From an optimization exercise on the open Yosys and OpenROAD flow, aimed at small area and few clock cycles per item; shortcuts taken in it are not production practice. In this exercise RTL edits were held to simulation tests only and were not proved equivalent to the original. Not every run is shown, and edits may drop behaviour that the tests do not exercise. The flow treats the clock pin as an ideal source, which a real chip does not have. No activity file was given, so power comes from the tool's default toggle rates.

Fig. 1: run 1, gate-type map
Bar = 100 µm.
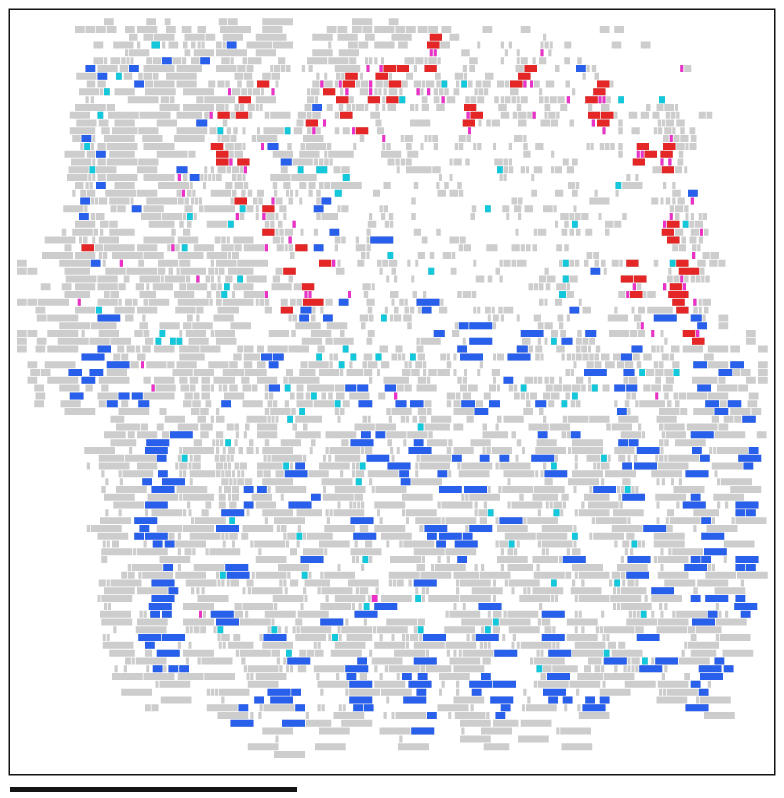
Fig. 2: run 1, wiring by layer
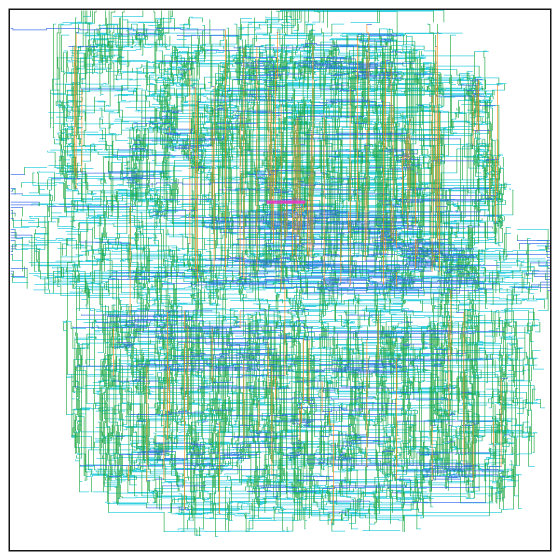
Fig. 3: run 1, the worst timing path
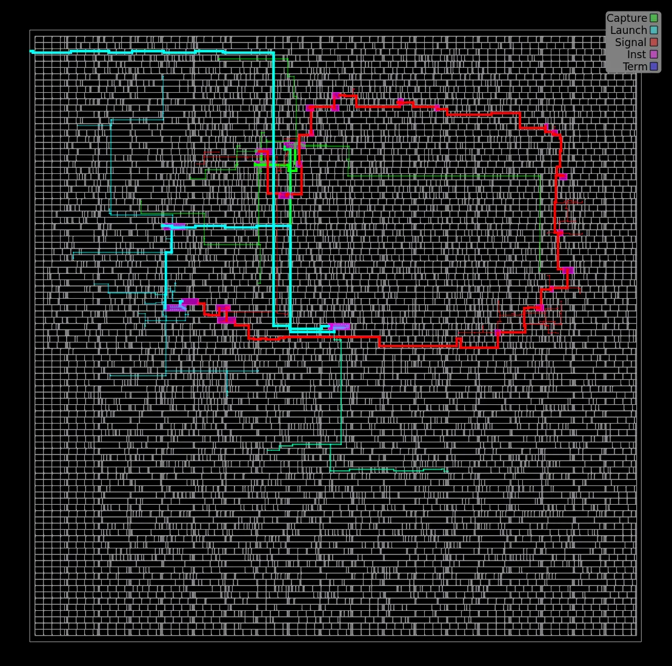
**design/flow/config.mk**
```make
export PLATFORM = sky130hd
export DESIGN_NAME = phase1_top
export DESIGN_NICKNAME = phase1_top
export VERILOG_FILES = /design/flow/design.v
export SDC_FILE = /design/flow/constraint.sdc
export NUM_CORES = 4
export LEC_CHECK = 0
export CAP_MARGIN = 20
export CORE_MARGIN = 2
export CORE_UTILIZATION = 40
export SLEW_MARGIN = 20
```
**design/flow/run.sh**
```bash
#!/bin/bash
# synth_recipe.tcl (not shown) runs the flow's synth.tcl, then flattens the netlist and writes it again
# the make line also repeats each setting of config.mk as NAME=value (left out here)
make -C /OpenROAD-flow-scripts/flow DESIGN_CONFIG=/design/flow/config.mk WORK_HOME=/design/flow/orfs CLKGATE_MAP_FILE= SYNTH_SCRIPT=/design/flow/synth_recipe.tcl finish
```
**design/flow/constraint.sdc**
```tcl
create_clock -name core_clock -period 8.0 [get_ports {clk}]
set_input_delay 1.6000 -clock core_clock [delete_from_list [all_inputs] [get_ports {clk}]]
set_output_delay 1.6000 -clock core_clock [all_outputs]
set_load 0.01 [all_outputs]
```
**design/flow/design.v**
```verilog
module MUX16 (in0, in1, select, out);
    input[15:0] in0;
    input[15:0] in1;
    input select;
    output reg[15:0] out;
    always @(in0 or in1 or select)
        begin
        case(select)
        0 : out = in0;
        1 : out = in1;
        default: out = in0;
        endcase
        end
endmodule
module MUX4 (in0, in1, select, out);
    input[3:0] in0;
    input[3:0] in1;
    input select;
    output reg[3:0] out;
    always @(in0 or in1 or select)
        begin
        case(select)
        0 : out = in0;
        1 : out = in1;
        default: out = in0;
        endcase
        end
endmodule
module MUX16_3_input (in0, in1, in2, select, out);
    input[15:0] in0;
    input[15:0] in1;
    input [15:0] in2;
    input [1:0] select;
    output reg[15:0] out;
    always @(in0 or in1 or in2 or select)
        begin
        case(select)
        2'b00 : out = in0;
        2'b01 : out = in1;
        2'b10 : out = in2;
        default: out = in0;
        endcase
        end
endmodule
module adder( pc_add, imm, shiftout);
  input [15:0] pc_add;
  input [15:0] imm;
  output [15:0] shiftout;
  assign shiftout = pc_add + imm;
endmodule
module sign_ext_4_16(
  imm_4, imm_16);
  input [3:0] imm_4;
  output[15:0] imm_16;
  assign imm_16 = {{12{imm_4[3]}}, imm_4};
endmodule  
module sign_ext_8_16(
  imm_8, imm_16);
  input [7:0] imm_8;
  output[15:0] imm_16;
  assign imm_16 = {{8{imm_8[7]}}, imm_8};
endmodule  
module sign_ext_12_16(
  imm_12, imm_16);
  input [11:0] imm_12;
  output[15:0] imm_16;
  assign imm_16 = {{4{imm_12[11]}}, imm_12};
endmodule  
module control(
    opcode,
    dmem_wen,
    rf_wen,
    alu_op,
    alusrc,
    regdest,
    branch,
    mem2reg,
    lhb_llb_con1,
    s5,
    s6,
    s7,
    jal,
    jr,
    exec, 
    lw
  );
 input[3:0] opcode;
 output reg dmem_wen;
 output reg rf_wen;
 output reg[2:0] alu_op;
 output reg alusrc;
 output reg regdest;
 output reg branch;
 output reg mem2reg;
 output reg lhb_llb_con1;
 output reg s5;
 output reg s6;
 output reg s7;
 output reg jal;
 output reg jr;
 output reg exec;
 output reg lw; 
always @ (*)
begin
  dmem_wen=1;
  rf_wen=0;
  alu_op=3'b000;
  alusrc=0;
  regdest=1;
  branch=0;
  mem2reg=0;
  lhb_llb_con1 = 0;
  s5 = 0;
  s6 = 1;
  s7 = 0;
  jal = 0;
  jr = 0;
  exec = 0;
  lw = 0;
  if ( (opcode==4'b0000) || (opcode==4'b0001) || (opcode==4'b0010) || (opcode==4'b0011) )
  begin
    dmem_wen=1;
    rf_wen=1;
    alu_op=opcode[2:0];
    alusrc=0;
    regdest=1;
    branch=0;
    mem2reg=0;
    lhb_llb_con1 = 0;
    s5 = 0;
    s6 = 1;
    s7 = 0; 
    jal = 0; 
    jr = 0;
    exec = 0;
    lw=0;
  end
  if ( (opcode==4'b0100) || (opcode==4'b0101) || (opcode==4'b0110) || (opcode==4'b0111) )
  begin
    dmem_wen=1;
    rf_wen=1;
    alu_op=opcode[2:0];
    alusrc=1;
    regdest=1;
    branch=0;
    mem2reg=0;
    lhb_llb_con1 = 0;
    s5 = 0;
    s6 = 1;
    s7 = 0;
    jal=0;
    jr = 0;
    exec = 0;
    lw=0;
  end
  if (opcode==4'b1000)
  begin
    dmem_wen=1;
    rf_wen=1;
    alu_op=3'b000;
    alusrc=1;
    regdest=1;
    branch=0;
    mem2reg=1;
    lhb_llb_con1 = 0;
    s5 = 0;
    s6 = 1;
    s7 = 0;
    jal=0;
    jr = 0;
    exec =0;
    lw=1;
  end
  if (opcode==4'b1001)
  begin
    dmem_wen=0;
    rf_wen=0;
    alu_op=3'b000;
    alusrc=1;
    regdest=0;
    branch=0;
    lhb_llb_con1 = 1;
    s5 = 0;
    s6 = 1;
    jal=0;
    jr = 0;
    exec = 0;
    lw=0;
    mem2reg=0;
  end
  if((opcode == 4'b1010)) 
  begin
    dmem_wen = 1;
    alu_op = 3'b010;
    rf_wen = 1;
    regdest = 1;
    branch = 0;
    lhb_llb_con1 = 1;
    mem2reg=0;
    alusrc = 0;
    s5 = 1;
    s6 = 0;
    s7 = 0;
    jal=0;
    jr = 0;
    exec = 0;
    lw=0;
  end
  if(opcode == 4'b1011)
  begin
    dmem_wen = 1;
    rf_wen = 1;
    regdest = 1;
    mem2reg=0;
    s7 = 1;
    branch = 0;
    jal=0;
    jr = 0;
    exec = 0;
    lw=0;
  end 
  if(opcode == 4'b1101)
  begin
    dmem_wen=1;
    rf_wen=1;
    alu_op=3'b000;  
    branch=0;
    jal = 1;
    mem2reg=0;
    lhb_llb_con1 = 0;
    s5 = 0;
    s6 = 1;
    s7 = 0;
    jr = 0;
    exec = 0;
    lw=0;
  end
  if(opcode == 4'b1110)
  begin
    dmem_wen = 1;
    rf_wen = 0;
    branch = 0;
    lhb_llb_con1 = 1;
    mem2reg=0;
    jal = 0;
    s5 = 0;
    s6 = 1;
    s7 = 0;
    jr = 1;
    exec = 0;
    lw=0;
  end
  if(opcode == 4'b1111)
  begin
    dmem_wen = 1;
    rf_wen = 0;
    branch = 0;
    mem2reg=0;
    lhb_llb_con1 = 1;
    jal = 0;
    s5 = 0;
    s6 = 1;
    s7 = 0;
    jr = 0;
    exec = 1;
    lw=0;
  end
  if((opcode == 4'b1100))
  begin
    s7 = 0;
    dmem_wen=1;
    rf_wen=0;
    branch=1;
    jal=0;
    jr = 0;
    mem2reg=0;
  end
end
endmodule
module alu(
   a,    
   b,    
   op,    
   imm,    
   flag_in,  
   flag_out,  
   out    
   );
   parameter DSIZE = 16;
   input [DSIZE-1:0] a, b;
   input [2:0] op;
   input [3:0] imm;
   input [2:0] flag_in;
   output reg[DSIZE-1:0] out;
   output reg [2:0] flag_out;
always @(*)
  begin
   flag_out = flag_in;
   flag_out[1] = 1'b0;
   case(op)
      3'd0: 
        begin
          out = a + b;
          flag_out[1] = ((a[15] == b[15])&&(b[15] != out[15]))? 1'b1 : 1'b0;
          if (flag_out[1] == 0) 
            flag_out[0] = out[15];
        end
      3'd1: 
        begin
          out = a - b;
          flag_out[1] = ((a[15] != b[15])&&(a[15] != out[15]))? 1'b1 : 1'b0;
          if (flag_out[1] == 0)
            flag_out[0] = out[15];
        end
      3'd2:             
          out = a & b;
      3'd3:           
          out = a | b;
      3'd4: out = a << imm;
      3'd5: out = a >> imm;
      3'd6: out = $signed(a) >>> imm;
      3'd7: out = (a << imm) | (a >> (5'd16-{1'b0,imm}));
      default: out = 0;
  endcase
  flag_out[2] = (out == 16'h0000)? 1'b1 : 1'b0;
end
endmodule
module regfile (
	clk,
	rst,
	wen,
	raddr1, 
	raddr2, 
	waddr, 
	wdata, 
  	rdata1,
	rdata2
	);
        parameter DSIZE=16;
        parameter NREG=16;
        localparam RSIZE=4;
  	input clk;
	input rst;
	input wen;
	input [RSIZE-1:0] raddr1;
	input [RSIZE-1:0] raddr2; 
	input [RSIZE-1:0] waddr;
	input [DSIZE-1:0] wdata;
 	output [DSIZE-1:0] rdata1;
	output [DSIZE-1:0] rdata2;
	reg [DSIZE-1:0] regdata [0:NREG-1];
	reg wen_temp;
	always@(posedge clk)
		begin
			if(rst)
				begin
					regdata[0] <=0;
                                        regdata[1] <=0;
                                        regdata[2] <=0;
                                        regdata[3] <=0;
                                        regdata[4] <=0;
                                        regdata[5] <=0;
                                        regdata[6] <=0;
                                        regdata[7] <=0;
                                        regdata[8] <=0;
                                        regdata[9] <=0;
                                        regdata[10] <=0;
                                        regdata[11] <=0;
                                        regdata[12] <=0;
                                        regdata[13] <=0;
                                        regdata[14] <=0;
                                        regdata[15] <=0;
				end
			else
				regdata[waddr] <= ((wen == 1) && (waddr != 0)) ? wdata : regdata[waddr];
		end
  assign rdata1 = ((wen===1) && (waddr == raddr1) && (waddr != 0))? wdata : regdata[raddr1];
  assign rdata2 = ((wen===1) && (waddr == raddr2) && (waddr != 0)) ? wdata : regdata[raddr2];
endmodule 
module phase1_top(
    input clk,
    input rst,
    output [15:0] imem_addr,
    input  [15:0] imem_rdata,
    output [15:0] dmem_addr,
    output [15:0] dmem_wdata,
    output        dmem_we,
    input  [15:0] dmem_rdata
);
reg  [15:0] pc_curr;
reg         valid_ifid;
reg  [15:0] inst_curr_IDIF;
reg  [15:0] pc_added_IDIF;
reg         valid_idex;
reg  [15:0] inst_curr_IDEX;
reg  [15:0] pc_added_IDEX;
reg  [15:0] rdata1_idex, rdata2_idex;
reg  [3:0]  raddr2_idex;
reg         dmem_wen_idex, rf_wen_idex, alusrc_idex, branch_idex, mem2reg_idex;
reg  [2:0]  alu_op_idex;
reg         s5_idex, s6_idex, s7_idex, jal_idex, jr_idex, exec_idex, lw_idex;
reg         valid_exmem;
reg         branch2_exmem;
reg  [15:0] branch_target_exmem;
reg  [15:0] aluout_exmem;
reg  [15:0] rdata2_exmem;
reg  [3:0]  rf_waddr_exmem;
reg         rf_wen_exmem, mem2reg_exmem, sw_exmem;
reg         valid_memwb;
reg  [15:0] aluout_memwb;
reg  [3:0]  rf_waddr_memwb;
reg         rf_wen_memwb, mem2reg_memwb;
reg  [2:0]  flag;
reg         exec_pending;
reg  [15:0] execPCadded;
wire stall;
wire [15:0] pc_added = pc_curr + 16'd1;
wire [15:0] pc_seq, pc_mux_out;
MUX16 pcStallMUX (.in0(pc_added), .in1(pc_curr), .select(stall), .out(pc_seq));
MUX16 S9 (.in0(pc_seq), .in1(branch_target_exmem), .select(branch2_exmem), .out(pc_mux_out));
assign imem_addr = rst ? 16'h0000 : pc_mux_out;
always @(posedge clk) begin
  if (rst) pc_curr <= 16'h0000;
  else     pc_curr <= pc_mux_out;
end
always @(posedge clk) begin
  if (rst || branch2_exmem) valid_ifid <= 1'b0;
  else if (!stall) valid_ifid <= 1'b1;
  if (!stall) begin
    inst_curr_IDIF <= imem_rdata;
    pc_added_IDIF  <= pc_added;
  end
end
wire [3:0] opcode = inst_curr_IDIF[15:12];
wire dmem_wen, rf_wen, alusrc, regdest, branch, mem2reg, lhb_llb_regcon;
wire s5, s6, s7, jal, jr, exec, lw;
wire [2:0] alu_op;
control Ctrl(
    .opcode(opcode),
    .dmem_wen(dmem_wen),
    .rf_wen(rf_wen),
    .alu_op(alu_op),
    .alusrc(alusrc),
    .regdest(regdest),
    .branch(branch),
    .mem2reg(mem2reg),
    .lhb_llb_con1(lhb_llb_regcon),
    .s5(s5),
    .s6(s6),
    .s7(s7),
    .jal(jal),
    .jr(jr),
    .exec(exec),
    .lw(lw)
);
wire [3:0] inst_raddr1 = inst_curr_IDIF[7:4];
wire [3:0] inst_raddr2;
MUX4 S4 (.in0(inst_curr_IDIF[3:0]), .in1(inst_curr_IDIF[11:8]),
  .select(lhb_llb_regcon), .out(inst_raddr2));
wire [15:0] rdata1, rdata2;
wire [15:0] rf_wdata;
regfile RF(
  .clk(clk),
  .rst(rst),
  .wen(valid_memwb & rf_wen_memwb),
  .raddr1(inst_raddr1),
  .raddr2(inst_raddr2),
  .waddr(rf_waddr_memwb),
  .wdata(rf_wdata),
  .rdata1(rdata1),
  .rdata2(rdata2)
);
wire uses_r1 = ~opcode[3] | (opcode == 4'b1000) | (opcode == 4'b1001);
wire uses_r2 = (opcode == 4'b0000) | (opcode == 4'b0001) | (opcode == 4'b0010) | (opcode == 4'b0011) |
               (opcode == 4'b1001) | (opcode == 4'b1010) | (opcode == 4'b1110) | (opcode == 4'b1111);
wire [3:0] rd_idex = inst_curr_IDEX[11:8];
assign stall = valid_ifid & valid_idex & lw_idex & (rd_idex != 4'd0) &
               ((uses_r1 & (inst_raddr1 == rd_idex)) | (uses_r2 & (inst_raddr2 == rd_idex)));
always @(posedge clk) begin
  if (rst || branch2_exmem || stall) valid_idex <= 1'b0;
  else valid_idex <= valid_ifid;
  inst_curr_IDEX <= inst_curr_IDIF;
  pc_added_IDEX  <= pc_added_IDIF;
  rdata1_idex    <= rdata1;
  rdata2_idex    <= rdata2;
  raddr2_idex    <= inst_raddr2;
  dmem_wen_idex  <= dmem_wen;
  rf_wen_idex    <= rf_wen;
  alu_op_idex    <= alu_op;
  alusrc_idex    <= alusrc;
  branch_idex    <= branch;
  mem2reg_idex   <= mem2reg;
  s5_idex        <= s5;
  s6_idex        <= s6;
  s7_idex        <= s7;
  jal_idex       <= jal;
  jr_idex        <= jr;
  exec_idex      <= exec;
  lw_idex        <= lw;
end
wire valid_ex = valid_idex & ~branch2_exmem;
wire [3:0] rs_idex = inst_curr_IDEX[7:4];
wire fwd_em_ok = valid_exmem & rf_wen_exmem & ~mem2reg_exmem & (rf_waddr_exmem != 4'd0);
wire fwd_mw_ok = valid_memwb & rf_wen_memwb & (rf_waddr_memwb != 4'd0);
wire [1:0] forwardA = (fwd_em_ok & (rf_waddr_exmem == rs_idex)) ? 2'b10 :
                      (fwd_mw_ok & (rf_waddr_memwb == rs_idex)) ? 2'b01 : 2'b00;
wire [1:0] forwardB = (fwd_em_ok & (rf_waddr_exmem == raddr2_idex)) ? 2'b10 :
                      (fwd_mw_ok & (rf_waddr_memwb == raddr2_idex)) ? 2'b01 : 2'b00;
wire [15:0] rdata1_idex_final, rdata2_idex_final;
MUX16_3_input forward_a_alu(.in0(rdata1_idex), .in1(rf_wdata), .in2(aluout_exmem),
  .select(forwardA), .out(rdata1_idex_final));
MUX16_3_input forward_b_alu(.in0(rdata2_idex), .in1(rf_wdata), .in2(aluout_exmem),
  .select(forwardB), .out(rdata2_idex_final));
wire [15:0] extended_idex, imm_16_0_idex, imm_12_to_16_idex;
sign_ext_4_16  signext4_16 (.imm_4(inst_curr_IDEX[3:0]),   .imm_16(extended_idex));
sign_ext_8_16  signext8_16 (.imm_8(inst_curr_IDEX[7:0]),   .imm_16(imm_16_0_idex));
sign_ext_12_16 signext12_16(.imm_12(inst_curr_IDEX[11:0]), .imm_16(imm_12_to_16_idex));
wire [15:0] shifted81  = {inst_curr_IDEX[7:0], 8'hFF};
wire [15:0] changed8_1 = {8'hFF, rdata2_idex_final[7:0]};
wire [15:0] alu_first_input, alu_second_input, alu_second_input_final;
MUX16 S6(.in0(shifted81), .in1(rdata1_idex_final), .select(s6_idex), .out(alu_first_input));
MUX16 S5(.in0(rdata2_idex_final), .in1(changed8_1), .select(s5_idex), .out(alu_second_input));
MUX16 S1(.in0(alu_second_input), .in1(extended_idex), .select(alusrc_idex), .out(alu_second_input_final));
wire [15:0] aluout;
wire [2:0]  flag_next;
alu ALU(
  .a(alu_first_input),
  .b(alu_second_input_final),
  .op(alu_op_idex),
  .imm(inst_curr_IDEX[3:0]),
  .flag_in(flag),
  .flag_out(flag_next),
  .out(aluout)
);
wire is_alu_idex = ~inst_curr_IDEX[15];
always @(posedge clk) begin
  if (rst) flag <= 3'b000;
  else if (valid_ex & is_alu_idex) flag <= flag_next;
end
wire [3:0] cond_IDEX = inst_curr_IDEX[11:8];
reg canBranch;
always @(*) begin
  case (cond_IDEX)
    4'b0000: canBranch = flag[2];
    4'b0001: canBranch = ~flag[2];
    4'b0010: canBranch = ~flag[2] & ~flag[0];
    4'b0011: canBranch = flag[0];
    4'b0100: canBranch = flag[2] | ~flag[0];
    4'b0101: canBranch = flag[0] | flag[2];
    4'b0110: canBranch = flag[1];
    4'b0111: canBranch = 1'b1;
    default: canBranch = 1'b0;
  endcase
end
wire [15:0] adderToAdd = jal_idex ? imm_12_to_16_idex : imm_16_0_idex;
wire [15:0] branch_target_idex;
adder branch_adder(.pc_add(pc_added_IDEX), .imm(adderToAdd), .shiftout(branch_target_idex));
wire is_ctrl_idex = branch_idex | jal_idex | jr_idex | exec_idex;
wire [15:0] branch_target_final = (jr_idex | exec_idex) ? rdata2_idex_final : branch_target_idex;
wire [15:0] branch_target_final_muxout;
MUX16 branch_target_final_or_exec(.in0(branch_target_final), .in1(execPCadded),
  .select(exec_pending), .out(branch_target_final_muxout));
wire branch2_idex = valid_ex & (exec_pending |
                    (branch_idex & canBranch) | jal_idex | jr_idex | exec_idex);
always @(posedge clk) begin
  if (rst) exec_pending <= 1'b0;
  else if (valid_ex) exec_pending <= ~exec_pending & exec_idex;
  if (valid_ex & ~exec_pending & exec_idex) execPCadded <= pc_added_IDEX;
end
wire [15:0] ex_result = jal_idex ? pc_added_IDEX : (s7_idex ? imm_16_0_idex : aluout);
wire [3:0]  rf_waddr  = jal_idex ? 4'b1111 : inst_curr_IDEX[11:8];
wire        rf_wen_ex = rf_wen_idex & ~(exec_pending & is_ctrl_idex);
always @(posedge clk) begin
  if (rst) begin
    valid_exmem   <= 1'b0;
    branch2_exmem <= 1'b0;
  end else begin
    valid_exmem   <= valid_ex;
    branch2_exmem <= branch2_idex;
  end
  branch_target_exmem <= branch_target_final_muxout;
  aluout_exmem   <= ex_result;
  rdata2_exmem   <= rdata2_idex_final;
  rf_waddr_exmem <= rf_waddr;
  rf_wen_exmem   <= rf_wen_ex;
  mem2reg_exmem  <= mem2reg_idex;
  sw_exmem       <= ~dmem_wen_idex;
end
assign dmem_addr  = aluout_exmem;
assign dmem_wdata = rdata2_exmem;
assign dmem_we    = valid_exmem & sw_exmem & ~rst;
always @(posedge clk) begin
  if (rst) valid_memwb <= 1'b0;
  else     valid_memwb <= valid_exmem;
  aluout_memwb   <= aluout_exmem;
  rf_waddr_memwb <= rf_waddr_exmem;
  rf_wen_memwb   <= rf_wen_exmem;
  mem2reg_memwb  <= mem2reg_exmem;
end
MUX16 mem2regMUX(.in0(aluout_memwb), .in1(dmem_rdata), .select(mem2reg_memwb), .out(rf_wdata));
endmodule
```
==> results.toml, run 1 <==
[detailed_routing]
dr.pass1.iters = 8
postRouteAntennaNets = 0
drt_iter0_drc = 2916

[worst_setup_path]
critPathLaunchType = "register"
required_ns = 8.50
arrival_ns = 7.34
cp_common_cell = "a2111oi_0"
crit_type = "register to register"

[synth]
synth_area_leaders = "edfxtp_1 (33%), dfxtp_1 (14%), mux4_2 (8.6%)"
synth_area_per_cell_um2 = 10.19
synthCells = 2706
yosys_warnings = 7
ys_types = 81
yosysTopAreaCell = "edfxtp_1"
netlist_area_um2 = 27570
synth_top_area_share_pct = 33.11

[grt]
global_route.usage.met1_pct = 40.46
grt_pass1_wl_um = 150400
grt-ovfl-total = 0
antenna_found_initial = 3
use_met2_pct = 43.45

[clock_network]
clk_latency_ns = 0.65
root_buffer = "clkbuf_16"
ctsHtreeMaxLevel = 2
clkTransAtPathRegs_ns = 0.06
postCtsHoldBufs = 0
postCtsSetupBuffers = 0

[power]
p_leak_nw = 11.95
clock_power_share_pct = 34.3
power_frac_comb_pct = 24.9

[timing]
holdWs_ns = 0.3254
worst_slack_ns = 1.163
skew_ns = 0.04191
final-setup-viol-count = 0
max_freq_mhz = 146.3
max_slew_margin_pct = 24.29
worstMarginPinSlew_ns = 1.136

[final_layout]
drive_gt1_share_pct = 13.50
top_register = "RF.regdata"
num-fill-cells = 6342
final-seq-area_um2 = 12860
syn2layout_area_growth_pct = 14.05

[placed_design]
postPlaceCellArea_um2 = 29610
hpwl_um = 71590
dp.cells = 3583

[worst_hold_path]
hold_class = "register to register"

[die]
rows = 96
die_y_um = 266.6
coreArea_um2 = 68470
start_util_pct = 40.27

[flow_run]
maxCapViolCount = 0

[outcome]
status = "timing/DRC/antenna clean"
Testbench counts for the RTL of run 1, summed over its fixed seeds: cycles 15,020, instructions 10,191.
## Picture notes: Fig. 1
| family | colour | cells | most used |
|---|---|---|---|
| and/or cells | cyan | 93 | and3_1 |
| mux cells | blue | 266 | mux2i_1 |
| inv cells | magenta | 76 | inv_1 |
| fa/ha/maj cells | red | 67 | ha_1 |
fraction of area in multi-input gates: 43.89%
Non-Filler Instances: 3683
most common cell after layout, fill and taps aside: nor2_1

## Picture notes: Fig. 2
| layer | colour | wire length |
|---|---|---|
| M3 | blue | 10500 µm |
| M5 | magenta | 17.5 µm |
| M4 | orange | 4600 µm |
| M2 | green | 44.9 mm |
| M1 | cyan | 43.4 mm |
gr usage total: 28.89%
average wire per cell in the routed design: 28.06 µm
WL final: 103400 µm
vias: 22800

## Picture notes: Fig. 3
fin crit period: 6.837 ns
setup TNS: 0 ns

## run 1: power groups by stage
stage | sequential [mW] | combinational, mW | clock, mW
after floorplan | 3.02 | 1.09 | 0
after global placement | 3.11 | 1.81 | 0
after detailed placement | 3.12 | 1.82 | 0
after CTS | 3.06 | 1.83 | 2.61
after global routing | 3.08 | 1.98 | 2.71
final | 3.07 | 1.88 | 2.58
## run 1: cell type report
type,count,area share (%)
multi-input combinational,1954,43.89
sequential,490,40.89
timing repair buffer,181,4.958
clock buffer,67,4.715
tap,882,3.509
clock inverter,33,1.122
inverter,76,0.9151
## run 1: final timing paths
kind	from	to	slack (ns)	cells after the start
worst max-delay path	inst_curr_IDEX[7]	flag[2]	1.16	18
worst min-delay path	mem2reg_idex	mem2reg_exmem	0.33	0
worst max register to register	inst_curr_IDEX[7]	flag[2]	1.16	18
worst min register to register	mem2reg_idex	mem2reg_exmem	0.33	0
## run 1: metal layers
| metal | part of all wire, % | vias to the layer above |
|---|---|---|
| met1 | 42 | 11300 |
| met5 | 0.016 | - |
| li1 | - | 9954 |
| met4 | 4.4 | 2 |
| met2 | 43 | 1312 |
| met3 | 10 | 232 |
## run 1: metrics by stage
| stage | total power, mW | util [%] |
|---|---|---|
| after floorplan | 4.106 | - |
| after global placement | 4.926 | 43.24 |
| after detailed placement | 4.937 | 43.25 |
| after CTS | 7.509 | 45.93 |
| after global routing | 7.769 | 45.93 |
| final | 7.528 | 45.93 |
## run 1: synthesized netlist by cell type (all sizes together), types with 39 or more instances
master	count
a21oi	88
and3	51
buf	39
clkbuf	162
dfxtp	186
edfxtp	304
ha	64
inv	74
mux2i	133
mux4	105
nand2	335
nand3	52
nor2	395
o21ai	141
xnor2	47
xor2	47
## run 1: cell usage in the layout (no fill, tap or decap), types with 81 or more instances in the layout
cell type / instances
mux4_2: 105
o21ai_0: 137
nor2_1: 394
a21oi_1: 88
edfxtp_1: 304
buf_4: 99
dfxtp_1: 183
clkdlybuf4s50_1: 81
mux2i_1: 113
nand2_1: 335
## run 1: cell families after synthesis
kind of cell | synth area share [%]
AO/OA/AOI/OAI | 12.74
XOR/XNOR | 3.013
adder cells (fa/ha/maj) | 3.122
buffers and inverters | 4.011
flip-flops | 46.61
multiplexers | 14.55
other | 0.01360
AND/OR/NAND/NOR | 15.94
Fig. 4: run 1, sequential cells coloured by netlist name
Other sequential cells in the stronger grey, the rest of the logic in the fainter grey.
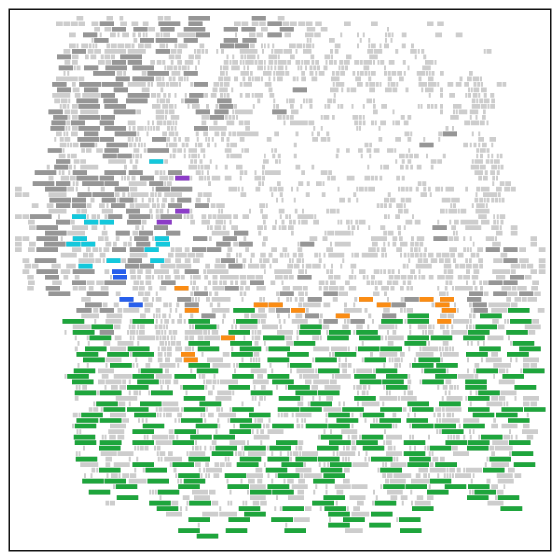

## Run 2: files that changed since run 1, shown whole
==> design/flow/design.v <==
module MUX16 (in0, in1, select, out);
    input[15:0] in0;
    input[15:0] in1;
    input select;
    output reg[15:0] out;
    always @(in0 or in1 or select)
        begin
        case(select)
        0 : out = in0;
        1 : out = in1;
        default: out = in0;
        endcase
        end
endmodule
module MUX4 (in0, in1, select, out);
    input[3:0] in0;
    input[3:0] in1;
    input select;
    output reg[3:0] out;
    always @(in0 or in1 or select)
        begin
        case(select)
        0 : out = in0;
        1 : out = in1;
        default: out = in0;
        endcase
        end
endmodule
module MUX16_3_input (in0, in1, in2, select, out);
    input[15:0] in0;
    input[15:0] in1;
    input [15:0] in2;
    input [1:0] select;
    output reg[15:0] out;
    always @(in0 or in1 or in2 or select)
        begin
        case(select)
        2'b00 : out = in0;
        2'b01 : out = in1;
        2'b10 : out = in2;
        default: out = in0;
        endcase
        end
endmodule
module adder( pc_add, imm, shiftout);
  input [15:0] pc_add;
  input [15:0] imm;
  output [15:0] shiftout;
  assign shiftout = pc_add + imm;
endmodule
module sign_ext_4_16(
  imm_4, imm_16);
  input [3:0] imm_4;
  output[15:0] imm_16;
  assign imm_16 = {{12{imm_4[3]}}, imm_4};
endmodule  
module sign_ext_8_16(
  imm_8, imm_16);
  input [7:0] imm_8;
  output[15:0] imm_16;
  assign imm_16 = {{8{imm_8[7]}}, imm_8};
endmodule  
module sign_ext_12_16(
  imm_12, imm_16);
  input [11:0] imm_12;
  output[15:0] imm_16;
  assign imm_16 = {{4{imm_12[11]}}, imm_12};
endmodule  
module control(
    opcode,
    dmem_wen,
    rf_wen,
    alu_op,
    alusrc,
    regdest,
    branch,
    mem2reg,
    lhb_llb_con1,
    s5,
    s6,
    s7,
    jal,
    jr,
    exec, 
    lw
  );
 input[3:0] opcode;
 output reg dmem_wen;
 output reg rf_wen;
 output reg[2:0] alu_op;
 output reg alusrc;
 output reg regdest;
 output reg branch;
 output reg mem2reg;
 output reg lhb_llb_con1;
 output reg s5;
 output reg s6;
 output reg s7;
 output reg jal;
 output reg jr;
 output reg exec;
 output reg lw; 
always @ (*)
begin
  dmem_wen=1;
  rf_wen=0;
  alu_op=3'b000;
  alusrc=0;
  regdest=1;
  branch=0;
  mem2reg=0;
  lhb_llb_con1 = 0;
  s5 = 0;
  s6 = 1;
  s7 = 0;
  jal = 0;
  jr = 0;
  exec = 0;
  lw = 0;
  if ( (opcode==4'b0000) || (opcode==4'b0001) || (opcode==4'b0010) || (opcode==4'b0011) )
  begin
    dmem_wen=1;
    rf_wen=1;
    alu_op=opcode[2:0];
    alusrc=0;
    regdest=1;
    branch=0;
    mem2reg=0;
    lhb_llb_con1 = 0;
    s5 = 0;
    s6 = 1;
    s7 = 0; 
    jal = 0; 
    jr = 0;
    exec = 0;
    lw=0;
  end
  if ( (opcode==4'b0100) || (opcode==4'b0101) || (opcode==4'b0110) || (opcode==4'b0111) )
  begin
    dmem_wen=1;
    rf_wen=1;
    alu_op=opcode[2:0];
    alusrc=1;
    regdest=1;
    branch=0;
    mem2reg=0;
    lhb_llb_con1 = 0;
    s5 = 0;
    s6 = 1;
    s7 = 0;
    jal=0;
    jr = 0;
    exec = 0;
    lw=0;
  end
  if (opcode==4'b1000)
  begin
    dmem_wen=1;
    rf_wen=1;
    alu_op=3'b000;
    alusrc=1;
    regdest=1;
    branch=0;
    mem2reg=1;
    lhb_llb_con1 = 0;
    s5 = 0;
    s6 = 1;
    s7 = 0;
    jal=0;
    jr = 0;
    exec =0;
    lw=1;
  end
  if (opcode==4'b1001)
  begin
    dmem_wen=0;
    rf_wen=0;
    alu_op=3'b000;
    alusrc=1;
    regdest=0;
    branch=0;
    lhb_llb_con1 = 1;
    s5 = 0;
    s6 = 1;
    jal=0;
    jr = 0;
    exec = 0;
    lw=0;
    mem2reg=0;
  end
  if((opcode == 4'b1010)) 
  begin
    dmem_wen = 1;
    alu_op = 3'b010;
    rf_wen = 1;
    regdest = 1;
    branch = 0;
    lhb_llb_con1 = 1;
    mem2reg=0;
    alusrc = 0;
    s5 = 1;
    s6 = 0;
    s7 = 0;
    jal=0;
    jr = 0;
    exec = 0;
    lw=0;
  end
  if(opcode == 4'b1011)
  begin
    dmem_wen = 1;
    rf_wen = 1;
    regdest = 1;
    mem2reg=0;
    s7 = 1;
    branch = 0;
    jal=0;
    jr = 0;
    exec = 0;
    lw=0;
  end 
  if(opcode == 4'b1101)
  begin
    dmem_wen=1;
    rf_wen=1;
    alu_op=3'b000;  
    branch=0;
    jal = 1;
    mem2reg=0;
    lhb_llb_con1 = 0;
    s5 = 0;
    s6 = 1;
    s7 = 0;
    jr = 0;
    exec = 0;
    lw=0;
  end
  if(opcode == 4'b1110)
  begin
    dmem_wen = 1;
    rf_wen = 0;
    branch = 0;
    lhb_llb_con1 = 1;
    mem2reg=0;
    jal = 0;
    s5 = 0;
    s6 = 1;
    s7 = 0;
    jr = 1;
    exec = 0;
    lw=0;
  end
  if(opcode == 4'b1111)
  begin
    dmem_wen = 1;
    rf_wen = 0;
    branch = 0;
    mem2reg=0;
    lhb_llb_con1 = 1;
    jal = 0;
    s5 = 0;
    s6 = 1;
    s7 = 0;
    jr = 0;
    exec = 1;
    lw=0;
  end
  if((opcode == 4'b1100))
  begin
    s7 = 0;
    dmem_wen=1;
    rf_wen=0;
    branch=1;
    jal=0;
    jr = 0;
    mem2reg=0;
  end
end
endmodule
module alu(
   a,    
   b,    
   op,    
   imm,    
   flag_in,  
   flag_out,  
   out    
   );
   parameter DSIZE = 16;
   input [DSIZE-1:0] a, b;
   input [2:0] op;
   input [3:0] imm;
   input [2:0] flag_in;
   output reg[DSIZE-1:0] out;
   output reg [2:0] flag_out;
always @(*)
  begin
   flag_out = flag_in;
   flag_out[1] = 1'b0;
   case(op)
      3'd0: 
        begin
          out = a + b;
          flag_out[1] = ((a[15] == b[15])&&(b[15] != out[15]))? 1'b1 : 1'b0;
          if (flag_out[1] == 0) 
            flag_out[0] = out[15];
        end
      3'd1: 
        begin
          out = a - b;
          flag_out[1] = ((a[15] != b[15])&&(a[15] != out[15]))? 1'b1 : 1'b0;
          if (flag_out[1] == 0)
            flag_out[0] = out[15];
        end
      3'd2:             
          out = a & b;
      3'd3:           
          out = a | b;
      3'd4: out = a << imm;
      3'd5: out = a >> imm;
      3'd6: out = $signed(a) >>> imm;
      3'd7: out = (a << imm) | (a >> (5'd16-{1'b0,imm}));
      default: out = 0;
  endcase
  flag_out[2] = (out == 16'h0000)? 1'b1 : 1'b0;
end
endmodule
module regfile (
	clk,
	rst,
	wen,
	raddr1, 
	raddr2, 
	waddr, 
	wdata, 
  	rdata1,
	rdata2
	);
        parameter DSIZE=16;
        parameter NREG=16;
        localparam RSIZE=4;
  	input clk;
	input rst;
	input wen;
	input [RSIZE-1:0] raddr1;
	input [RSIZE-1:0] raddr2; 
	input [RSIZE-1:0] waddr;
	input [DSIZE-1:0] wdata;
 	output [DSIZE-1:0] rdata1;
	output [DSIZE-1:0] rdata2;
	reg [DSIZE-1:0] regdata [0:NREG-1];
	reg wen_temp;
	always@(posedge clk)
		begin
			if(rst)
				begin
					regdata[0] <=0;
                                        regdata[1] <=0;
                                        regdata[2] <=0;
                                        regdata[3] <=0;
                                        regdata[4] <=0;
                                        regdata[5] <=0;
                                        regdata[6] <=0;
                                        regdata[7] <=0;
                                        regdata[8] <=0;
                                        regdata[9] <=0;
                                        regdata[10] <=0;
                                        regdata[11] <=0;
                                        regdata[12] <=0;
                                        regdata[13] <=0;
                                        regdata[14] <=0;
                                        regdata[15] <=0;
				end
			else
				regdata[waddr] <= ((wen == 1) && (waddr != 0)) ? wdata : regdata[waddr];
		end
  assign rdata1 = ((wen===1) && (waddr == raddr1) && (waddr != 0))? wdata : regdata[raddr1];
  assign rdata2 = ((wen===1) && (waddr == raddr2) && (waddr != 0)) ? wdata : regdata[raddr2];
endmodule 
module phase1_top(
    input clk,
    input rst,
    output [15:0] imem_addr,
    input  [15:0] imem_rdata,
    output [15:0] dmem_addr,
    output [15:0] dmem_wdata,
    output        dmem_we,
    input  [15:0] dmem_rdata
);
reg  [15:0] pc;     
reg         xm;     
reg         lwb;    
reg  [3:0]  lrd;    
reg         fz, fv, fn;
wire [15:0] ir = imem_rdata;
wire [3:0]  op = ir[15:12];
wire [3:0]  ra = ir[11:8];
wire [3:0]  rb = ir[7:4];
wire [3:0]  rc = ir[3:0];
wire exe    = ~lwb;                      
wire is_alu = ~op[3];
wire is_lw  = op == 4'b1000;
wire is_sw  = op == 4'b1001;
wire is_lhb = op == 4'b1010;
wire is_llb = op == 4'b1011;
wire is_br  = op == 4'b1100;
wire is_jal = op == 4'b1101;
wire is_jr  = op == 4'b1110;
wire is_ex  = op == 4'b1111;
wire [3:0]  addr_b = (op[3] | op[2]) ? ra : rc;
reg  [15:0] R [1:15];
reg  [15:0] rda, rdb;
integer i;
always @(*) begin
  rda = 16'h0000;
  rdb = 16'h0000;
  for (i = 1; i < 16; i = i + 1) begin
    if (rb == i)     rda = rda | R[i];
    if (addr_b == i) rdb = rdb | R[i];
  end
end
wire [15:0] sext4 = {{12{rc[3]}}, rc};
wire        sub   = op == 4'b0001;
wire [15:0] add_b = op[3] ? sext4 : (sub ? ~rdb : rdb);
wire [15:0] sum   = rda + add_b + {15'd0, sub};
reg  [15:0] shres;
always @(*) begin
  case (op[1:0])
    2'd0: shres = rda << rc;
    2'd1: shres = rda >> rc;
    2'd2: shres = $signed(rda) >>> rc;
    default: shres = (rda << rc) | (rda >> (5'd16 - {1'b0, rc}));
  endcase
end
wire [15:0] pc_inc = pc + 16'd1;
reg [15:0] res;
always @(*) begin
  case (op)
    4'd0, 4'd1: res = sum;
    4'd2:       res = rda & rdb;
    4'd3:       res = rda | rdb;
    4'b1010:       res = {ir[7:0], rdb[7:0]};
    4'b1011:       res = {{8{ir[7]}}, ir[7:0]};
    4'b1101:       res = pc_inc;
    default:    res = shres;
  endcase
end
wire v_new = ~op[2] & ~op[1] & (rda[15] == add_b[15]) & (sum[15] != rda[15]);
wire z_new = res == 16'h0000;
wire n_new = (~op[2] & ~op[1] & ~v_new) ? sum[15] : fn;
reg cond;
always @(*) begin
  case (ra)
    4'd0: cond = fz;
    4'd1: cond = ~fz;
    4'd2: cond = ~fz & ~fn;
    4'd3: cond = fn;
    4'd4: cond = fz | ~fn;
    4'd5: cond = fn | fz;
    4'd6: cond = fv;
    4'd7: cond = 1'b1;
    default: cond = 1'b0;
  endcase
end
wire ctl     = exe & ~xm;                  
wire taken   = ctl & ((is_br & cond) | is_jal);
wire [15:0] off = is_jal ? {{4{ir[11]}}, ir[11:0]} : {{8{ir[7]}}, ir[7:0]};
wire [15:0] tgt = pc_inc + (taken ? off : 16'd0);
wire to_reg  = ctl & (is_jr | is_ex);
wire [15:0] npc = lwb ? pc : (to_reg ? rdb : tgt);
assign imem_addr = rst ? 16'h0000 : npc;
wire lw_go = exe & is_lw & (ra != 4'd0);
always @(posedge clk) begin
  if (rst) begin
    pc  <= 16'h0000;
    xm  <= 1'b0;
    lwb <= 1'b0;
    fz  <= 1'b0;
    fv  <= 1'b0;
    fn  <= 1'b0;
  end else begin
    if (!(ctl & is_ex)) pc <= npc;
    xm  <= ctl & is_ex;
    lwb <= lw_go;
    if (exe & is_alu) begin
      fz <= z_new;
      fv <= v_new;
      fn <= n_new;
    end
  end
  if (lw_go) lrd <= ra;
end
wire        wen   = lwb | (exe & (is_alu | is_lhb | is_llb | (is_jal & ~xm)));
wire [3:0]  waddr = lwb ? lrd : ((is_jal & ~xm) ? 4'd15 : ra);
wire [15:0] wdata = lwb ? dmem_rdata : res;
wire [15:0] wd    = rst ? 16'h0000 : wdata;
integer k;
always @(posedge clk) begin
  for (k = 1; k < 16; k = k + 1)
    if (rst | (wen & (waddr == k))) R[k] <= wd;
end
assign dmem_addr  = sum;
assign dmem_wdata = rdb;
assign dmem_we    = ~rst & exe & is_sw;
endmodule
Fig. 5: run 2, sequential cells coloured by netlist name
Other sequential cells in the stronger grey, the rest of the logic in the fainter grey.
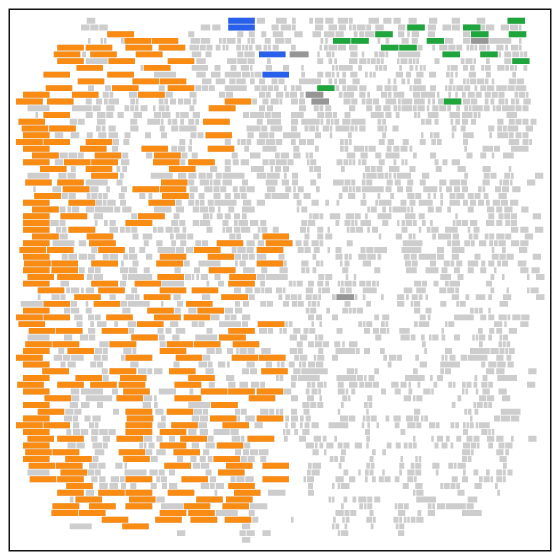
| name in the netlist | colour | placed flops |
|---|---|---|
| lrd | blue | 4 |
| pc | green | 16 |
| R | orange | 240 |
not coloured: 5

==> results.toml, run 2 <==
[outcome]
status = "timing/DRC/antenna clean"

[clock_network]
root_buffer = "clkbuf_16"
clkTransAtPathRegs_ns = 0.06
ctsHtreeMaxLevel = 1
postCtsHoldBufs = 0

[synth]
synth_simple_gate_area_share_pct = 14.76
synth_top_area_share_pct = 40.06
synthCells = 1837
synth_top_family_by_area = "compound AO/OA/AOI/OAI gates"
synth_area_leaders = "edfxtp_1 (40%), mux2i_1 (5.8%), a22oi_1 (3.4%)"
yosys_warnings = 2
synth_area_per_cell_um2 = 9.956
synth_xor_area_share_pct = 2.908
netlist_area_um2 = 18290
synth.most_common_cell = "edfxtp_1"
yosysTopAreaCell = "edfxtp_1"
synth-compound-area-share_pct = 25.22
synth.top_cells.by_count = "edfxtp_1 (244), nor2_1 (145), nand2_1 (143)"

[die]
rows = 78
coreArea_um2 = 45280
die_y_um = 217.8
start_util_pct = 40.39

[timing]
final-setup-viol-count = 0
max_freq_mhz = 127.0
max_slew_margin_pct = 21.38
worstMarginPinSlew_ns = 1.175
skew_ns = 0.02172
setup_tns_ns = 0

[grt]
grt-ovfl-total = 0
antenna_found_initial = 2
grt_pass1_wl_um = 127600

[detailed_routing]
drt-total-wl_um = 91690
dr.pass1.iters = 9
vias = 18670
drt_iter0_drc = 3021
wl_per_cell_um = 33.20

[worst_setup_path]
r2r_cells = 23
cp_common_cell = "buf_4"
crit_cells = 21
rrSetupSlack_ns = 2.44

[final_layout]
most-common-layout-cells = "buf_4 (313), edfxtp_1 (244), nand2_1 (142)"
syn2layout_area_growth_pct = 26.42
drive_gt1_share_pct = 23.97
top_register = "R"

[placed_design]
hpwl_um = 67070

[power]
power_frac_comb_pct = 35.9
p_leak_nw = 9.020
Testbench counts for the RTL of run 2, summed over its fixed seeds: cycles 11,209, instructions 10,191.
Fig. 6: run 2, the worst timing path
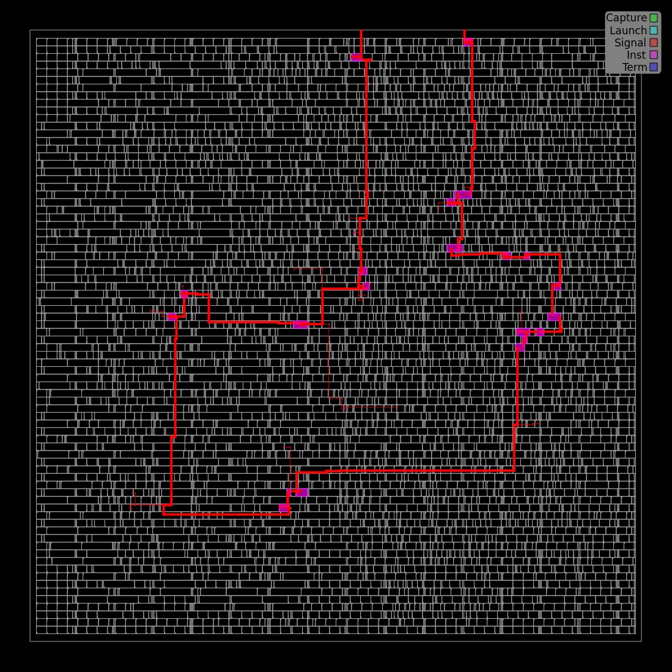
final core occ: 51.06%
fin crit period: 7.875 ns
Non-Filler Instances: 2762
setup ws final: 0.1251 ns

## run 2: changes by cell type after synthesis, moves of 33 or more
cell	previous run	this run
nand2_1	335	143
ha_1	64	31
mux4_2	105	14
dfxtp_1	186	21
and3_1	51	7
a222oi_1	0	36
o21ai_0	137	74
a22oi_1	9	83
clkbuf_1	162	96
edfxtp_1	304	244
nor2_1	395	145
## run 2: per-stage QoR
stage	instances	hold slack, ns	power [mW]	cell area [µm²]	setup slack, ns
2_1_floorplan	1837	0.4570	2.569	18290	0.4144
3_3_place_gp	2682	0.4871	3.439	21690	-0.7032
3_5_place_dp	2682	0.4876	3.437	21690	-0.6768
4_1_cts	2741	0.5116	4.747	22770	-0.04961
5_1_grt	2762	0.5291	4.976	23120	-0.09284
6_report	2762	0.5162	4.836	23120	0.1251
## run 2: metal layers
layer,up-vias,global-route usage [%],part of all wire [%]
li1,7879,-,-
met1,9137,49.66,39
met2,1356,58.47,44
met3,298,6.667,11
met4,0,20.23,6.4
met5,-,0,0
## run 2: worst register-to-register path, stage by stage, from the launching register on
cell       delay [ns]
edfxtp_1         0.41
a222oi_1         0.36
o22ai_1          0.11
a2111o_1         0.51
xnor2_2          0.18
o21ai_1          0.10
fa_2             0.41
fa_2             0.38
a21o_1           0.19
a211oi_2         0.22
nor2_2           0.07
o21ai_1          0.15
buf_4            0.14
a311oi_2         0.11
buf_4            0.17
xor2_2           0.16
buf_4            0.14
a221oi_1         0.60
a31oi_1          0.11
buf_4            0.20
buf_4            0.13
nor2_1           0.10
nand4bb_1        0.16
o41ai_2          0.36
## run 2: area by class of cell
class,count,area [µm²]
fillers,4198,22160
multi-input cells,1388,10130
inverters,45,168.9
clock inverters,21,177.7
flip-flops and latches,265,7749
clock buffers,32,737.0
repair buffers,410,3403
well taps,600,750.7
diodes,1,2.502
## run 2: power by group through the flow
stage / sequential, mW / clock, mW / combinational, mW
3_3_place_gp: 1.82 / 0 / 1.62
6_report: 1.80 / 1.30 / 1.74
4_1_cts: 1.79 / 1.31 / 1.64
2_1_floorplan: 1.78 / 0 / 0.784
3_5_place_dp: 1.82 / 0 / 1.62
5_1_grt: 1.81 / 1.37 / 1.80
## run 2: final timing paths
| path | start | end |
|---|---|---|
| min | pc[10] | pc[10] |
| min reg2reg | pc[10] | pc[10] |
| max reg2reg | R[4][0] | fz |
| max | imem_rdata[2] | dmem_addr[12] |
Fig. 7: run 2, gate-type map
Bar = 50 µm.
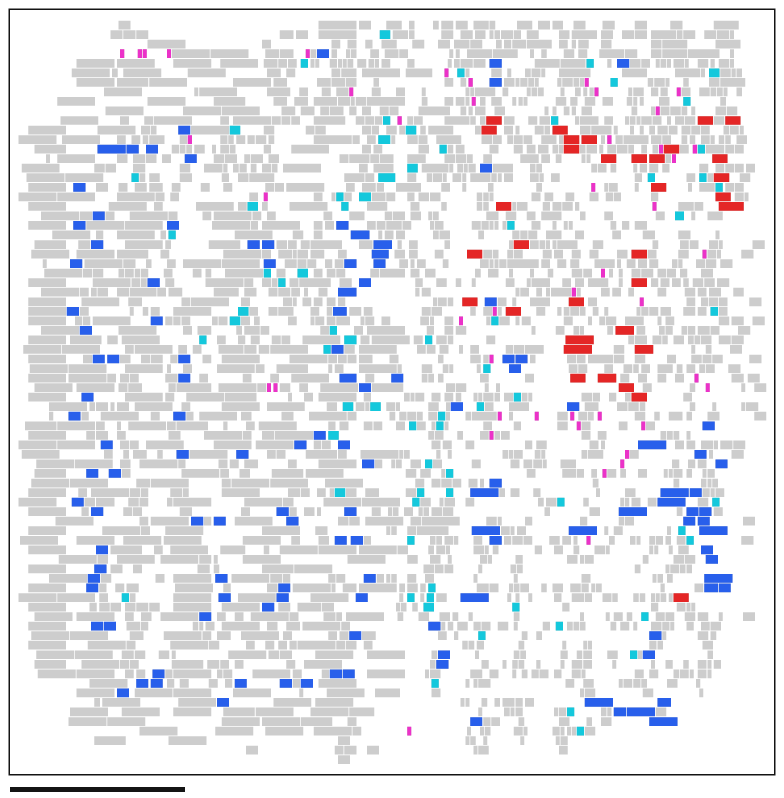

## Run 3: files that changed since run 2, shown whole
removed: design/flow/run.sh
==> design/flow/design.v <==
module MUX16 (in0, in1, select, out);
    input[15:0] in0;
    input[15:0] in1;
    input select;
    output reg[15:0] out;
    always @(in0 or in1 or select)
        begin
        case(select)
        0 : out = in0;
        1 : out = in1;
        default: out = in0;
        endcase
        end
endmodule
module MUX4 (in0, in1, select, out);
    input[3:0] in0;
    input[3:0] in1;
    input select;
    output reg[3:0] out;
    always @(in0 or in1 or select)
        begin
        case(select)
        0 : out = in0;
        1 : out = in1;
        default: out = in0;
        endcase
        end
endmodule
module MUX16_3_input (in0, in1, in2, select, out);
    input[15:0] in0;
    input[15:0] in1;
    input [15:0] in2;
    input [1:0] select;
    output reg[15:0] out;
    always @(in0 or in1 or in2 or select)
        begin
        case(select)
        2'b00 : out = in0;
        2'b01 : out = in1;
        2'b10 : out = in2;
        default: out = in0;
        endcase
        end
endmodule
module adder( pc_add, imm, shiftout);
  input [15:0] pc_add;
  input [15:0] imm;
  output [15:0] shiftout;
  assign shiftout = pc_add + imm;
endmodule
module sign_ext_4_16(
  imm_4, imm_16);
  input [3:0] imm_4;
  output[15:0] imm_16;
  assign imm_16 = {{12{imm_4[3]}}, imm_4};
endmodule  
module sign_ext_8_16(
  imm_8, imm_16);
  input [7:0] imm_8;
  output[15:0] imm_16;
  assign imm_16 = {{8{imm_8[7]}}, imm_8};
endmodule  
module sign_ext_12_16(
  imm_12, imm_16);
  input [11:0] imm_12;
  output[15:0] imm_16;
  assign imm_16 = {{4{imm_12[11]}}, imm_12};
endmodule  
module control(
    opcode,
    dmem_wen,
    rf_wen,
    alu_op,
    alusrc,
    regdest,
    branch,
    mem2reg,
    lhb_llb_con1,
    s5,
    s6,
    s7,
    jal,
    jr,
    exec, 
    lw
  );
 input[3:0] opcode;
 output reg dmem_wen;
 output reg rf_wen;
 output reg[2:0] alu_op;
 output reg alusrc;
 output reg regdest;
 output reg branch;
 output reg mem2reg;
 output reg lhb_llb_con1;
 output reg s5;
 output reg s6;
 output reg s7;
 output reg jal;
 output reg jr;
 output reg exec;
 output reg lw; 
always @ (*)
begin
  dmem_wen=1;
  rf_wen=0;
  alu_op=3'b000;
  alusrc=0;
  regdest=1;
  branch=0;
  mem2reg=0;
  lhb_llb_con1 = 0;
  s5 = 0;
  s6 = 1;
  s7 = 0;
  jal = 0;
  jr = 0;
  exec = 0;
  lw = 0;
  if ( (opcode==4'b0000) || (opcode==4'b0001) || (opcode==4'b0010) || (opcode==4'b0011) )
  begin
    dmem_wen=1;
    rf_wen=1;
    alu_op=opcode[2:0];
    alusrc=0;
    regdest=1;
    branch=0;
    mem2reg=0;
    lhb_llb_con1 = 0;
    s5 = 0;
    s6 = 1;
    s7 = 0; 
    jal = 0; 
    jr = 0;
    exec = 0;
    lw=0;
  end
  if ( (opcode==4'b0100) || (opcode==4'b0101) || (opcode==4'b0110) || (opcode==4'b0111) )
  begin
    dmem_wen=1;
    rf_wen=1;
    alu_op=opcode[2:0];
    alusrc=1;
    regdest=1;
    branch=0;
    mem2reg=0;
    lhb_llb_con1 = 0;
    s5 = 0;
    s6 = 1;
    s7 = 0;
    jal=0;
    jr = 0;
    exec = 0;
    lw=0;
  end
  if (opcode==4'b1000)
  begin
    dmem_wen=1;
    rf_wen=1;
    alu_op=3'b000;
    alusrc=1;
    regdest=1;
    branch=0;
    mem2reg=1;
    lhb_llb_con1 = 0;
    s5 = 0;
    s6 = 1;
    s7 = 0;
    jal=0;
    jr = 0;
    exec =0;
    lw=1;
  end
  if (opcode==4'b1001)
  begin
    dmem_wen=0;
    rf_wen=0;
    alu_op=3'b000;
    alusrc=1;
    regdest=0;
    branch=0;
    lhb_llb_con1 = 1;
    s5 = 0;
    s6 = 1;
    jal=0;
    jr = 0;
    exec = 0;
    lw=0;
    mem2reg=0;
  end
  if((opcode == 4'b1010)) 
  begin
    dmem_wen = 1;
    alu_op = 3'b010;
    rf_wen = 1;
    regdest = 1;
    branch = 0;
    lhb_llb_con1 = 1;
    mem2reg=0;
    alusrc = 0;
    s5 = 1;
    s6 = 0;
    s7 = 0;
    jal=0;
    jr = 0;
    exec = 0;
    lw=0;
  end
  if(opcode == 4'b1011)
  begin
    dmem_wen = 1;
    rf_wen = 1;
    regdest = 1;
    mem2reg=0;
    s7 = 1;
    branch = 0;
    jal=0;
    jr = 0;
    exec = 0;
    lw=0;
  end 
  if(opcode == 4'b1101)
  begin
    dmem_wen=1;
    rf_wen=1;
    alu_op=3'b000;  
    branch=0;
    jal = 1;
    mem2reg=0;
    lhb_llb_con1 = 0;
    s5 = 0;
    s6 = 1;
    s7 = 0;
    jr = 0;
    exec = 0;
    lw=0;
  end
  if(opcode == 4'b1110)
  begin
    dmem_wen = 1;
    rf_wen = 0;
    branch = 0;
    lhb_llb_con1 = 1;
    mem2reg=0;
    jal = 0;
    s5 = 0;
    s6 = 1;
    s7 = 0;
    jr = 1;
    exec = 0;
    lw=0;
  end
  if(opcode == 4'b1111)
  begin
    dmem_wen = 1;
    rf_wen = 0;
    branch = 0;
    mem2reg=0;
    lhb_llb_con1 = 1;
    jal = 0;
    s5 = 0;
    s6 = 1;
    s7 = 0;
    jr = 0;
    exec = 1;
    lw=0;
  end
  if((opcode == 4'b1100))
  begin
    s7 = 0;
    dmem_wen=1;
    rf_wen=0;
    branch=1;
    jal=0;
    jr = 0;
    mem2reg=0;
  end
end
endmodule
module dp_mux2i(input a, input b, input s, output y);
  assign y = ~(s ? b : a);
endmodule
module dp_mux2(input a, input b, input s, output y);
  assign y = s ? b : a;
endmodule
module alu_shift(
  input         en,       
  input  [1:0]  op,       
  input  [3:0]  k,
  input  [15:0] a,
  output [15:0] rot,
  output [15:0] sk,
  output [15:0] sfn
);
  wire        right = op[0] ^ op[1];          
  wire        rl    = op[0] & op[1];
  wire [3:1]  m     = k[3:1] ^ {3{right}};
  wire        sel0  = ~right & ~k[0];
  wire        sel1  = k[0];
  wire        sel2  = right & ~k[0];
  wire [15:0] s1, s2, s3;
  genvar i;
  generate for (i = 0; i < 16; i = i + 1) begin : st
    c_aoi222  m1(.a1(sel0), .a2(a[i]), .b1(sel1), .b2(a[(i+15)%16]), .c1(sel2), .c2(a[(i+14)%16]),
                 .y(s1[i]));                                                
    dp_mux2i  m2(.a(s1[i]), .b(s1[(i+14)%16]), .s(m[1]), .y(s2[i]));        
    dp_mux2i  m3(.a(s2[i]), .b(s2[(i+12)%16]), .s(m[2]), .y(s3[i]));        
    dp_mux2i  m4(.a(s3[i]), .b(s3[(i+8)%16]),  .s(m[3]), .y(rot[i]));       
  end endgenerate
  wire [15:0] lo;
  dp_therm th(.force1(rl), .k(k), .lo(lo));
  wire el = en & ~right;
  wire er = en & right;
  wire ef = en & op[1] & ~op[0] & a[15];
  generate for (i = 0; i < 16; i = i + 1) begin : mk
    dp_ao2  u(.s1(el), .d1(lo[i]), .s2(er), .d2(lo[15-i]), .y(sk[i]));
    dp_ornot f(.a(lo[15-i]), .b(ef), .y(sfn[i]));
  end endgenerate
endmodule
module dp_therm(input force1, input [3:0] k, output [15:0] lo);
  assign lo = {16{force1}} | (16'hFFFF << k);
endmodule
module dp_ao2(input s1, d1, s2, d2, output y);
  assign y = (s1 & d1) | (s2 & d2);
endmodule
module dp_ornot(input a, b, output y);
  assign y = a | ~b;
endmodule
module c_aoi222(input a1, a2, b1, b2, c1, c2, output y);
  assign y = ~((a1 & a2) | (b1 & b2) | (c1 & c2));
endmodule
module c_aoi21(input a1, a2, b, output y);
  assign y = ~((a1 & a2) | b);
endmodule
module c_nand2(input a, b, output y);
  assign y = ~(a & b);
endmodule
module c_nand3(input a, b, c, output y);
  assign y = ~(a & b & c);
endmodule
module c_nand4(input a, b, c, d, output y);
  assign y = ~(a & b & c & d);
endmodule
module c_nand5(input a, b, c, d, e, output y);
  assign y = ~(a & b & c & d & e);
endmodule
module c_nand6(input a, b, c, d, e, f, output y);
  assign y = ~(a & b & c & d & e & f);
endmodule
module c_inv(input a, output y);
  assign y = ~a;
endmodule
module dp_ao7(input s1, d1, s2, d2, s3, d3, s4, d4, s5, d5, s6, d6, s7, d7, output y);
  wire n1, n2, n3;
  c_aoi222 u1(.a1(s1), .a2(d1), .b1(s2), .b2(d2), .c1(s3), .c2(d3), .y(n1));
  c_aoi222 u2(.a1(s4), .a2(d4), .b1(s5), .b2(d5), .c1(s6), .c2(d6), .y(n2));
  c_nand2  u3(.a(s7), .b(d7), .y(n3));
  c_nand3  o(.a(n1), .b(n2), .c(n3), .y(y));
endmodule
module dp_ao8(input s1, d1, s2, d2, s3, d3, s4, d4, s5, d5, s6, d6, s7, d7, s8n, output y);
  wire n1, n2, n3;
  c_aoi222 u1(.a1(s1), .a2(d1), .b1(s2), .b2(d2), .c1(s3), .c2(d3), .y(n1));
  c_aoi222 u2(.a1(s4), .a2(d4), .b1(s5), .b2(d5), .c1(s6), .c2(d6), .y(n2));
  c_nand2  u3(.a(s7), .b(d7), .y(n3));
  c_nand4  o(.a(n1), .b(n2), .c(n3), .d(s8n), .y(y));
endmodule
module dp_ao4(input s1, d1, s2, d2, s3, d3, s4, d4, output y);
  wire n1, n2;
  c_aoi222 u1(.a1(s1), .a2(d1), .b1(s2), .b2(d2), .c1(s3), .c2(d3), .y(n1));
  c_nand2  u2(.a(s4), .b(d4), .y(n2));
  c_nand2  o(.a(n1), .b(n2), .y(y));
endmodule
module dp_ao3(input s1, d1, s2, d2, s3, d3, output y);
  wire n1;
  c_aoi222 u1(.a1(s1), .a2(d1), .b1(s2), .b2(d2), .c1(s3), .c2(d3), .y(n1));
  c_inv    o(.a(n1), .y(y));
endmodule
module dp_add(input [15:0] a, input [15:0] b, input cin,
              output [15:0] s, output [15:0] g, output [15:0] p);
  assign s = a + b + {15'd0, cin};
  assign g = a & b;
  assign p = a ^ b;
endmodule
module rf_bit(input [15:1] s, input [15:1] r, output y);
  wire [4:0] n;
  genvar g;
  generate for (g = 0; g < 5; g = g + 1) begin : grp
    c_aoi222 u(.a1(s[3*g+1]), .a2(r[3*g+1]), .b1(s[3*g+2]), .b2(r[3*g+2]),
               .c1(s[3*g+3]), .c2(r[3*g+3]), .y(n[g]));
  end endgenerate
  c_nand5 o(.a(n[0]), .b(n[1]), .c(n[2]), .d(n[3]), .e(n[4]), .y(y));
endmodule
module rf_bit_x(input [15:1] s, input [15:1] r, input xs, input x, output y);
  wire [5:0] n;
  genvar g;
  generate for (g = 0; g < 5; g = g + 1) begin : grp
    c_aoi222 u(.a1(s[3*g+1]), .a2(r[3*g+1]), .b1(s[3*g+2]), .b2(r[3*g+2]),
               .c1(s[3*g+3]), .c2(r[3*g+3]), .y(n[g]));
  end endgenerate
  c_nand2 x5(.a(xs), .b(x), .y(n[5]));
  c_nand6 o(.a(n[0]), .b(n[1]), .c(n[2]), .d(n[3]), .e(n[4]), .f(n[5]), .y(y));
endmodule
module rf_read(
  input  [3:0]  addr,
  input  [15:0] r1, r2, r3, r4, r5, r6, r7, r8, r9, r10, r11, r12, r13, r14, r15,
  output [15:0] q
);
  wire [15:1] s;
  genvar g, b;
  generate for (g = 1; g < 16; g = g + 1) begin : dec
    assign s[g] = addr == g;
  end endgenerate
  wire [16*15-1:0] all = {r15, r14, r13, r12, r11, r10, r9, r8, r7, r6, r5, r4, r3, r2, r1};
  generate for (b = 0; b < 16; b = b + 1) begin : bits
    wire [15:1] col;
    for (g = 1; g < 16; g = g + 1) begin : c
      assign col[g] = all[16*(g-1) + b];
    end
    rf_bit u(.s(s), .r(col), .y(q[b]));
  end endgenerate
endmodule
module rf_read_x(
  input         en,
  input  [3:0]  addr,
  input         xs,
  input  [15:0] x,
  input  [15:0] r1, r2, r3, r4, r5, r6, r7, r8, r9, r10, r11, r12, r13, r14, r15,
  output [15:0] q
);
  wire [15:1] s;
  genvar g, b;
  generate for (g = 1; g < 16; g = g + 1) begin : dec
    assign s[g] = en & (addr == g);
  end endgenerate
  wire [16*15-1:0] all = {r15, r14, r13, r12, r11, r10, r9, r8, r7, r6, r5, r4, r3, r2, r1};
  generate for (b = 0; b < 16; b = b + 1) begin : bits
    wire [15:1] col;
    for (g = 1; g < 16; g = g + 1) begin : c
      assign col[g] = all[16*(g-1) + b];
    end
    rf_bit_x u(.s(s), .r(col), .xs(xs), .x(x[b]), .y(q[b]));
  end endgenerate
endmodule
module phase1_top(
    input clk,
    input rst,
    output [15:0] imem_addr,
    input  [15:0] imem_rdata,
    output [15:0] dmem_addr,
    output [15:0] dmem_wdata,
    output        dmem_we,
    input  [15:0] dmem_rdata
);
reg  [15:0] pc;     
reg         xm;     
reg         boot;   
reg         pend;   
reg         lwb;    
reg  [3:0]  pr;
reg  [15:0] lb;
reg         fz, fv, fn;
reg  [15:0] R [1:15];
wire [15:0] ir = imem_rdata;
wire [3:0]  op = ir[15:12];
wire [3:0]  ra = ir[11:8];
wire [3:0]  rb = ir[7:4];
wire [3:0]  rc = ir[3:0];
wire is_alu = ~op[3];
wire is_lw  = op == 4'b1000;
wire is_sw  = op == 4'b1001;
wire is_lhb = op == 4'b1010;
wire is_llb = op == 4'b1011;
wire is_br  = op == 4'b1100;
wire is_jal = op == 4'b1101;
wire is_jr  = op == 4'b1110;
wire is_ex  = op == 4'b1111;
wire is_rel = is_br | is_jal;              
wire is_as  = ~op[3] & ~op[2] & ~op[1];    
wire sub    = op == 4'b0001;
wire [3:0]  addr_b = (op[3] | op[2]) ? ra : rc;
wire use_a = is_alu | is_lw | is_sw;
wire use_b = (~op[3] & ~op[2]) | is_sw | is_lhb | ((is_jr | is_ex) & ~xm);
wire hazard = pend & ((use_a & (rb == pr)) | (use_b & (addr_b == pr)) | (is_ex & ~xm));
wire hold   = boot | hazard;
wire exe    = ~hold;                       
wire ctl    = exe & ~xm;                   
wire [15:0] pc_inc = pc + 16'd1;
wire [15:0] rda, rdb;
rf_read_x RA(.en(~is_rel), .addr(rb), .xs(is_rel), .x(pc_inc),
           .r1(R[1]), .r2(R[2]), .r3(R[3]), .r4(R[4]), .r5(R[5]),
           .r6(R[6]), .r7(R[7]), .r8(R[8]), .r9(R[9]), .r10(R[10]), .r11(R[11]),
           .r12(R[12]), .r13(R[13]), .r14(R[14]), .r15(R[15]), .q(rda));
rf_read RB(.addr(addr_b),
           .r1(R[1]), .r2(R[2]), .r3(R[3]), .r4(R[4]), .r5(R[5]),
           .r6(R[6]), .r7(R[7]), .r8(R[8]), .r9(R[9]), .r10(R[10]), .r11(R[11]),
           .r12(R[12]), .r13(R[13]), .r14(R[14]), .r15(R[15]), .q(rdb));
wire s_sh   = ~op[3] & op[2];            
wire [15:0] imm = is_jal ? {{4{ir[11]}}, ir[11:0]} :
                  is_br  ? {{8{ir[7]}}, ir[7:0]} : {{12{rc[3]}}, rc};
wire [15:0] add_b = op[3] ? imm : (rdb ^ {16{sub}});
wire [15:0] sum, g, p;
dp_add ADD(.a(rda), .b(add_b), .cin(sub), .s(sum), .g(g), .p(p));
wire [15:0] rot, sk, sfn;
alu_shift SH(.en(s_sh), .op(op[1:0]), .k(rc), .a(rda), .rot(rot), .sk(sk), .sfn(sfn));
wire s_sum  = is_as;
wire s_g    = op[3:1] == 3'b001;           
wire s_p    = op == 4'b0011;
wire s_lo   = is_lhb;                       
wire s_llb_lo = is_llb;                     
wire s_lhb_hi = is_lhb;                     
wire s_sx   = is_llb;                       
wire s_link = is_jal;
wire [15:0] res;
genvar gi;
generate for (gi = 0; gi < 16; gi = gi + 1) begin : rs
  if (gi < 8) begin : lo
    dp_ao8 u(.s1(s_sum), .d1(sum[gi]), .s2(s_g), .d2(g[gi]), .s3(s_p), .d3(p[gi]),
             .s4(sk[gi]), .d4(rot[gi]), .s5(s_lo), .d5(rdb[gi]), .s6(s_llb_lo), .d6(ir[gi]),
             .s7(s_link), .d7(pc_inc[gi]), .s8n(sfn[gi]), .y(res[gi]));
  end else begin : hi
    dp_ao8 u(.s1(s_sum), .d1(sum[gi]), .s2(s_g), .d2(g[gi]), .s3(s_p), .d3(p[gi]),
             .s4(sk[gi]), .d4(rot[gi]), .s5(s_lhb_hi), .d5(ir[gi-8]), .s6(s_sx), .d6(ir[7]),
             .s7(s_link), .d7(pc_inc[gi]), .s8n(sfn[gi]), .y(res[gi]));
  end
end endgenerate
wire v_new = is_as & (rda[15] == add_b[15]) & (sum[15] != rda[15]);
wire z_new = res == 16'h0000;
wire n_new = (is_as & ~v_new) ? sum[15] : fn;
reg cond;
always @(*) begin
  case (ra)
    4'd0: cond = fz;
    4'd1: cond = ~fz;
    4'd2: cond = ~fz & ~fn;
    4'd3: cond = fn;
    4'd4: cond = fz | ~fn;
    4'd5: cond = fn | fz;
    4'd6: cond = fv;
    4'd7: cond = 1'b1;
    default: cond = 1'b0;
  endcase
end
wire taken  = ctl & ((is_br & cond) | is_jal);
wire to_reg = ctl & (is_jr | is_ex);
wire n_hold = hold;
wire n_reg  = to_reg;
wire n_tk   = taken;
wire n_inc  = exe & ~to_reg & ~taken;
wire [15:0] npc;
generate for (gi = 0; gi < 16; gi = gi + 1) begin : np
  dp_ao4 u(.s1(n_hold), .d1(pc[gi]), .s2(n_reg), .d2(rdb[gi]), .s3(n_tk), .d3(sum[gi]),
           .s4(n_inc), .d4(pc_inc[gi]), .y(npc[gi]));
end endgenerate
assign imem_addr = npc;
wire        iwen  = exe & (is_alu | is_lhb | is_llb | (is_jal & ~xm));
wire [3:0]  iwa   = (is_jal & ~xm) ? 4'd15 : ra;
wire        pwr   = pend & ~iwen;          
wire        wen   = iwen | pwr;
wire [3:0]  waddr = pwr ? pr : iwa;
wire        w_res = ~rst & ~pwr;
wire        w_dm  = ~rst & pwr & lwb;
wire        w_lb  = ~rst & pwr & ~lwb;
wire [15:0] wd;
generate for (gi = 0; gi < 16; gi = gi + 1) begin : wb
  dp_ao3 u(.s1(w_res), .d1(res[gi]), .s2(w_dm), .d2(dmem_rdata[gi]), .s3(w_lb), .d3(lb[gi]),
           .y(wd[gi]));
end endgenerate
integer k;
always @(posedge clk) begin
  for (k = 1; k < 16; k = k + 1)
    if (rst | (wen & (waddr == k))) R[k] <= wd;
end
wire lw_go = exe & is_lw & (ra != 4'd0);
always @(posedge clk) begin
  if (rst) begin
    pc   <= 16'h0000;
    xm   <= 1'b0;
    boot <= 1'b1;
    pend <= 1'b0;
    fz   <= 1'b0;
    fv   <= 1'b0;
    fn   <= 1'b0;
  end else begin
    if (!(ctl & is_ex)) pc <= npc;
    if (exe) xm <= ~xm & is_ex;
    boot <= 1'b0;
    pend <= lw_go | (pend & iwen & (iwa != pr));
    if (exe & is_alu) begin
      fz <= z_new;
      fv <= v_new;
      fn <= n_new;
    end
  end
  lwb <= lw_go;
  if (lw_go) pr <= ra;
  if (lwb) lb <= dmem_rdata;
end
assign dmem_addr  = sum;
assign dmem_wdata = rdb;
assign dmem_we    = ~rst & exe & is_sw;
endmodule
==> design/flow/flow/run.sh <==
#!/bin/bash
# Layout flow: the standard flow (standard.sh, unchanged synthesis and
# steps) with the port buffers made from sky130_fd_sc_hd__buf_2 instead of
# the cell buffer_ports picks by default. Each tool's output goes to
# orfs/logs (ORFS's own logs); make's output to flow.log here.
set -euo pipefail
export BUFFER_PORTS_ARGS="-buffer_cell sky130_fd_sc_hd__buf_2"
bash standard.sh finish > flow.log 2>&1
==> design/flow/standard.sh <==
#!/bin/bash
# synth_recipe.tcl (not shown) runs the flow's synth.tcl, then flattens the netlist and writes it again
# the make line also repeats each setting of config.mk as NAME=value (left out here)
make -C /OpenROAD-flow-scripts/flow DESIGN_CONFIG=/design/flow/config.mk WORK_HOME=/design/flow/orfs CLKGATE_MAP_FILE= SYNTH_SCRIPT=/design/flow/synth_recipe.tcl "${@:-finish}"
==> design/flow/config.mk <==
export PLATFORM = sky130hd
export DESIGN_NAME = phase1_top
export DESIGN_NICKNAME = phase1_top
export VERILOG_FILES = /design/flow/design.v
export SDC_FILE = /design/flow/constraint.sdc
export NUM_CORES = 4
export LEC_CHECK = 0
export CAP_MARGIN = 20
export CORE_MARGIN = 2
export CORE_UTILIZATION = 60
export SETUP_SLACK_MARGIN = 0.2
export SLEW_MARGIN = 20
export SYNTH_HIERARCHICAL = 1
Fig. 8: run 3, gate-type map
Bar = 50 µm.
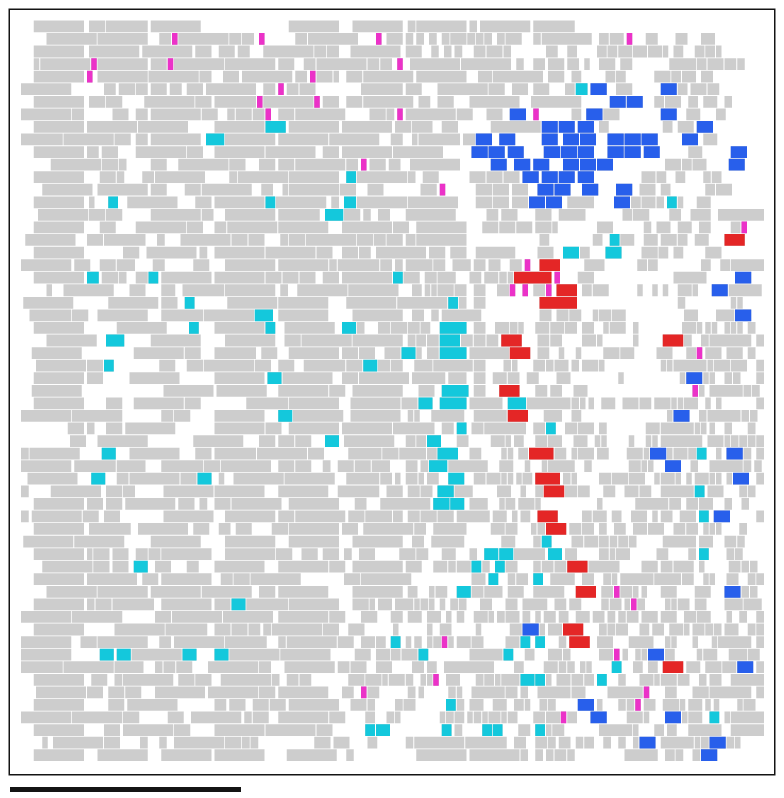
| family | colour | cells | most used |
|---|---|---|---|
| mux cells | blue | 68 | mux2i_1 |
| fa/ha/maj cells | red | 20 | ha_1 |
| inv cells | magenta | 34 | inv_1 |
| and/or cells | cyan | 83 | and3_1 |

==> results.toml, run 3 <==
[grt]
use_met2_pct = 66.53
antenna_found_initial = 4
grt-ovfl-total = 0
met3_usage_pct = 14.59

[outcome]
status = "timing/DRC/antenna clean"

[synth]
yosysTopAreaCell = "edfxtp_1"
synth.most_common_cell = "edfxtp_1"
synthCells = 1270
synth_area_per_cell_um2 = 12.31
synth_top_area_share_pct = 49.96

[die]
rows = 59
coreArea_um2 = 25840
die_y_um = 165.4

[detailed_routing]
vias = 14990
wl_met2_um = 27290
drt-total-wl_um = 63690
dr_wl_met3_um = 10380

[clock_network]
ctsHtreeMaxLevel = 1
clkTransAtPathRegs_ns = 0.06
postCtsHoldBufs = 0

[timing]
max_freq_mhz = 128.9
worst_slack_ns = 0.2402
final-setup-viol-count = 0
period_needed_ns = 7.760
worstMarginPinSlew_ns = 1.137

[worst_hold_path]
min_from = "fv"

[final_layout]
layout.cells.non_filler = 1892
fin_util_pct = 73.98

[power]
p_leak_nw = 7.432
Testbench counts for the RTL of run 3, summed over its fixed seeds: cycles 10,347, instructions 10,191.
Fig. 9: run 3, wiring by layer
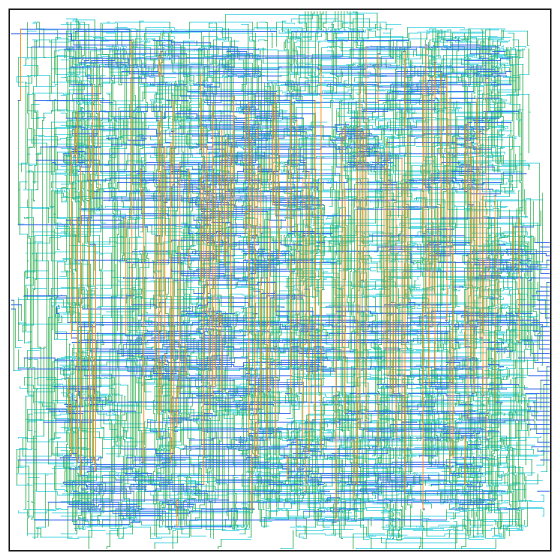
| layer | colour | wire length |
|---|---|---|
| M1 | cyan | 20.2 mm |
| M4 | orange | 5860 µm |
| M2 | green | 27.3 mm |
| M3 | blue | 10400 µm |

run 3: worst reg2reg max path, cell delays in order (launching register included):
cell and delay, ns:
dfxtp_1 0.41, ha_1 0.24, nand4_1 0.10, inv_1 0.13, and2_1 0.24, nand3_1 0.12, xnor2_1 0.33, nand2_1 0.28
and4_1 0.36, nand3_1 0.11, buf_4 0.19, ha_1 0.27, a21oi_1 0.24, o21bai_1 0.13, buf_4 0.16, a211oi_4 0.23
xnor2_2 0.11, buf_4 0.15, a222oi_1 0.33, buf_4 0.23, nand4_1 0.15, buf_4 0.20, a222oi_1 0.45, buf_4 0.19
inv_1 0.04, buf_4 0.19
run 3: path summary, 6_finish.rpt:
kind | to | slack [ns] | depth (start not counted)
setup / recovery | imem_addr[12] | 0.24 | 21
hold / removal | fv | 0.49 | 2
setup reg to reg | R[14][14] | 2.11 | 25
hold reg to reg | fv | 0.49 | 2
run 3: cell type report:
| type | instances | area (µm²) | share of cell area [%] |
|---|---|---|---|
| Antenna cell | 2 | 5.005 | 0.02618 |
| Sequential cell | 283 | 8268 | 43.25 |
| Tap cell | 335 | 419.2 | 2.193 |
| Multi-Input combinational cell | 918 | 7415 | 38.79 |
| Clock inverter | 21 | 167.7 | 0.8771 |
| Inverter | 34 | 127.6 | 0.6677 |
| Timing Repair Buffer | 266 | 1972 | 10.32 |
| Clock buffer | 33 | 740.7 | 3.875 |
run 3: logic make-up after synthesis:
| family | count (synthesis) | share of synthesized area (%) |
|---|---|---|
| AND/OR/NAND/NOR | 396 | 14.20 |
| buffers and inverters | 71 | 2.074 |
| XOR/XNOR | 52 | 2.914 |
| multiplexers | 68 | 4.355 |
| adder cells (fa/ha/maj) | 20 | 1.697 |
| other | 1 | 0.02400 |
| AO/OA/AOI/OAI | 379 | 21.83 |
| flip-flops | 283 | 52.91 |
run 3: power by group:
part | internal (mW) | switching, mW | leakage (nW)
logic | 0.500 | 0.807 | 4.14
registers | 1.80 | 0.0805 | 2.84
clock network | 0.709 | 0.614 | 0.452
total | 3.01 | 1.50 | 7.43
run 3: through the flow:
stage          setup TNS (ns)  total power, mW
4_1_cts                     0            4.335
3_5_place_dp          -0.1864            3.041
2_1_floorplan               0            2.494
6_report                    0            4.507
3_3_place_gp         -0.06103            3.026
5_1_grt                     0            4.608
Fig. 10: run 3, cell outlines without signal wires
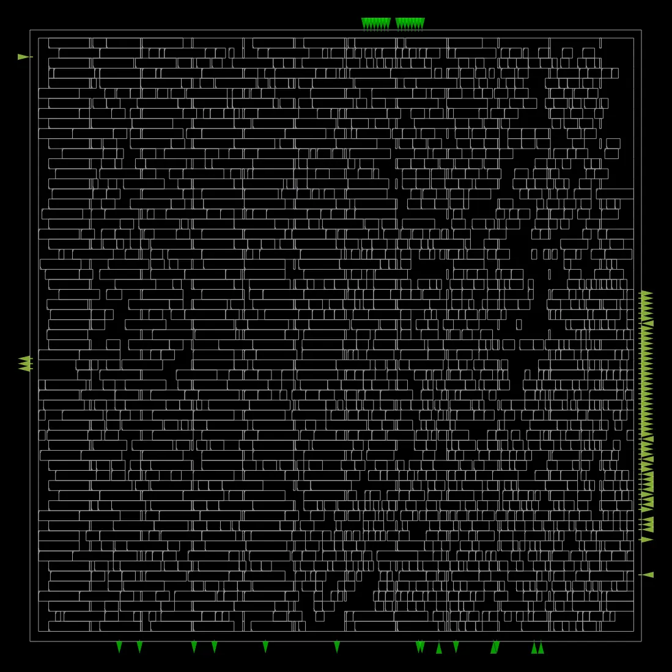

==> run 3 -> run 4 <==
--- a/design/flow/config.mk
+++ b/design/flow/config.mk
@@ -9,4 +9,5 @@
 export CORE_MARGIN = 2
 export CORE_UTILIZATION = 60
+export CTS_BUF_LIST = sky130_fd_sc_hd__clkbuf_4
 export SETUP_SLACK_MARGIN = 0.2
 export SLEW_MARGIN = 20
Fig. 11: run 4, cell outlines without signal wires
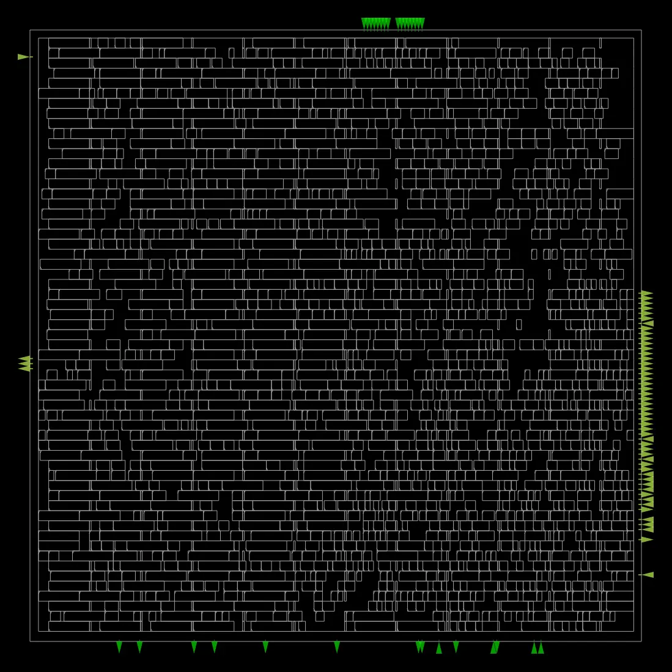
Seq/total area: 43.57%
fillers: 1803
final core occ: 73.45%
tap cells: 335
Core ar.: 25840 µm²

Fig. 12: run 4, routed metal per tile
The die is cut into 33 by 33 equal tiles; dark purple is low, yellow is high, scaled to the fullest tile. Values are wire area over tile area, all layers added.
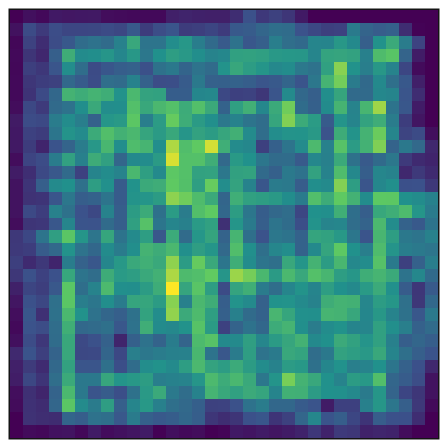
fullest tile: 1.1
densest ninth of the die: middle
mean over tiles: 0.43
nearly empty tiles: 2.7%
tiles over half the peak: 32%

==> results.toml, run 4 <==
[power]
p_total_mw = 4.419
p_leak_nw = 7.428

[die]
rows = 59
die_y_um = 165.4

[detailed_routing]
drc = 0
vias = 15070
drt-total-wl_um = 62910

[timing]
worstMarginPinSlew_ns = 1.229
max_freq_mhz = 127.8
hold_viol_final = 0
period_needed_ns = 7.822
final-setup-viol-count = 0

[synth]
async_reset_ff_share_pct = 0
synthCells = 1270
synth_area_per_cell_um2 = 12.31
synth_top_area_share_pct = 49.96
yosysTopAreaCell = "edfxtp_1"
ys_types = 75

[worst_setup_path]
crit_slowest_cell = "nor2_1"
startpoint = "imem_rdata[14]"

[final_layout]
final-seq-area_um2 = 8268
multi_input_area_um2 = 7397

[outcome]
status = "timing/DRC/antenna clean"

[grt]
antenna_found_initial = 1
grt-ovfl-total = 0

[clock_network]
ctsHtreeMaxLevel = 3
## run 4: cell counts after synthesis
No cell type changed its count.
## run 4: path summary, 6_finish.rpt
path                            slack [ns]            end  depth (start not counted)
worst max-delay path                  0.18  imem_addr[12]                         21
worst min-delay path                  0.49             fv                          2
worst max register to register        2.17      R[11][14]                         22
worst min register to register        0.49             fv                          2
## run 4: worst max-delay path: cells and delay by family
| kind | cells | cell delay (ns) |
|---|---|---|
| simple gates | 6 | 1.77 |
| compound gates | 6 | 1.19 |
| buf+inv | 6 | 0.87 |
| fa+ha+maj | 2 | 0.61 |
| xor+xnor | 1 | 0.17 |
## run 4: final cells by class
cell class / count / area share [%]
Clock buffer: 100 / 3.956
Clock inverter: 25 / 0.9164
Multi-Input combinational cell: 916 / 38.98
Timing Repair Buffer: 250 / 9.691
Tap cell: 335 / 2.209
Inverter: 34 / 0.6725
Antenna cell: 1 / 0.01319
Sequential cell: 283 / 43.57
## run 4: timing repair
| item | in CTS | in global routing |
|---|---|---|
| gates resized for setup | 22 | 64 |
| pin swaps | 12 | 65 |
| setup endpoints to repair | 12 | 16 |
| hold buffers | 0 | 0 |
| gates cloned | 0 | 2 |
| setup buffers | 10 | 19 |
## run 4: kinds of logic (layout without fill, tap and decap cells)
logic type      Yosys count  in the layout  synth area share [%]
simple gates            396            396                 14.20
compound gates          379            379                 21.83
flops                   283            283                 52.91
buf+inv                  71            409                 2.074
mux                      68             68                 4.355
xor+xnor                 52             52                 2.914
fa+ha+maj                20             20                 1.697
other cells               1              2               0.02400
## run 4: metrics by stage
| stage | cell area, µm² | instances | setup WS (ns) | hold slack, ns |
|---|---|---|---|---|
| final | 18980 | 1944 | 0.1780 | 0.4868 |
| after global routing | 18980 | 1944 | 0.1157 | 0.5165 |
| after CTS | 18520 | 1921 | 0.1903 | 0.4879 |
| after detailed placement | 17440 | 1786 | -0.09020 | 0.4738 |
| after global placement | 17440 | 1786 | -0.04995 | 0.4668 |
| after floorplan | 15630 | 1270 | 0.4132 | 0.4449 |
## run 4: power by group
part	switching, mW	internal, mW	total [mW]
sequential	0.0798	1.80	1.88
clock	0.618	0.650	1.27
combinational	0.791	0.484	1.27
total	1.49	2.93	4.42
## run 4: metal layers
layer	vias up	global-route usage (%)	wire, µm
met3	296	15.36	9975
met2	1472	66.88	27210
met5	-	0	0
met1	7103	54.40	20170
met4	0	32.09	5551
li1	6198	-	-
Fig. 13: run 4, the worst timing path
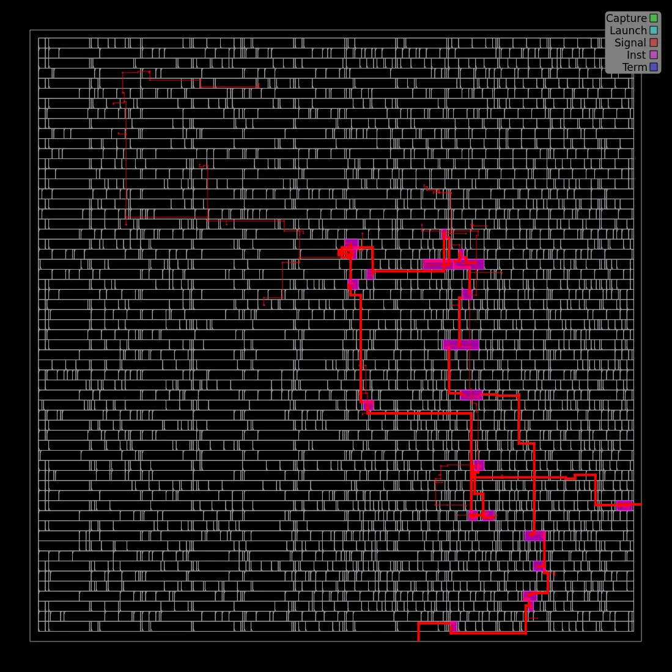

==> run 4 -> run 5 <==
--- a/design/flow/config.mk
+++ b/design/flow/config.mk
@@ -10,4 +10,5 @@
 export CORE_UTILIZATION = 60
 export CTS_BUF_LIST = sky130_fd_sc_hd__clkbuf_4
+export GPL_TIMING_DRIVEN = 0
 export SETUP_SLACK_MARGIN = 0.2
 export SLEW_MARGIN = 20
Fig. 14: run 5, the worst timing path
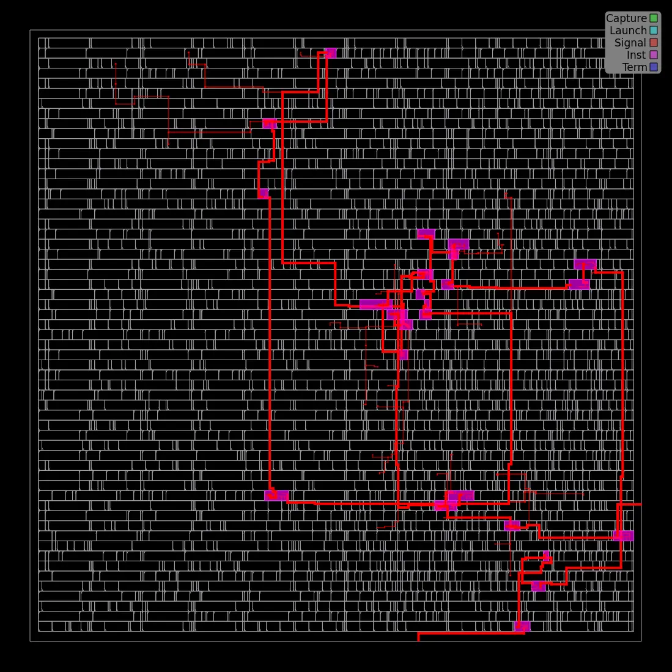
setup ws final: -0.3139 ns
setup TNS: -1.311 ns

Fig. 15: run 5, gate-type map
Bar = 50 µm.
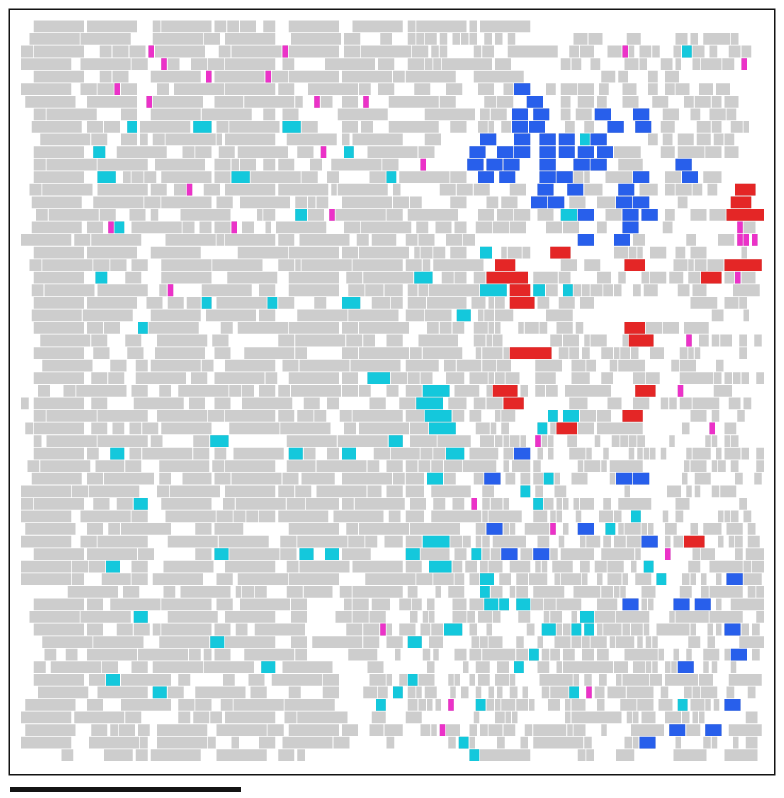
| family | colour | cells | most used |
|---|---|---|---|
| mux cells | blue | 68 | mux2i_1 |
| inv cells | magenta | 34 | inv_1 |
| fa/ha/maj cells | red | 20 | ha_1 |
| and/or cells | cyan | 81 | and3_1 |

==> results.toml, run 5 <==
[outcome]
status = "complete, but fails checks"
failed_checks = "negative setup slack"

[die]
die_w_um = 165.4
rows = 59
coreArea_um2 = 25840
pin_count = 83
die_y_um = 165.4

[final_layout]
layout.cells.non_filler = 1892
num-fill-cells = 1827
multi_input_area_um2 = 7702
nets = 1573
fin_area_um2 = 18890
fin_util_pct = 73.10
final-seq-area_um2 = 8268

[clock_network]
clk_latency_ns = 0.73
ctsHtreeMaxLevel = 3
postCtsHoldBufs = 0
clkTransAtPathRegs_ns = 0.06

[timing]
worstMarginPinSlew_ns = 1.172
final-setup-viol-count = 8
max_freq_mhz = 120.3
holdWs_ns = 0.4834
hold_viol_final = 0
worst_slack_ns = -0.3139
drv_slew = 0
period_needed_ns = 8.314

[detailed_routing]
postRouteAntennaNets = 0
drt-total-wl_um = 63280
drc = 0
vias = 15060

[grt]
antenna_found_initial = 1
grt-ovfl-total = 0
grt_pass1_wl_um = 88140
grt_max_degree = 30

[worst_setup_path]
critPathLaunchType = "primary input"
cp_common_cell = "buf_6"
slowest_delay_ns = 0.42
crit_slowest_cell = "ha_1"
cp_max_fo = 6

[synth]
synthCells = 1270
async_reset_ff_share_pct = 0
ys_types = 75
synth_top_area_share_pct = 49.96
yosysTopAreaCell = "edfxtp_1"
netlist_area_um2 = 15630
synth-edff-count = 260
synth_area_per_cell_um2 = 12.31

[power]
p_leak_nw = 7.228
pwr_density_cell_nw_per_um2 = 232.2
p_total_mw = 4.386

[placed_design]
dp_slack_ns = -1.361
postPlaceCellArea_um2 = 16690
dp.cells = 1701
port_buffers = 82
[run 5: kinds of logic (layout without fill, tap and decap cells)]
kind of cell | Yosys count | in the layout | share of synthesized area [%]
and+or+nand+nor | 396 | 396 | 14.20
AOI/OAI and AO/OA | 379 | 379 | 21.83
DFF | 283 | 283 | 52.91
buffers and inverters | 71 | 357 | 2.074
muxes | 68 | 68 | 4.355
xor gates and xnor gates | 52 | 52 | 2.914
adders and majority gates | 20 | 20 | 1.697
other | 1 | 2 | 0.02400
[run 5: final cells by class]
| cell class | count | share of cell area (%) |
|---|---|---|
| Timing Repair Buffer | 174 | 6.717 |
| Sequential cell | 283 | 43.78 |
| Tap cell | 335 | 2.219 |
| Clock inverter | 17 | 0.8281 |
| Multi-Input combinational cell | 916 | 40.78 |
| Clock buffer | 95 | 3.776 |
| Inverter | 34 | 0.6757 |
| Antenna cell | 1 | 0.01325 |
| Buffer | 37 | 1.212 |
[run 5: final timing paths]
| kind | startpoint | end | slack [ns] | cells after the start |
|---|---|---|---|---|
| worst min register to register | fv | fv | 0.48 | 2 |
| worst max-delay path | imem_rdata[14] | imem_addr[12] | -0.31 | 26 |
| worst max register to register | pc[0] | R[3][15] | 1.69 | 20 |
| worst min-delay path | fv | fv | 0.48 | 2 |
[run 5: Yosys stat by module (local to each module, per instance), a selection]
module / times used / cells / area (µm²)
c_nand6: 16 / 2 / 13.76
alu_shift: 1 / 10 / 82.58
c_nand4: 16 / 1 / 6.256
c_aoi222: 240 / 1 / 10.01
c_inv: 16 / 1 / 3.754
c_nand2: 64 / 1 / 3.754
dp_ao2: 16 / 1 / 8.758
[run 5: timing repair]
action,4_1_cts,5_1_grt
resized for setup,116,53
setup buffers,58,20
pin swaps,37,35
endpoints found under the setup margin,161,81
[run 5: metal layers]
metal / wire [µm] / global-route usage, %
met1: 20290 / 55.13
met4: 5628 / 32.33
met2: 27710 / 69.41
met5: 0 / 0
met3: 9653 / 13.49
[run 5: worst max-delay path: cells and delay by family]
family / cells / cell delay (ns)
AOI/OAI and AO/OA: 6 / 1.58
xor gates and xnor gates: 2 / 0.40
adders and majority gates: 1 / 0.42
buffers and inverters: 9 / 1.22
and+or+nand+nor: 8 / 1.45
[run 5: power by group]
part / internal, mW / switching, mW / leakage (nW)
Sequential: 1.80 / 0.0768 / 2.84
Combinational: 0.463 / 0.819 / 3.87
Clock: 0.646 / 0.584 / 0.519
Total: 2.91 / 1.48 / 7.23
Fig. 16: run 5, cell outlines without signal wires
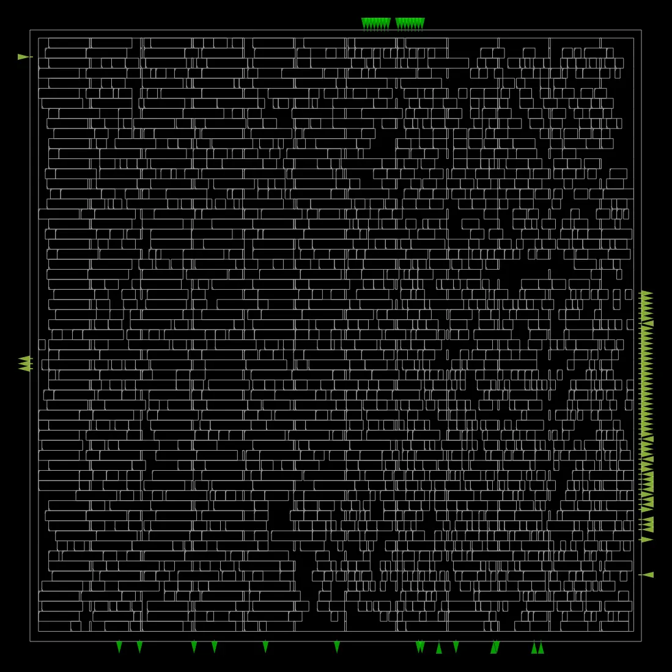

==> run 5 -> run 6 <==
--- a/design/flow/design.v
+++ b/design/flow/design.v
@@ -376,10 +376,84 @@
   c_inv    o(.a(n1), .y(y));
 endmodule
-module dp_add(input [15:0] a, input [15:0] b, input cin,
-              output [15:0] s, output [15:0] g, output [15:0] p);
-  assign s = a + b + {15'd0, cin};
+module dp_gp(input a, b, output g, p);
   assign g = a & b;
   assign p = a ^ b;
 endmodule
+module dp_pfx(input gh, ph, gl, pl, output g, p);
+  assign g = gh | (ph & gl);
+  assign p = ph & pl;
+endmodule
+module dp_xor(input a, b, output y);
+  assign y = a ^ b;
+endmodule
+module dp_add(input [15:0] a, input [15:0] b, input cin,
+              output [15:0] s, output [15:0] g, output [15:0] p);
+  genvar i, l;
+  generate for (i = 0; i < 16; i = i + 1) begin : gp
+    dp_gp u(.a(a[i]), .b(b[i]), .g(g[i]), .p(p[i]));
+  end endgenerate
+  wire [15:0] G [0:4];
+  wire [15:0] P [0:4];
+  dp_a21o c0(.a1(p[0]), .a2(cin), .b(g[0]), .y(G[0][0]));
+  assign P[0][0] = 1'b0;                       
+  generate for (i = 1; i < 16; i = i + 1) begin : l0
+    assign G[0][i] = g[i];
+    assign P[0][i] = p[i];
+  end endgenerate
+  generate for (l = 0; l < 4; l = l + 1) begin : lv
+    for (i = 0; i < 16; i = i + 1) begin : n
+      if (i & (1 << l)) begin : c
+        localparam integer J = ((i >> l) << l) - 1;
+        if (J < (1 << l)) begin : grey            
+          dp_a21o u(.a1(P[l][i]), .a2(G[l][J]), .b(G[l][i]), .y(G[l+1][i]));
+          assign P[l+1][i] = 1'b0;
+        end else begin : black
+          dp_pfx u(.gh(G[l][i]), .ph(P[l][i]), .gl(G[l][J]), .pl(P[l][J]),
+                   .g(G[l+1][i]), .p(P[l+1][i]));
+        end
+      end else begin : w
+        assign G[l+1][i] = G[l][i];
+        assign P[l+1][i] = P[l][i];
+      end
+    end
+  end endgenerate
+  dp_xor x0(.a(p[0]), .b(cin), .y(s[0]));
+  generate for (i = 1; i < 16; i = i + 1) begin : sm
+    dp_xor x(.a(p[i]), .b(G[4][i-1]), .y(s[i]));
+  end endgenerate
+endmodule
+module dp_ha(input a, b, output s, c);
+  assign s = a ^ b;
+  assign c = a & b;
+endmodule
+module dp_inc(input [15:0] a, output [15:0] y);
+  wire [3:0] gc;                        
+  assign gc[0] = 1'b1;
+  assign gc[1] = &a[3:0];
+  assign gc[2] = gc[1] & (&a[7:4]);
+  assign gc[3] = gc[2] & (&a[11:8]);
+  genvar g, i;
+  generate for (g = 0; g < 4; g = g + 1) begin : grp
+    wire [4:0] c;
+    assign c[0] = gc[g];
+    for (i = 0; i < 4; i = i + 1) begin : b
+      dp_ha h(.a(a[4*g+i]), .b(c[i]), .s(y[4*g+i]), .c(c[i+1]));
+    end
+  end endgenerate
+endmodule
+module dp_wdec(input rst, input wen, input [3:0] waddr, output [15:1] we);
+  wire [3:0] hi, lo;
+  genvar k;
+  generate for (k = 0; k < 4; k = k + 1) begin : pd
+    assign hi[k] = wen & (waddr[3:2] == k);
+    assign lo[k] = waddr[1:0] == k;
+  end endgenerate
+  generate for (k = 1; k < 16; k = k + 1) begin : d
+    dp_a21o u(.a1(hi[k/4]), .a2(lo[k%4]), .b(rst), .y(we[k]));
+  end endgenerate
+endmodule
+module dp_a21o(input a1, a2, b, output y);
+  assign y = (a1 & a2) | b;
+endmodule
 module rf_bit(input [15:1] s, input [15:1] r, output y);
   wire [4:0] n;
@@ -485,7 +559,8 @@
 wire exe    = ~hold;                       
 wire ctl    = exe & ~xm;                   
-wire [15:0] pc_inc = pc + 16'd1;
+wire [15:0] pc_inc;
+dp_inc INC(.a(pc), .y(pc_inc));
 wire [15:0] rda, rdb;
-rf_read_x RA(.en(~is_rel), .addr(rb), .xs(is_rel), .x(pc_inc),
+rf_read_x RA(.en(~is_rel), .addr(rb), .xs(is_rel), .x(pc),
            .r1(R[1]), .r2(R[2]), .r3(R[3]), .r4(R[4]), .r5(R[5]),
            .r6(R[6]), .r7(R[7]), .r8(R[8]), .r9(R[9]), .r10(R[10]), .r11(R[11]),
@@ -500,5 +575,5 @@
 wire [15:0] add_b = op[3] ? imm : (rdb ^ {16{sub}});
 wire [15:0] sum, g, p;
-dp_add ADD(.a(rda), .b(add_b), .cin(sub), .s(sum), .g(g), .p(p));
+dp_add ADD(.a(rda), .b(add_b), .cin(sub | is_rel), .s(sum), .g(g), .p(p));
 wire [15:0] rot, sk, sfn;
 alu_shift SH(.en(s_sh), .op(op[1:0]), .k(rc), .a(rda), .rot(rot), .sk(sk), .sfn(sfn));
@@ -549,6 +624,6 @@
 wire [15:0] npc;
 generate for (gi = 0; gi < 16; gi = gi + 1) begin : np
-  dp_ao4 u(.s1(n_hold), .d1(pc[gi]), .s2(n_reg), .d2(rdb[gi]), .s3(n_tk), .d3(sum[gi]),
-           .s4(n_inc), .d4(pc_inc[gi]), .y(npc[gi]));
+  dp_ao4 u(.s1(n_hold), .d1(pc[gi]), .s2(n_reg), .d2(rdb[gi]), .s3(n_inc), .d3(pc_inc[gi]),
+           .s4(n_tk), .d4(sum[gi]), .y(npc[gi]));      
 end endgenerate
 assign imem_addr = npc;
@@ -566,8 +641,10 @@
            .y(wd[gi]));
 end endgenerate
+wire [15:1] wek;
+dp_wdec WDEC(.rst(rst), .wen(wen), .waddr(waddr), .we(wek));
 integer k;
 always @(posedge clk) begin
   for (k = 1; k < 16; k = k + 1)
-    if (rst | (wen & (waddr == k))) R[k] <= wd;
+    if (wek[k]) R[k] <= wd;
 end
 wire lw_go = exe & is_lw & (ra != 4'd0);
--- a/design/flow/config.mk
+++ b/design/flow/config.mk
@@ -10,5 +10,4 @@
 export CORE_UTILIZATION = 60
 export CTS_BUF_LIST = sky130_fd_sc_hd__clkbuf_4
-export GPL_TIMING_DRIVEN = 0
 export SETUP_SLACK_MARGIN = 0.2
 export SLEW_MARGIN = 20
Fig. 17: run 6, cell outlines without signal wires
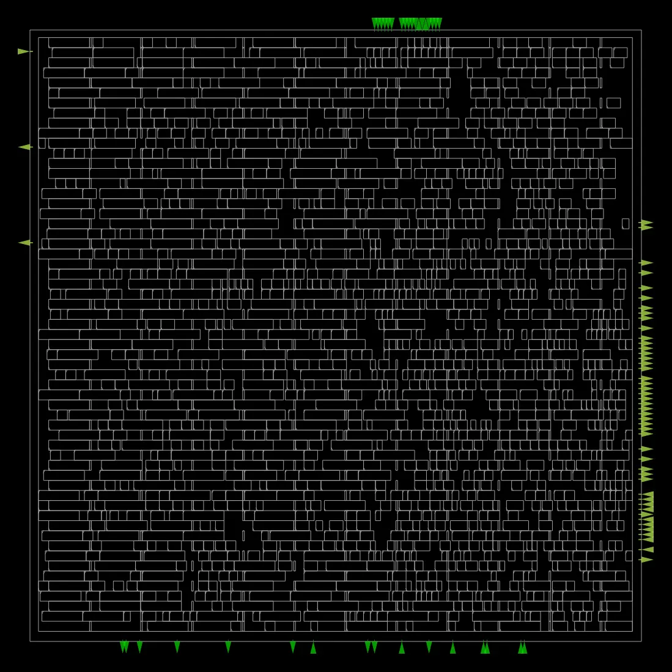
FF+latch count: 283
final core occ: 69.92%
Non-Filler Instances: 1844
fillers: 1913
Row Count: 59

==> results.toml, run 6 <==
[worst_setup_path]
reg2reg_to = "R[14][9]"
r2r-start = "R[10][5]"
slowest_delay_ns = 0.55
endpoint = "imem_addr[11]"
startpoint = "imem_rdata[14]"
r2r_cells = 17
crit_chain = "clkbuf_4 -> buf_4 -> nor2b_1 -> nand2_2 -> nand3b_1 -> buf_4 -> nor2_2 -> buf_4 -> a222oi_1 -> and4_1 -> nand3_2 -> ha_1 -> and2_1 -> a21o_1 -> a21o_2 -> a21o_1 -> xor2_1 -> nand2_1 -> nand2_1 -> buf_2"
rrSetupSlack_ns = 2.83
critPathLaunchType = "primary input"

[clock_network]
postCtsSetupBuffers = 5
clkTransAtPathRegs_ns = 0.06
ctsHtreeMaxLevel = 3
postCtsHoldBufs = 0
clk_latency_ns = 0.76
postCtsResizedCells = 3

[detailed_routing]
postRouteAntennaNets = 0
drc = 0
drt-total-wl_um = 57210

[power]
pwr_density_cell_nw_per_um2 = 233.4
internal-power_mw = 2.796
p_seq_share_pct = 44.6
comb-power_mw = 1.10
seq-power_mw = 1.88
clock_power_share_pct = 29.3
p_sw_share_pct = 33.52
power_frac_comb_pct = 26.1
p_total_mw = 4.206
p_leak_nw = 7.212
clk-power_mw = 1.23
power.switching_mw = 1.410

[synth]
ys_types = 66
async_reset_ff_share_pct = 0
synth_area_per_cell_um2 = 12.51
netlist_area_um2 = 15600
synthCells = 1247
synth_top_area_share_pct = 50.03
yosysTopAreaCell = "edfxtp_1"
synth-edff-count = 260

[outcome]
status = "timing/DRC/antenna clean"

[timing]
setup_tns_ns = 0
final-setup-viol-count = 0
drv_slew = 0
worstMarginPinSlew_ns = 1.137
max_freq_mhz = 130.0
hold_viol_final = 0
period_needed_ns = 7.693
holdWs_ns = 0.4900

[final_layout]
nets = 1525
multi_input_area_um2 = 7019

[grt]
grt_max_degree = 32
antenna_found_initial = 2
grt_pass1_wl_um = 81140
grt-ovfl-total = 0

[die]
die_y_um = 165.3
die_w_um = 165.3
coreArea_um2 = 25760

[placed_design]
port_buffers = 82
Testbench counts for the RTL of run 6, summed over its fixed seeds: cycles 10,347, instructions 10,191.
Fig. 18: run 6, sequential cells coloured by netlist name
Other sequential cells in the stronger grey, the rest of the logic in the fainter grey.
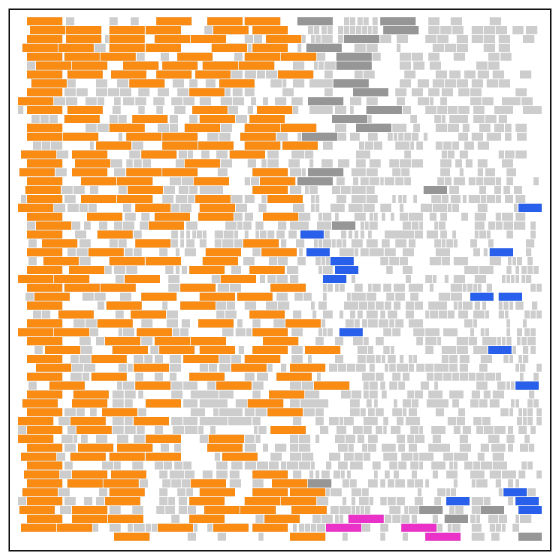
| name in the netlist | colour | placed flops |
|---|---|---|
| pr | magenta | 4 |
| R | orange | 240 |
| pc | blue | 16 |
not coloured: 23

run 6: changes by cell type in the layout (fill, tap and decap cells not counted), sizes merged, moves of 12 or more:
cell | before | now
a21o | 6 | 49
nor2 | 67 | 30
mux2i | 68 | 56
xnor2 | 30 | 15
nand2 | 95 | 117
ha | 18 | 33
nand3 | 52 | 35
run 6: layout make-up:
cell class | instances | share of cell area (%)
Clock inverter | 23 | 0.7432
Multi-Input combinational cell | 880 | 38.96
Sequential cell | 283 | 45.90
Antenna cell | 1 | 0.01389
Inverter | 29 | 0.6042
Clock buffer | 103 | 4.292
Tap cell | 335 | 2.327
Timing Repair Buffer | 190 | 7.161
run 6: per-stage QoR:
| stage | setup slack, ns | instance area (µm²) |
|---|---|---|
| floorplan | 0.7678 | 15610 |
| finish | 0.3072 | 18010 |
| global placement | 0.1937 | 16840 |
| global route | 0.2013 | 18010 |
| detailed placement | 0.1205 | 16850 |
| CTS | 0.2125 | 17810 |
run 6: how the worst min path moves through the flow:
stage,cells past startpoint,end,slack [ns],startpoint
floorplan,2,fv,0.45,fv
global route,2,fv,0.54,fv
global placement,2,fv,0.47,fv
detailed placement,2,fv,0.47,fv
finish,2,fv,0.49,fv
CTS,2,fv,0.49,fv
run 6: cells by family after synthesis:
group	Yosys count	synth area share, %
and+or+nand+nor	356	13.17
muxes	57	3.664
buffers and inverters	84	3.039
DFF	283	52.98
xor gates and xnor gates	41	2.301
adders and majority gates	33	2.646
other	2	0.04813
AOI/OAI and AO/OA	391	22.15
run 6: layer usage:
| metal | part of all wire, % | global-route usage [%] | wire [µm] | vias to the layer above |
|---|---|---|---|---|
| li1 | - | - | - | 5895 |
| met1 | 36 | 54.52 | 20660 | 6809 |
| met2 | 44 | 61.63 | 25230 | 1303 |
| met3 | 14 | 12.16 | 8015 | 201 |
| met4 | 5.8 | 21.54 | 3301 | 0 |
| met5 | 0 | 0 | 0 | - |
run 6: worst max-delay path: cells and delay by family:
| kind | cells | cell delay, ns |
|---|---|---|
| XOR/XNOR | 1 | 0.26 |
| buffers and inverters | 5 | 0.94 |
| adder cells (fa/ha/maj) | 1 | 0.42 |
| AND/OR/NAND/NOR | 9 | 1.55 |
| AO/OA/AOI/OAI | 4 | 1.28 |
Fig. 19: run 6, routed metal per tile
The die is cut into 33 by 33 equal tiles; dark purple is low, yellow is high, scaled to the fullest tile. Values are wire area over tile area, all layers added.
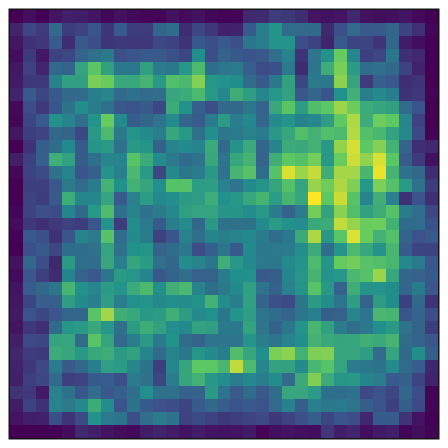

==> run 6 -> run 7 <==
==> design/flow/flow/run.sh (replaced) <==
#!/bin/bash
# Layout flow: the standard flow (standard.sh: unchanged synthesis and
# steps) with two changes: the port buffers are sky130_fd_sc_hd__buf_2
# instead of the cell buffer_ports picks by default, and clock tree
# synthesis inserts no dummy loads. ORFS writes each tool's output to
# orfs/logs; make's own output goes to flow.log here.
set -euo pipefail
export BUFFER_PORTS_ARGS="-buffer_cell sky130_fd_sc_hd__buf_2"
export CTS_ARGS="-sink_clustering_enable -repair_clock_nets -buf_list sky130_fd_sc_hd__clkbuf_4 -dont_use_dummy_load"
bash standard.sh finish > flow.log 2>&1
Fig. 20: run 7, routed metal per tile
The die is cut into 33 by 33 equal tiles; dark purple is low, yellow is high, scaled to the fullest tile. Values are wire area over tile area, all layers added.
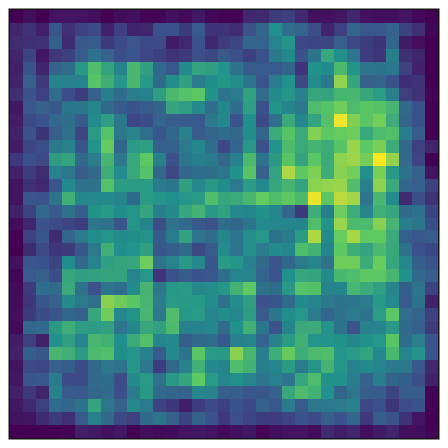
nearly empty tiles: 3.0%
fullest tile: 0.97
emptiest ninth of the die: top left
mean over tiles: 0.38
tiles over half the peak: 29%
densest ninth of the die: right middle
average wire per cell in the routed design: 31.82 µm
WL final: 57050 µm
gr usage total: 40.83%

Fig. 21: run 7, gate-type map
Bar = 50 µm.
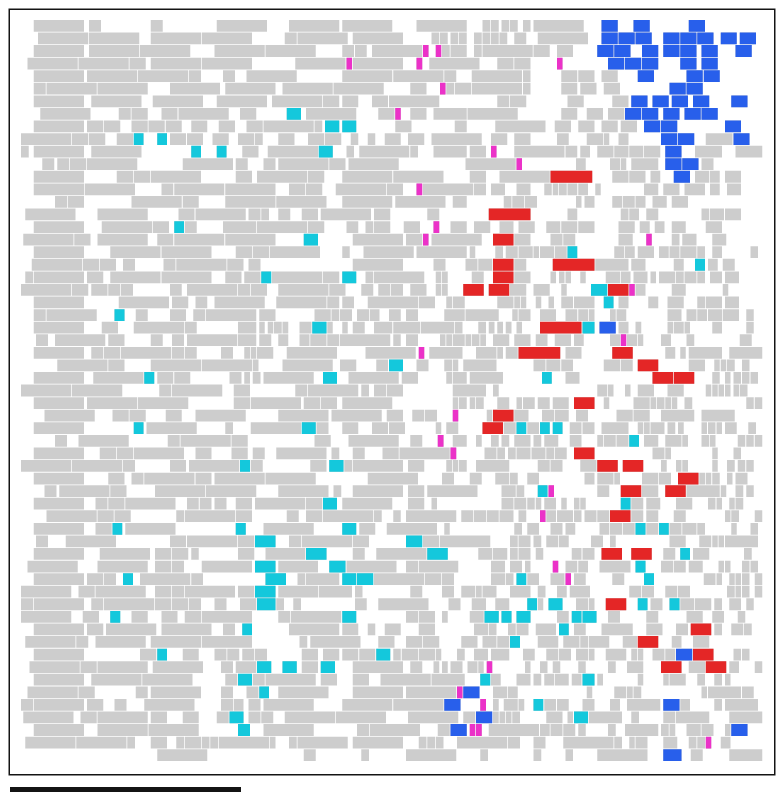
| family | colour | cells | most used |
|---|---|---|---|
| inv cells | magenta | 29 | inv_1 |
| and/or cells | cyan | 82 | and2_1 |
| mux cells | blue | 57 | mux2i_1 |
| fa/ha/maj cells | red | 33 | ha_1 |

==> results.toml, run 7 <==
[placed_design]
port_buffers = 82
postPlaceCellArea_um2 = 16850

[final_layout]
multi_input_area_um2 = 7086
nets = 1523
layout.cells.non_filler = 1793

[synth]
synth-edff-count = 260
synth-adder-area-share_pct = 2.646
async_reset_ff_share_pct = 0
yosysTopAreaCell = "edfxtp_1"
synthMuxAreaShare_pct = 3.664
synth_top_area_share_pct = 50.03
synthCells = 1247
synth_simple_gate_area_share_pct = 13.17
netlist_area_um2 = 15600
synth_area_per_cell_um2 = 12.51
synth_xor_area_share_pct = 2.301

[grt]
use_met2_pct = 61.25
antenna_found_initial = 3
global_route.usage.met1_pct = 54.34
met3_usage_pct = 11.29
grt_busiest_layer = "met2"
grt_pass1_wl_um = 80470
grt_max_degree = 32
grt-ovfl-total = 0

[worst_setup_path]
slowest_delay_ns = 0.59
path_delay_family = "simple AND/OR/NAND/NOR gates"
crit_chain = "buf_2 -> buf_4 -> nand2_2 -> nand3b_1 -> nor2_4 -> buf_4 -> a222oi_1 -> and4_1 -> nand3_2 -> ha_4 -> and2_1 -> a21o_1 -> a21o_2 -> a21o_1 -> xor2_1 -> nand2_1 -> nand2_1 -> buf_2"

[die]
die_y_um = 165.3
die_w_um = 165.3
rows = 59
coreArea_um2 = 25760

[detailed_routing]
wl_met2_um = 24990
postRouteAntennaNets = 0
routed.top_layer = "met5"
met1_length_um = 20580

[clock_network]
postCtsHoldBufs = 0
clkTransAtPathRegs_ns = 0.06

[timing]
period_needed_ns = 7.758
hold_viol_final = 0
setup_tns_ns = 0
worstMarginPinSlew_ns = 1.138

[outcome]
status = "timing/DRC/antenna clean"

[power]
internal-power_mw = 2.618
pwr_density_cell_nw_per_um2 = 221.5
p_seq_share_pct = 47.8
p_sw_share_pct = 33.30
clock_power_share_pct = 24.0
run 7: cell counts after synthesis:
No cell type changed its count.
run 7: worst paths after layout:
| kind | from | to | cells after the start | slack [ns] |
|---|---|---|---|---|
| max | imem_rdata[15] | imem_addr[11] | 18 | 0.24 |
| min | fv | fv | 2 | 0.49 |
| max reg2reg | R[10][5] | R[8][11] | 17 | 2.73 |
| min reg2reg | fv | fv | 2 | 0.49 |
run 7: Yosys stat by module (local to each module, per instance), a selection:
module / cells / times used / cell area (µm²)
c_nand5: 2 / 16 / 11.26
dp_ornot: 1 / 16 / 6.256
dp_gp: 1 / 16 / 12.51
rf_read: 19 / 1 / 264.0
alu_shift: 10 / 1 / 82.58
dp_inc: 7 / 1 / 46.29
rf_read_x: 22 / 1 / 105.1
c_nand6: 2 / 16 / 13.76
dp_a21o: 1 / 30 / 7.507
dp_xor: 1 / 16 / 8.758
phase1_top: 548 / 1 / 9832
c_aoi222: 1 / 240 / 10.01
c_inv: 1 / 16 / 3.754
dp_wdec: 8 / 1 / 62.56
run 7: cell type report:
cell class | count | area share [%]
Multi-Input combinational cell | 880 | 39.99
Inverter | 29 | 0.6144
Antenna cell | 4 | 0.05649
Sequential cell | 283 | 46.66
Clock buffer | 74 | 3.135
Tap cell | 335 | 2.366
Timing Repair Buffer | 188 | 7.175
run 7: cell families after synthesis:
family	Yosys count
flops	283
fa+ha+maj	33
compound gates	391
mux	57
xor+xnor	41
buf+inv	84
other cells	2
simple gates	356
run 7: power by group through the flow:
stage	Sequential, mW	Combinational, mW	Clock (mW)
after floorplan	1.87	0.620	0
after global placement	1.90	1.02	0
after detailed placement	1.90	1.03	0
after CTS	1.87	1.03	0.947
after global routing	1.89	1.15	1.02
final	1.88	1.10	0.943
run 7: through the flow:
stage | util [%] | setup WS [ns] | total power, mW | hold WS [ns]
floorplan | - | 0.7678 | 2.492 | 0.4496
global placement | 65.36 | 0.1937 | 2.915 | 0.4675
detailed placement | 65.39 | 0.1205 | 2.929 | 0.4694
CTS | 67.74 | 0.2125 | 3.852 | 0.4868
global route | 68.75 | 0.1536 | 4.056 | 0.5384
finish | 68.77 | 0.2424 | 3.925 | 0.4898
run 7: repair_timing:
item                                    in CTS  in global routing
buffers inserted                             4                 10
pin swaps                                    0                 13
endpoints found under the setup margin       9                 19
resized for setup                            3                 26
Fig. 22: run 7, sequential cells coloured by netlist name
Other sequential cells in the stronger grey, the rest of the logic in the fainter grey.
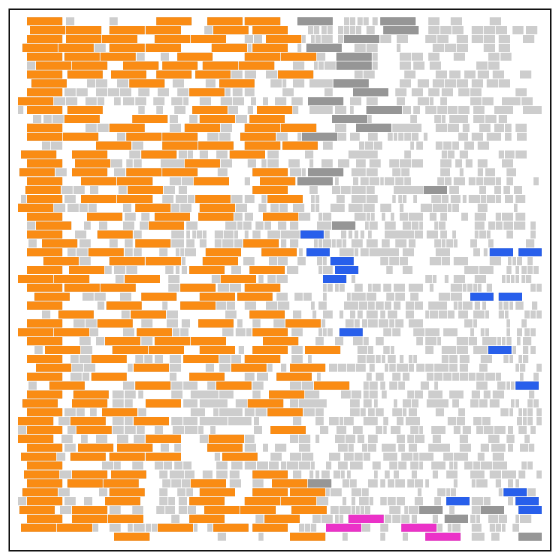

==> run 7 -> run 8 <==
==> design/flow/flow/run.sh (replaced) <==
#!/bin/bash
# Layout flow: the standard flow (standard.sh: unchanged synthesis and
# steps) with two changes: the port buffers are sky130_fd_sc_hd__buf_2
# instead of the cell buffer_ports picks by default, and clock tree
# synthesis inserts no dummy loads and clusters up to 10 sinks per buffer. ORFS writes each tool's output to
# orfs/logs; make's own output goes to flow.log here.
set -euo pipefail
export BUFFER_PORTS_ARGS="-buffer_cell sky130_fd_sc_hd__buf_2"
export CTS_ARGS="-sink_clustering_enable -repair_clock_nets -buf_list sky130_fd_sc_hd__clkbuf_4 -sink_clustering_size 10 -sink_clustering_max_diameter 60 -dont_use_dummy_load"
bash standard.sh finish > flow.log 2>&1
Fig. 23: run 8, sequential cells coloured by netlist name
Other sequential cells in the stronger grey, the rest of the logic in the fainter grey.
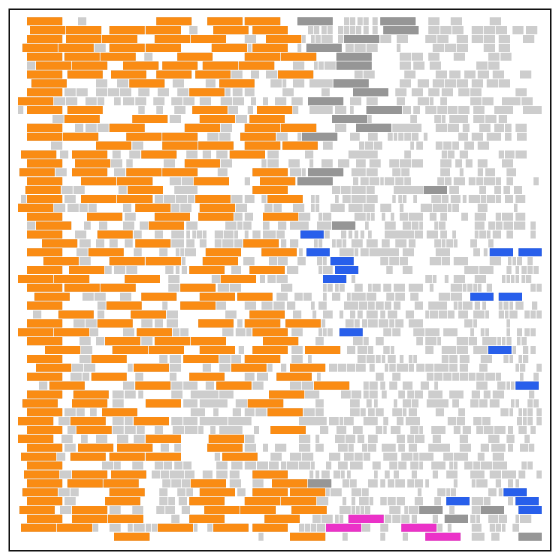
| name in the netlist | colour | placed flops |
|---|---|---|
| pr | magenta | 4 |
| pc | blue | 16 |
| R | orange | 240 |

==> results.toml, run 8 <==
[die]
coreArea_um2 = 25760
die_y_um = 165.3
start_util_pct = 60.57
die_w_um = 165.3
rows = 59

[synth]
synthCells = 1247
yosysTopAreaCell = "edfxtp_1"
synth_xor_area_share_pct = 2.301
netlist_area_um2 = 15600
async_reset_ff_share_pct = 0
synth-compound-area-share_pct = 22.15
synth_top_area_share_pct = 50.03
synth_area_per_cell_um2 = 12.51
synth-adder-area-share_pct = 2.646
synth-edff-count = 260
synthMuxAreaShare_pct = 3.664
synth_simple_gate_area_share_pct = 13.17

[grt]
grt_pass1_wl_um = 80590
grt-ovfl-total = 0
grt_max_degree = 32
grt_pass1_vias = 12260
antenna_found_initial = 4

[clock_network]
clock_path_buffers = 3
clk_latency_ns = 0.68
ctsHtreeMaxLevel = 2
clkTransAtPathRegs_ns = 0.10
root_buffer = "clkbuf_4"
postCtsHoldBufs = 0

[outcome]
status = "timing/DRC/antenna clean"

[detailed_routing]
drt-total-wl_um = 56820
postRouteAntennaNets = 0
drt_iter0_drc = 3414

[worst_setup_path]
startpoint = "imem_rdata[15]"
cp_max_fo = 31
r2r-start = "R[10][8]"

[worst_hold_path]
min_from = "fv"
hold_class = "register to register"

[timing]
holdWs_ns = 0.4964
worstMarginPinSlew_ns = 1.111
final-setup-viol-count = 0
worst_slack_ns = 0.2315
rsz0062_at_grt = "false"
hold_viol_final = 0
period_needed_ns = 7.768
setup_tns_ns = 0

[placed_design]
port_buffers = 82
postPlaceCellArea_um2 = 16850
dp_slack_ns = 0.1205

[final_layout]
syn2layout_area_growth_pct = 11.79
fin_util_pct = 67.71
largest_reg_flops = 240
final_common_cell = "edfxtp_1"
layout.cells.non_filler = 1755
nets = 1485

[power]
pwr_density_cell_nw_per_um2 = 209.5
irDropWorstVdd_uv = 178.8
p_total_mw = 3.654
Fig. 24: run 8, wiring by layer
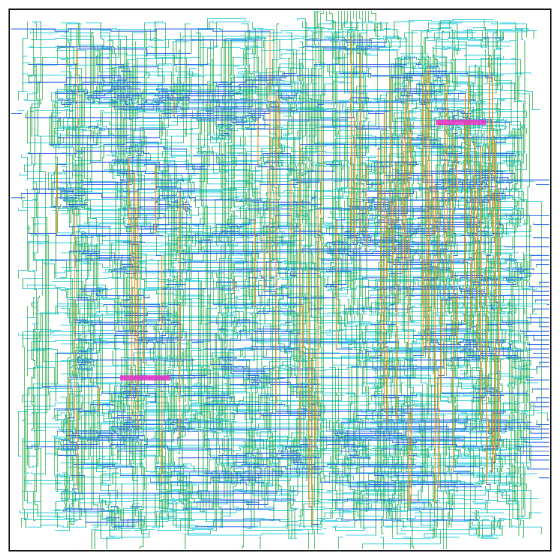
| layer | colour | wire length |
|---|---|---|
| M4 | orange | 3330 µm |
| M1 | cyan | 20.4 mm |
| M5 | magenta | 27.6 µm |
| M2 | green | 25.1 mm |
| M3 | blue | 7970 µm |
gr usage total: 40.81%
average wire per cell in the routed design: 32.38 µm

==> run 8: cell counts after synthesis <==
No cell type changed its count.
==> run 8: path summary, 6_finish.rpt <==
path,slack (ns),end,cells after the start
max,0.23,imem_addr[11],18
min,0.50,fv,2
max reg2reg,2.83,R[7][15],18
min reg2reg,0.50,fv,2
==> run 8: worst max-delay path: stages <==
cell,delay (ns)
buf_2,0.23
buf_4,0.37
nand2_2,0.21
nand3b_1,0.40
nor2_4,0.17
buf_4,0.21
a222oi_1,0.56
and4_1,0.28
nand3_1,0.28
ha_4,0.37
and2_1,0.15
a21o_1,0.25
a21o_2,0.29
a21o_1,0.19
xor2_1,0.27
nand2_1,0.10
nand2_1,0.09
buf_2,0.13
==> run 8: routing by layer <==
layer / track usage [%] / wire, µm / up-vias / share of wire (%)
li1: - / - / 5756 / -
met2: 61.44 / 25070 / 1256 / 44
met4: 20.08 / 3334 / 4 / 5.9
met3: 10.64 / 7973 / 206 / 14
met5: 0 / 27 / - / 0.048
met1: 55.16 / 20420 / 6660 / 36
==> run 8: layout make-up <==
type | instances | area, µm² | area share [%]
clock buffers | 36 | 270.3 | 1.549
diodes | 4 | 10.01 | 0.05738
well taps | 335 | 419.2 | 2.403
multi-input cells | 880 | 7098 | 40.69
flip-flops and latches | 283 | 8268 | 47.39
repair buffers | 188 | 1271 | 7.287
inverters | 29 | 108.9 | 0.6240
==> run 8: power breakdown <==
part	leakage, nW	switching (mW)	internal, mW
sequential	2.84	0.0814	1.79
combinational	3.83	0.703	0.402
clock	0.166	0.468	0.208
total	6.84	1.25	2.40
==> run 8: what timing repair did <==
item                       4_1_cts  5_1_grt
gates resized for setup          3       29
pin swaps                        0       13
setup endpoints to repair        9       20
buffers inserted                 4       10
==> run 8: Yosys stat by module, one instance, submodules excluded, a selection <==
module      cells inside  area [µm²]  copies in the design
dp_pfx                 2       13.76                    14
dp_xor                 1       8.758                    16
dp_ao2                 1       8.758                    16
rf_read               19       264.0                     1
phase1_top           548        9832                     1
c_nand4                1       6.256                    16
c_inv                  1       3.754                    16
dp_inc                 7       46.29                     1
c_aoi222               1       10.01                   240
dp_gp                  1       12.51                    16
rf_read_x             22       105.1                     1
c_nand6                2       13.76                    16
alu_shift             10       82.58                     1
dp_ornot               1       6.256                    16
dp_therm              25       165.2                     1
dp_mux2i               1       10.01                    48
Fig. 25: run 8, routed metal per tile
The die is cut into 33 by 33 equal tiles; dark purple is low, yellow is high, scaled to the fullest tile. Values are wire area over tile area, all layers added.
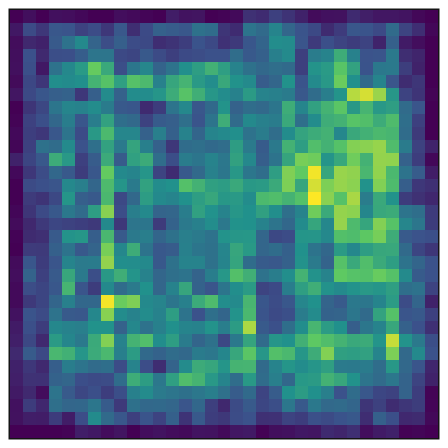

==> run 8 -> run 9 <==
==> design/flow/flow/run.sh (replaced) <==
#!/bin/bash
# Layout flow: the standard flow (standard.sh: unchanged synthesis and
# steps) with three changes: the port buffers are sky130_fd_sc_hd__buf_2
# instead of the cell buffer_ports picks by default, clock tree synthesis
# inserts no dummy loads, and after clock tree synthesis cells on paths
# with slack to spare are downsized (recover.tcl). ORFS writes each tool's
# output to orfs/logs; make's own output goes to flow.log here.
set -euo pipefail
here=$(cd "$(dirname "$0")" && pwd)
export BUFFER_PORTS_ARGS="-buffer_cell sky130_fd_sc_hd__buf_2"
export CTS_ARGS="-sink_clustering_enable -repair_clock_nets -buf_list sky130_fd_sc_hd__clkbuf_4 -dont_use_dummy_load"
export POST_CTS_TCL="$here/recover.tcl"
bash standard.sh finish > flow.log 2>&1
==> design/flow/flow/recover.tcl (new file) <==
# After clock tree synthesis and its timing repair: downsize cells on paths
# with slack to spare, then legalize the placement again.
repair_timing -recover_power 100 -setup_margin 0.2 -verbose
detailed_placement
check_placement -verbose
Fig. 26: run 9, routed metal per tile
The die is cut into 33 by 33 equal tiles; dark purple is low, yellow is high, scaled to the fullest tile. Values are wire area over tile area, all layers added.
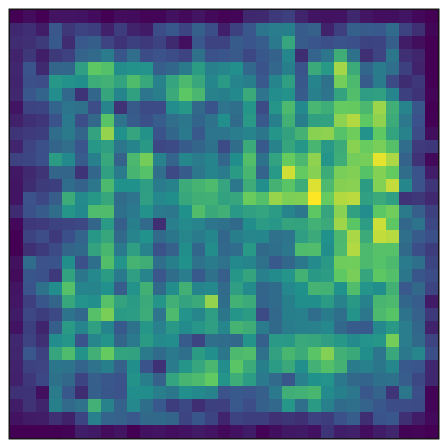
tiles over half the peak: 31%
nearly empty tiles: 2.8%
fullest tile: 0.96
densest ninth of the die: right middle

==> results.toml, run 9 <==
[worst_setup_path]
reg2reg_to = "R[15][14]"
crit_slowest_cell = "a222oi_1"
startpoint = "imem_rdata[14]"
r2r-start = "R[10][5]"

[final_layout]
largest_reg_flops = 240
nets = 1524
syn2layout_area_growth_pct = 12.44

[clock_network]
clkTransAtPathRegs_ns = 0.06
clk_latency_ns = 0.73

[worst_hold_path]
hold_class = "register to register"
whs_path_depth = 2

[grt]
grtUsageTotal_pct = 40.97
grt_max_degree = 32
grt-ovfl-total = 0
grt_pass1_wl_um = 80800

[detailed_routing]
drt-total-wl_um = 57310
wl_per_cell_um = 31.91
postRouteAntennaNets = 0

[outcome]
status = "timing/DRC/antenna clean"

[die]
rows = 59
start_util_pct = 60.57
die_w_um = 165.3
coreArea_um2 = 25760

[synth]
synth-compound-area-share_pct = 22.15
async_reset_ff_share_pct = 0
synthCells = 1247
yosysTopAreaCell = "edfxtp_1"
synth-edff-count = 260
synthMuxAreaShare_pct = 3.664

[power]
power.switching_mw = 1.312
power_frac_comb_pct = 27.5
clock_power_share_pct = 24.3
p_seq_share_pct = 48.2

[timing]
hold_viol_final = 0
period_needed_ns = 7.805
Fig. 27: run 9, gate-type map
Bar = 50 µm.
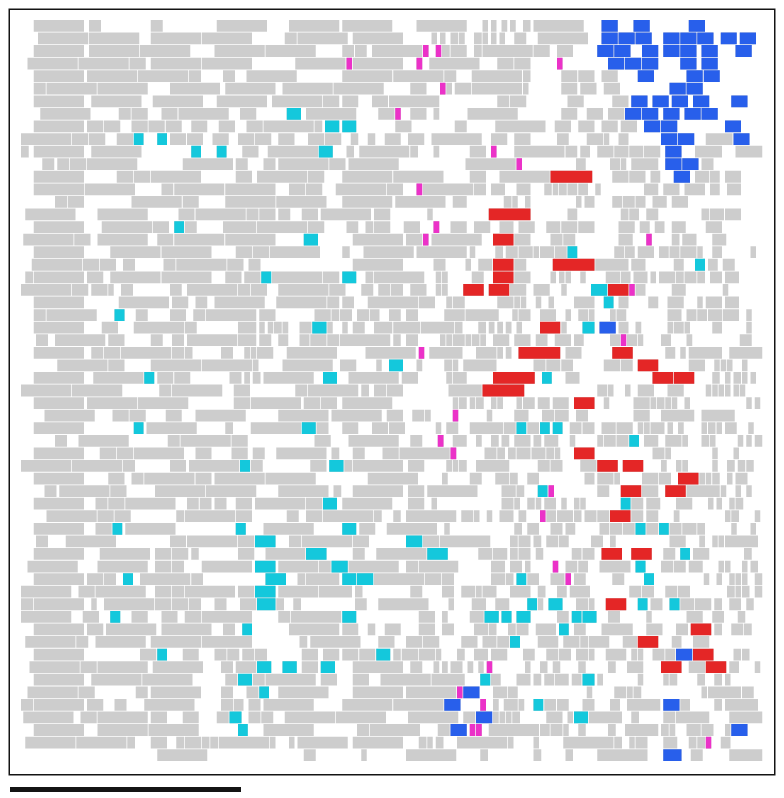
| family | colour | cells | most used |
|---|---|---|---|
| mux cells | blue | 57 | mux2i_1 |
| inv cells | magenta | 29 | inv_1 |
| and/or cells | cyan | 82 | and2_1 |
| fa/ha/maj cells | red | 33 | ha_1 |
fraction of area in multi-input gates: 40.41%
Non-Filler Instances: 1796
most common cell after layout, fill and taps aside: edfxtp_1

[run 9: layout make-up]
| type | count | area, µm² | area share (%) |
|---|---|---|---|
| flip-flops and latches | 283 | 8268 | 47.12 |
| repair buffers | 189 | 1090 | 6.211 |
| well taps | 335 | 419.2 | 2.389 |
| diodes | 6 | 15.01 | 0.08557 |
| inverters | 29 | 108.9 | 0.6204 |
| multi-input cells | 880 | 7089 | 40.41 |
| clock buffers | 74 | 555.5 | 3.166 |
[run 9: per-module statistics from Yosys, one instance, submodules excluded, excerpt]
module,cell area (µm²),copies in the design,cells
phase1_top,9832,1,548
dp_wdec,62.56,1,8
c_nand6,13.76,16,2
dp_gp,12.51,16,1
c_aoi222,10.01,240,1
dp_mux2i,10.01,48,1
dp_a21o,7.507,30,1
dp_ornot,6.256,16,1
c_inv,3.754,16,1
[run 9: layer usage]
layer | vias to the layer above | part of all wire, % | wire length, µm | GRT usage, %
li1 | 5850 | - | - | -
met1 | 6897 | 36 | 20660 | 54.39
met2 | 1315 | 44 | 25110 | 61.14
met3 | 210 | 14 | 8087 | 11.96
met4 | 0 | 6.0 | 3450 | 21.58
met5 | - | 0 | 0 | 0
[run 9: metrics by stage]
step,utilization (%),hold WS (ns),worst slack (ns),instance area (µm²)
after floorplan,-,0.4496,0.7678,15610
after global placement,65.36,0.4675,0.1937,16840
after detailed placement,65.39,0.4694,0.1205,16850
after global routing,68.06,0.5384,0.1318,17540
final,68.10,0.4900,0.1945,17550
[run 9: worst min path at each step]
stage	slack, ns	end	start
2_1_floorplan	0.45	fv	fv
3_3_place_gp	0.47	fv	fv
3_5_place_dp	0.47	fv	fv
5_1_grt	0.54	fv	fv
6_report	0.49	fv	fv
[run 9: critical path: cells and delay by family]
kind	cells	cell delay [ns]
AOI/OAI and AO/OA	4	1.27
xor gates and xnor gates	1	0.29
adders and majority gates	1	0.37
buffers and inverters	4	0.79
and+or+nand+nor	9	1.85
[run 9: cells by family after synthesis]
family                   Yosys count
multiplexers                      57
buffers and inverters             84
AO/OA/AOI/OAI                    391
adder cells (fa/ha/maj)           33
other                              2
XOR/XNOR                          41
flip-flops                       283
AND/OR/NAND/NOR                  356
[run 9: power groups by stage]
stage	clock network (mW)	registers, mW	logic, mW
finish	0.946	1.88	1.07
global route	1.02	1.89	1.12
detailed placement	0	1.90	1.03
global placement	0	1.90	1.02
floorplan	0	1.87	0.620

## afterwards: timing with drivers on the ports
No port has a modelled driver above. Below, the same layouts with a new extraction and two added sets of constraints. Step 1 sets driving cells, clkbuf_16 on the clock port and buf_2 on the other inputs (assumed; they add their load-dependent delay and slew). Step 2 also shifts input and output timing later by t, the mid clock arrival at the registers, as if the neighbouring blocks saw the same clock. Three values: no drivers, after step 1, after step 2; two values: the first two.
run	t, ns	setup WS [ns]	worst register clock-pin slew, ns	pins driven straight from the clock port
run 1	0.692	1.163 / 1.126 / 0.701	0.07 / 0.07	1
run 2	0.629	0.125 / 0.098 / 0.098	0.07 / 0.07	1
run 3	0.647	0.240 / 0.208 / 0.176	0.07 / 0.07	1
run 4	0.768	0.178 / 0.146 / -0.109	0.08 / 0.08	1
run 5	0.743	-0.314 / -0.363 / -0.617	0.08 / 0.08	1
run 6	0.760	0.307 / 0.272 / 0.237	0.08 / 0.08	1
run 7	0.693	0.242 / 0.208 / 0.135	0.07 / 0.07	1
run 8	0.684	0.232 / 0.202 / 0.202	0.12 / 0.12	1
run 9	0.700	0.195 / 0.159 / -0.446	0.07 / 0.07	1
Met with ideal ports but missed after step 2: setup timing in run 4 and run 9. The setup slack of run 9, which loses most, moves by -0.036 ns with the drivers and by -0.641 ns with both steps.
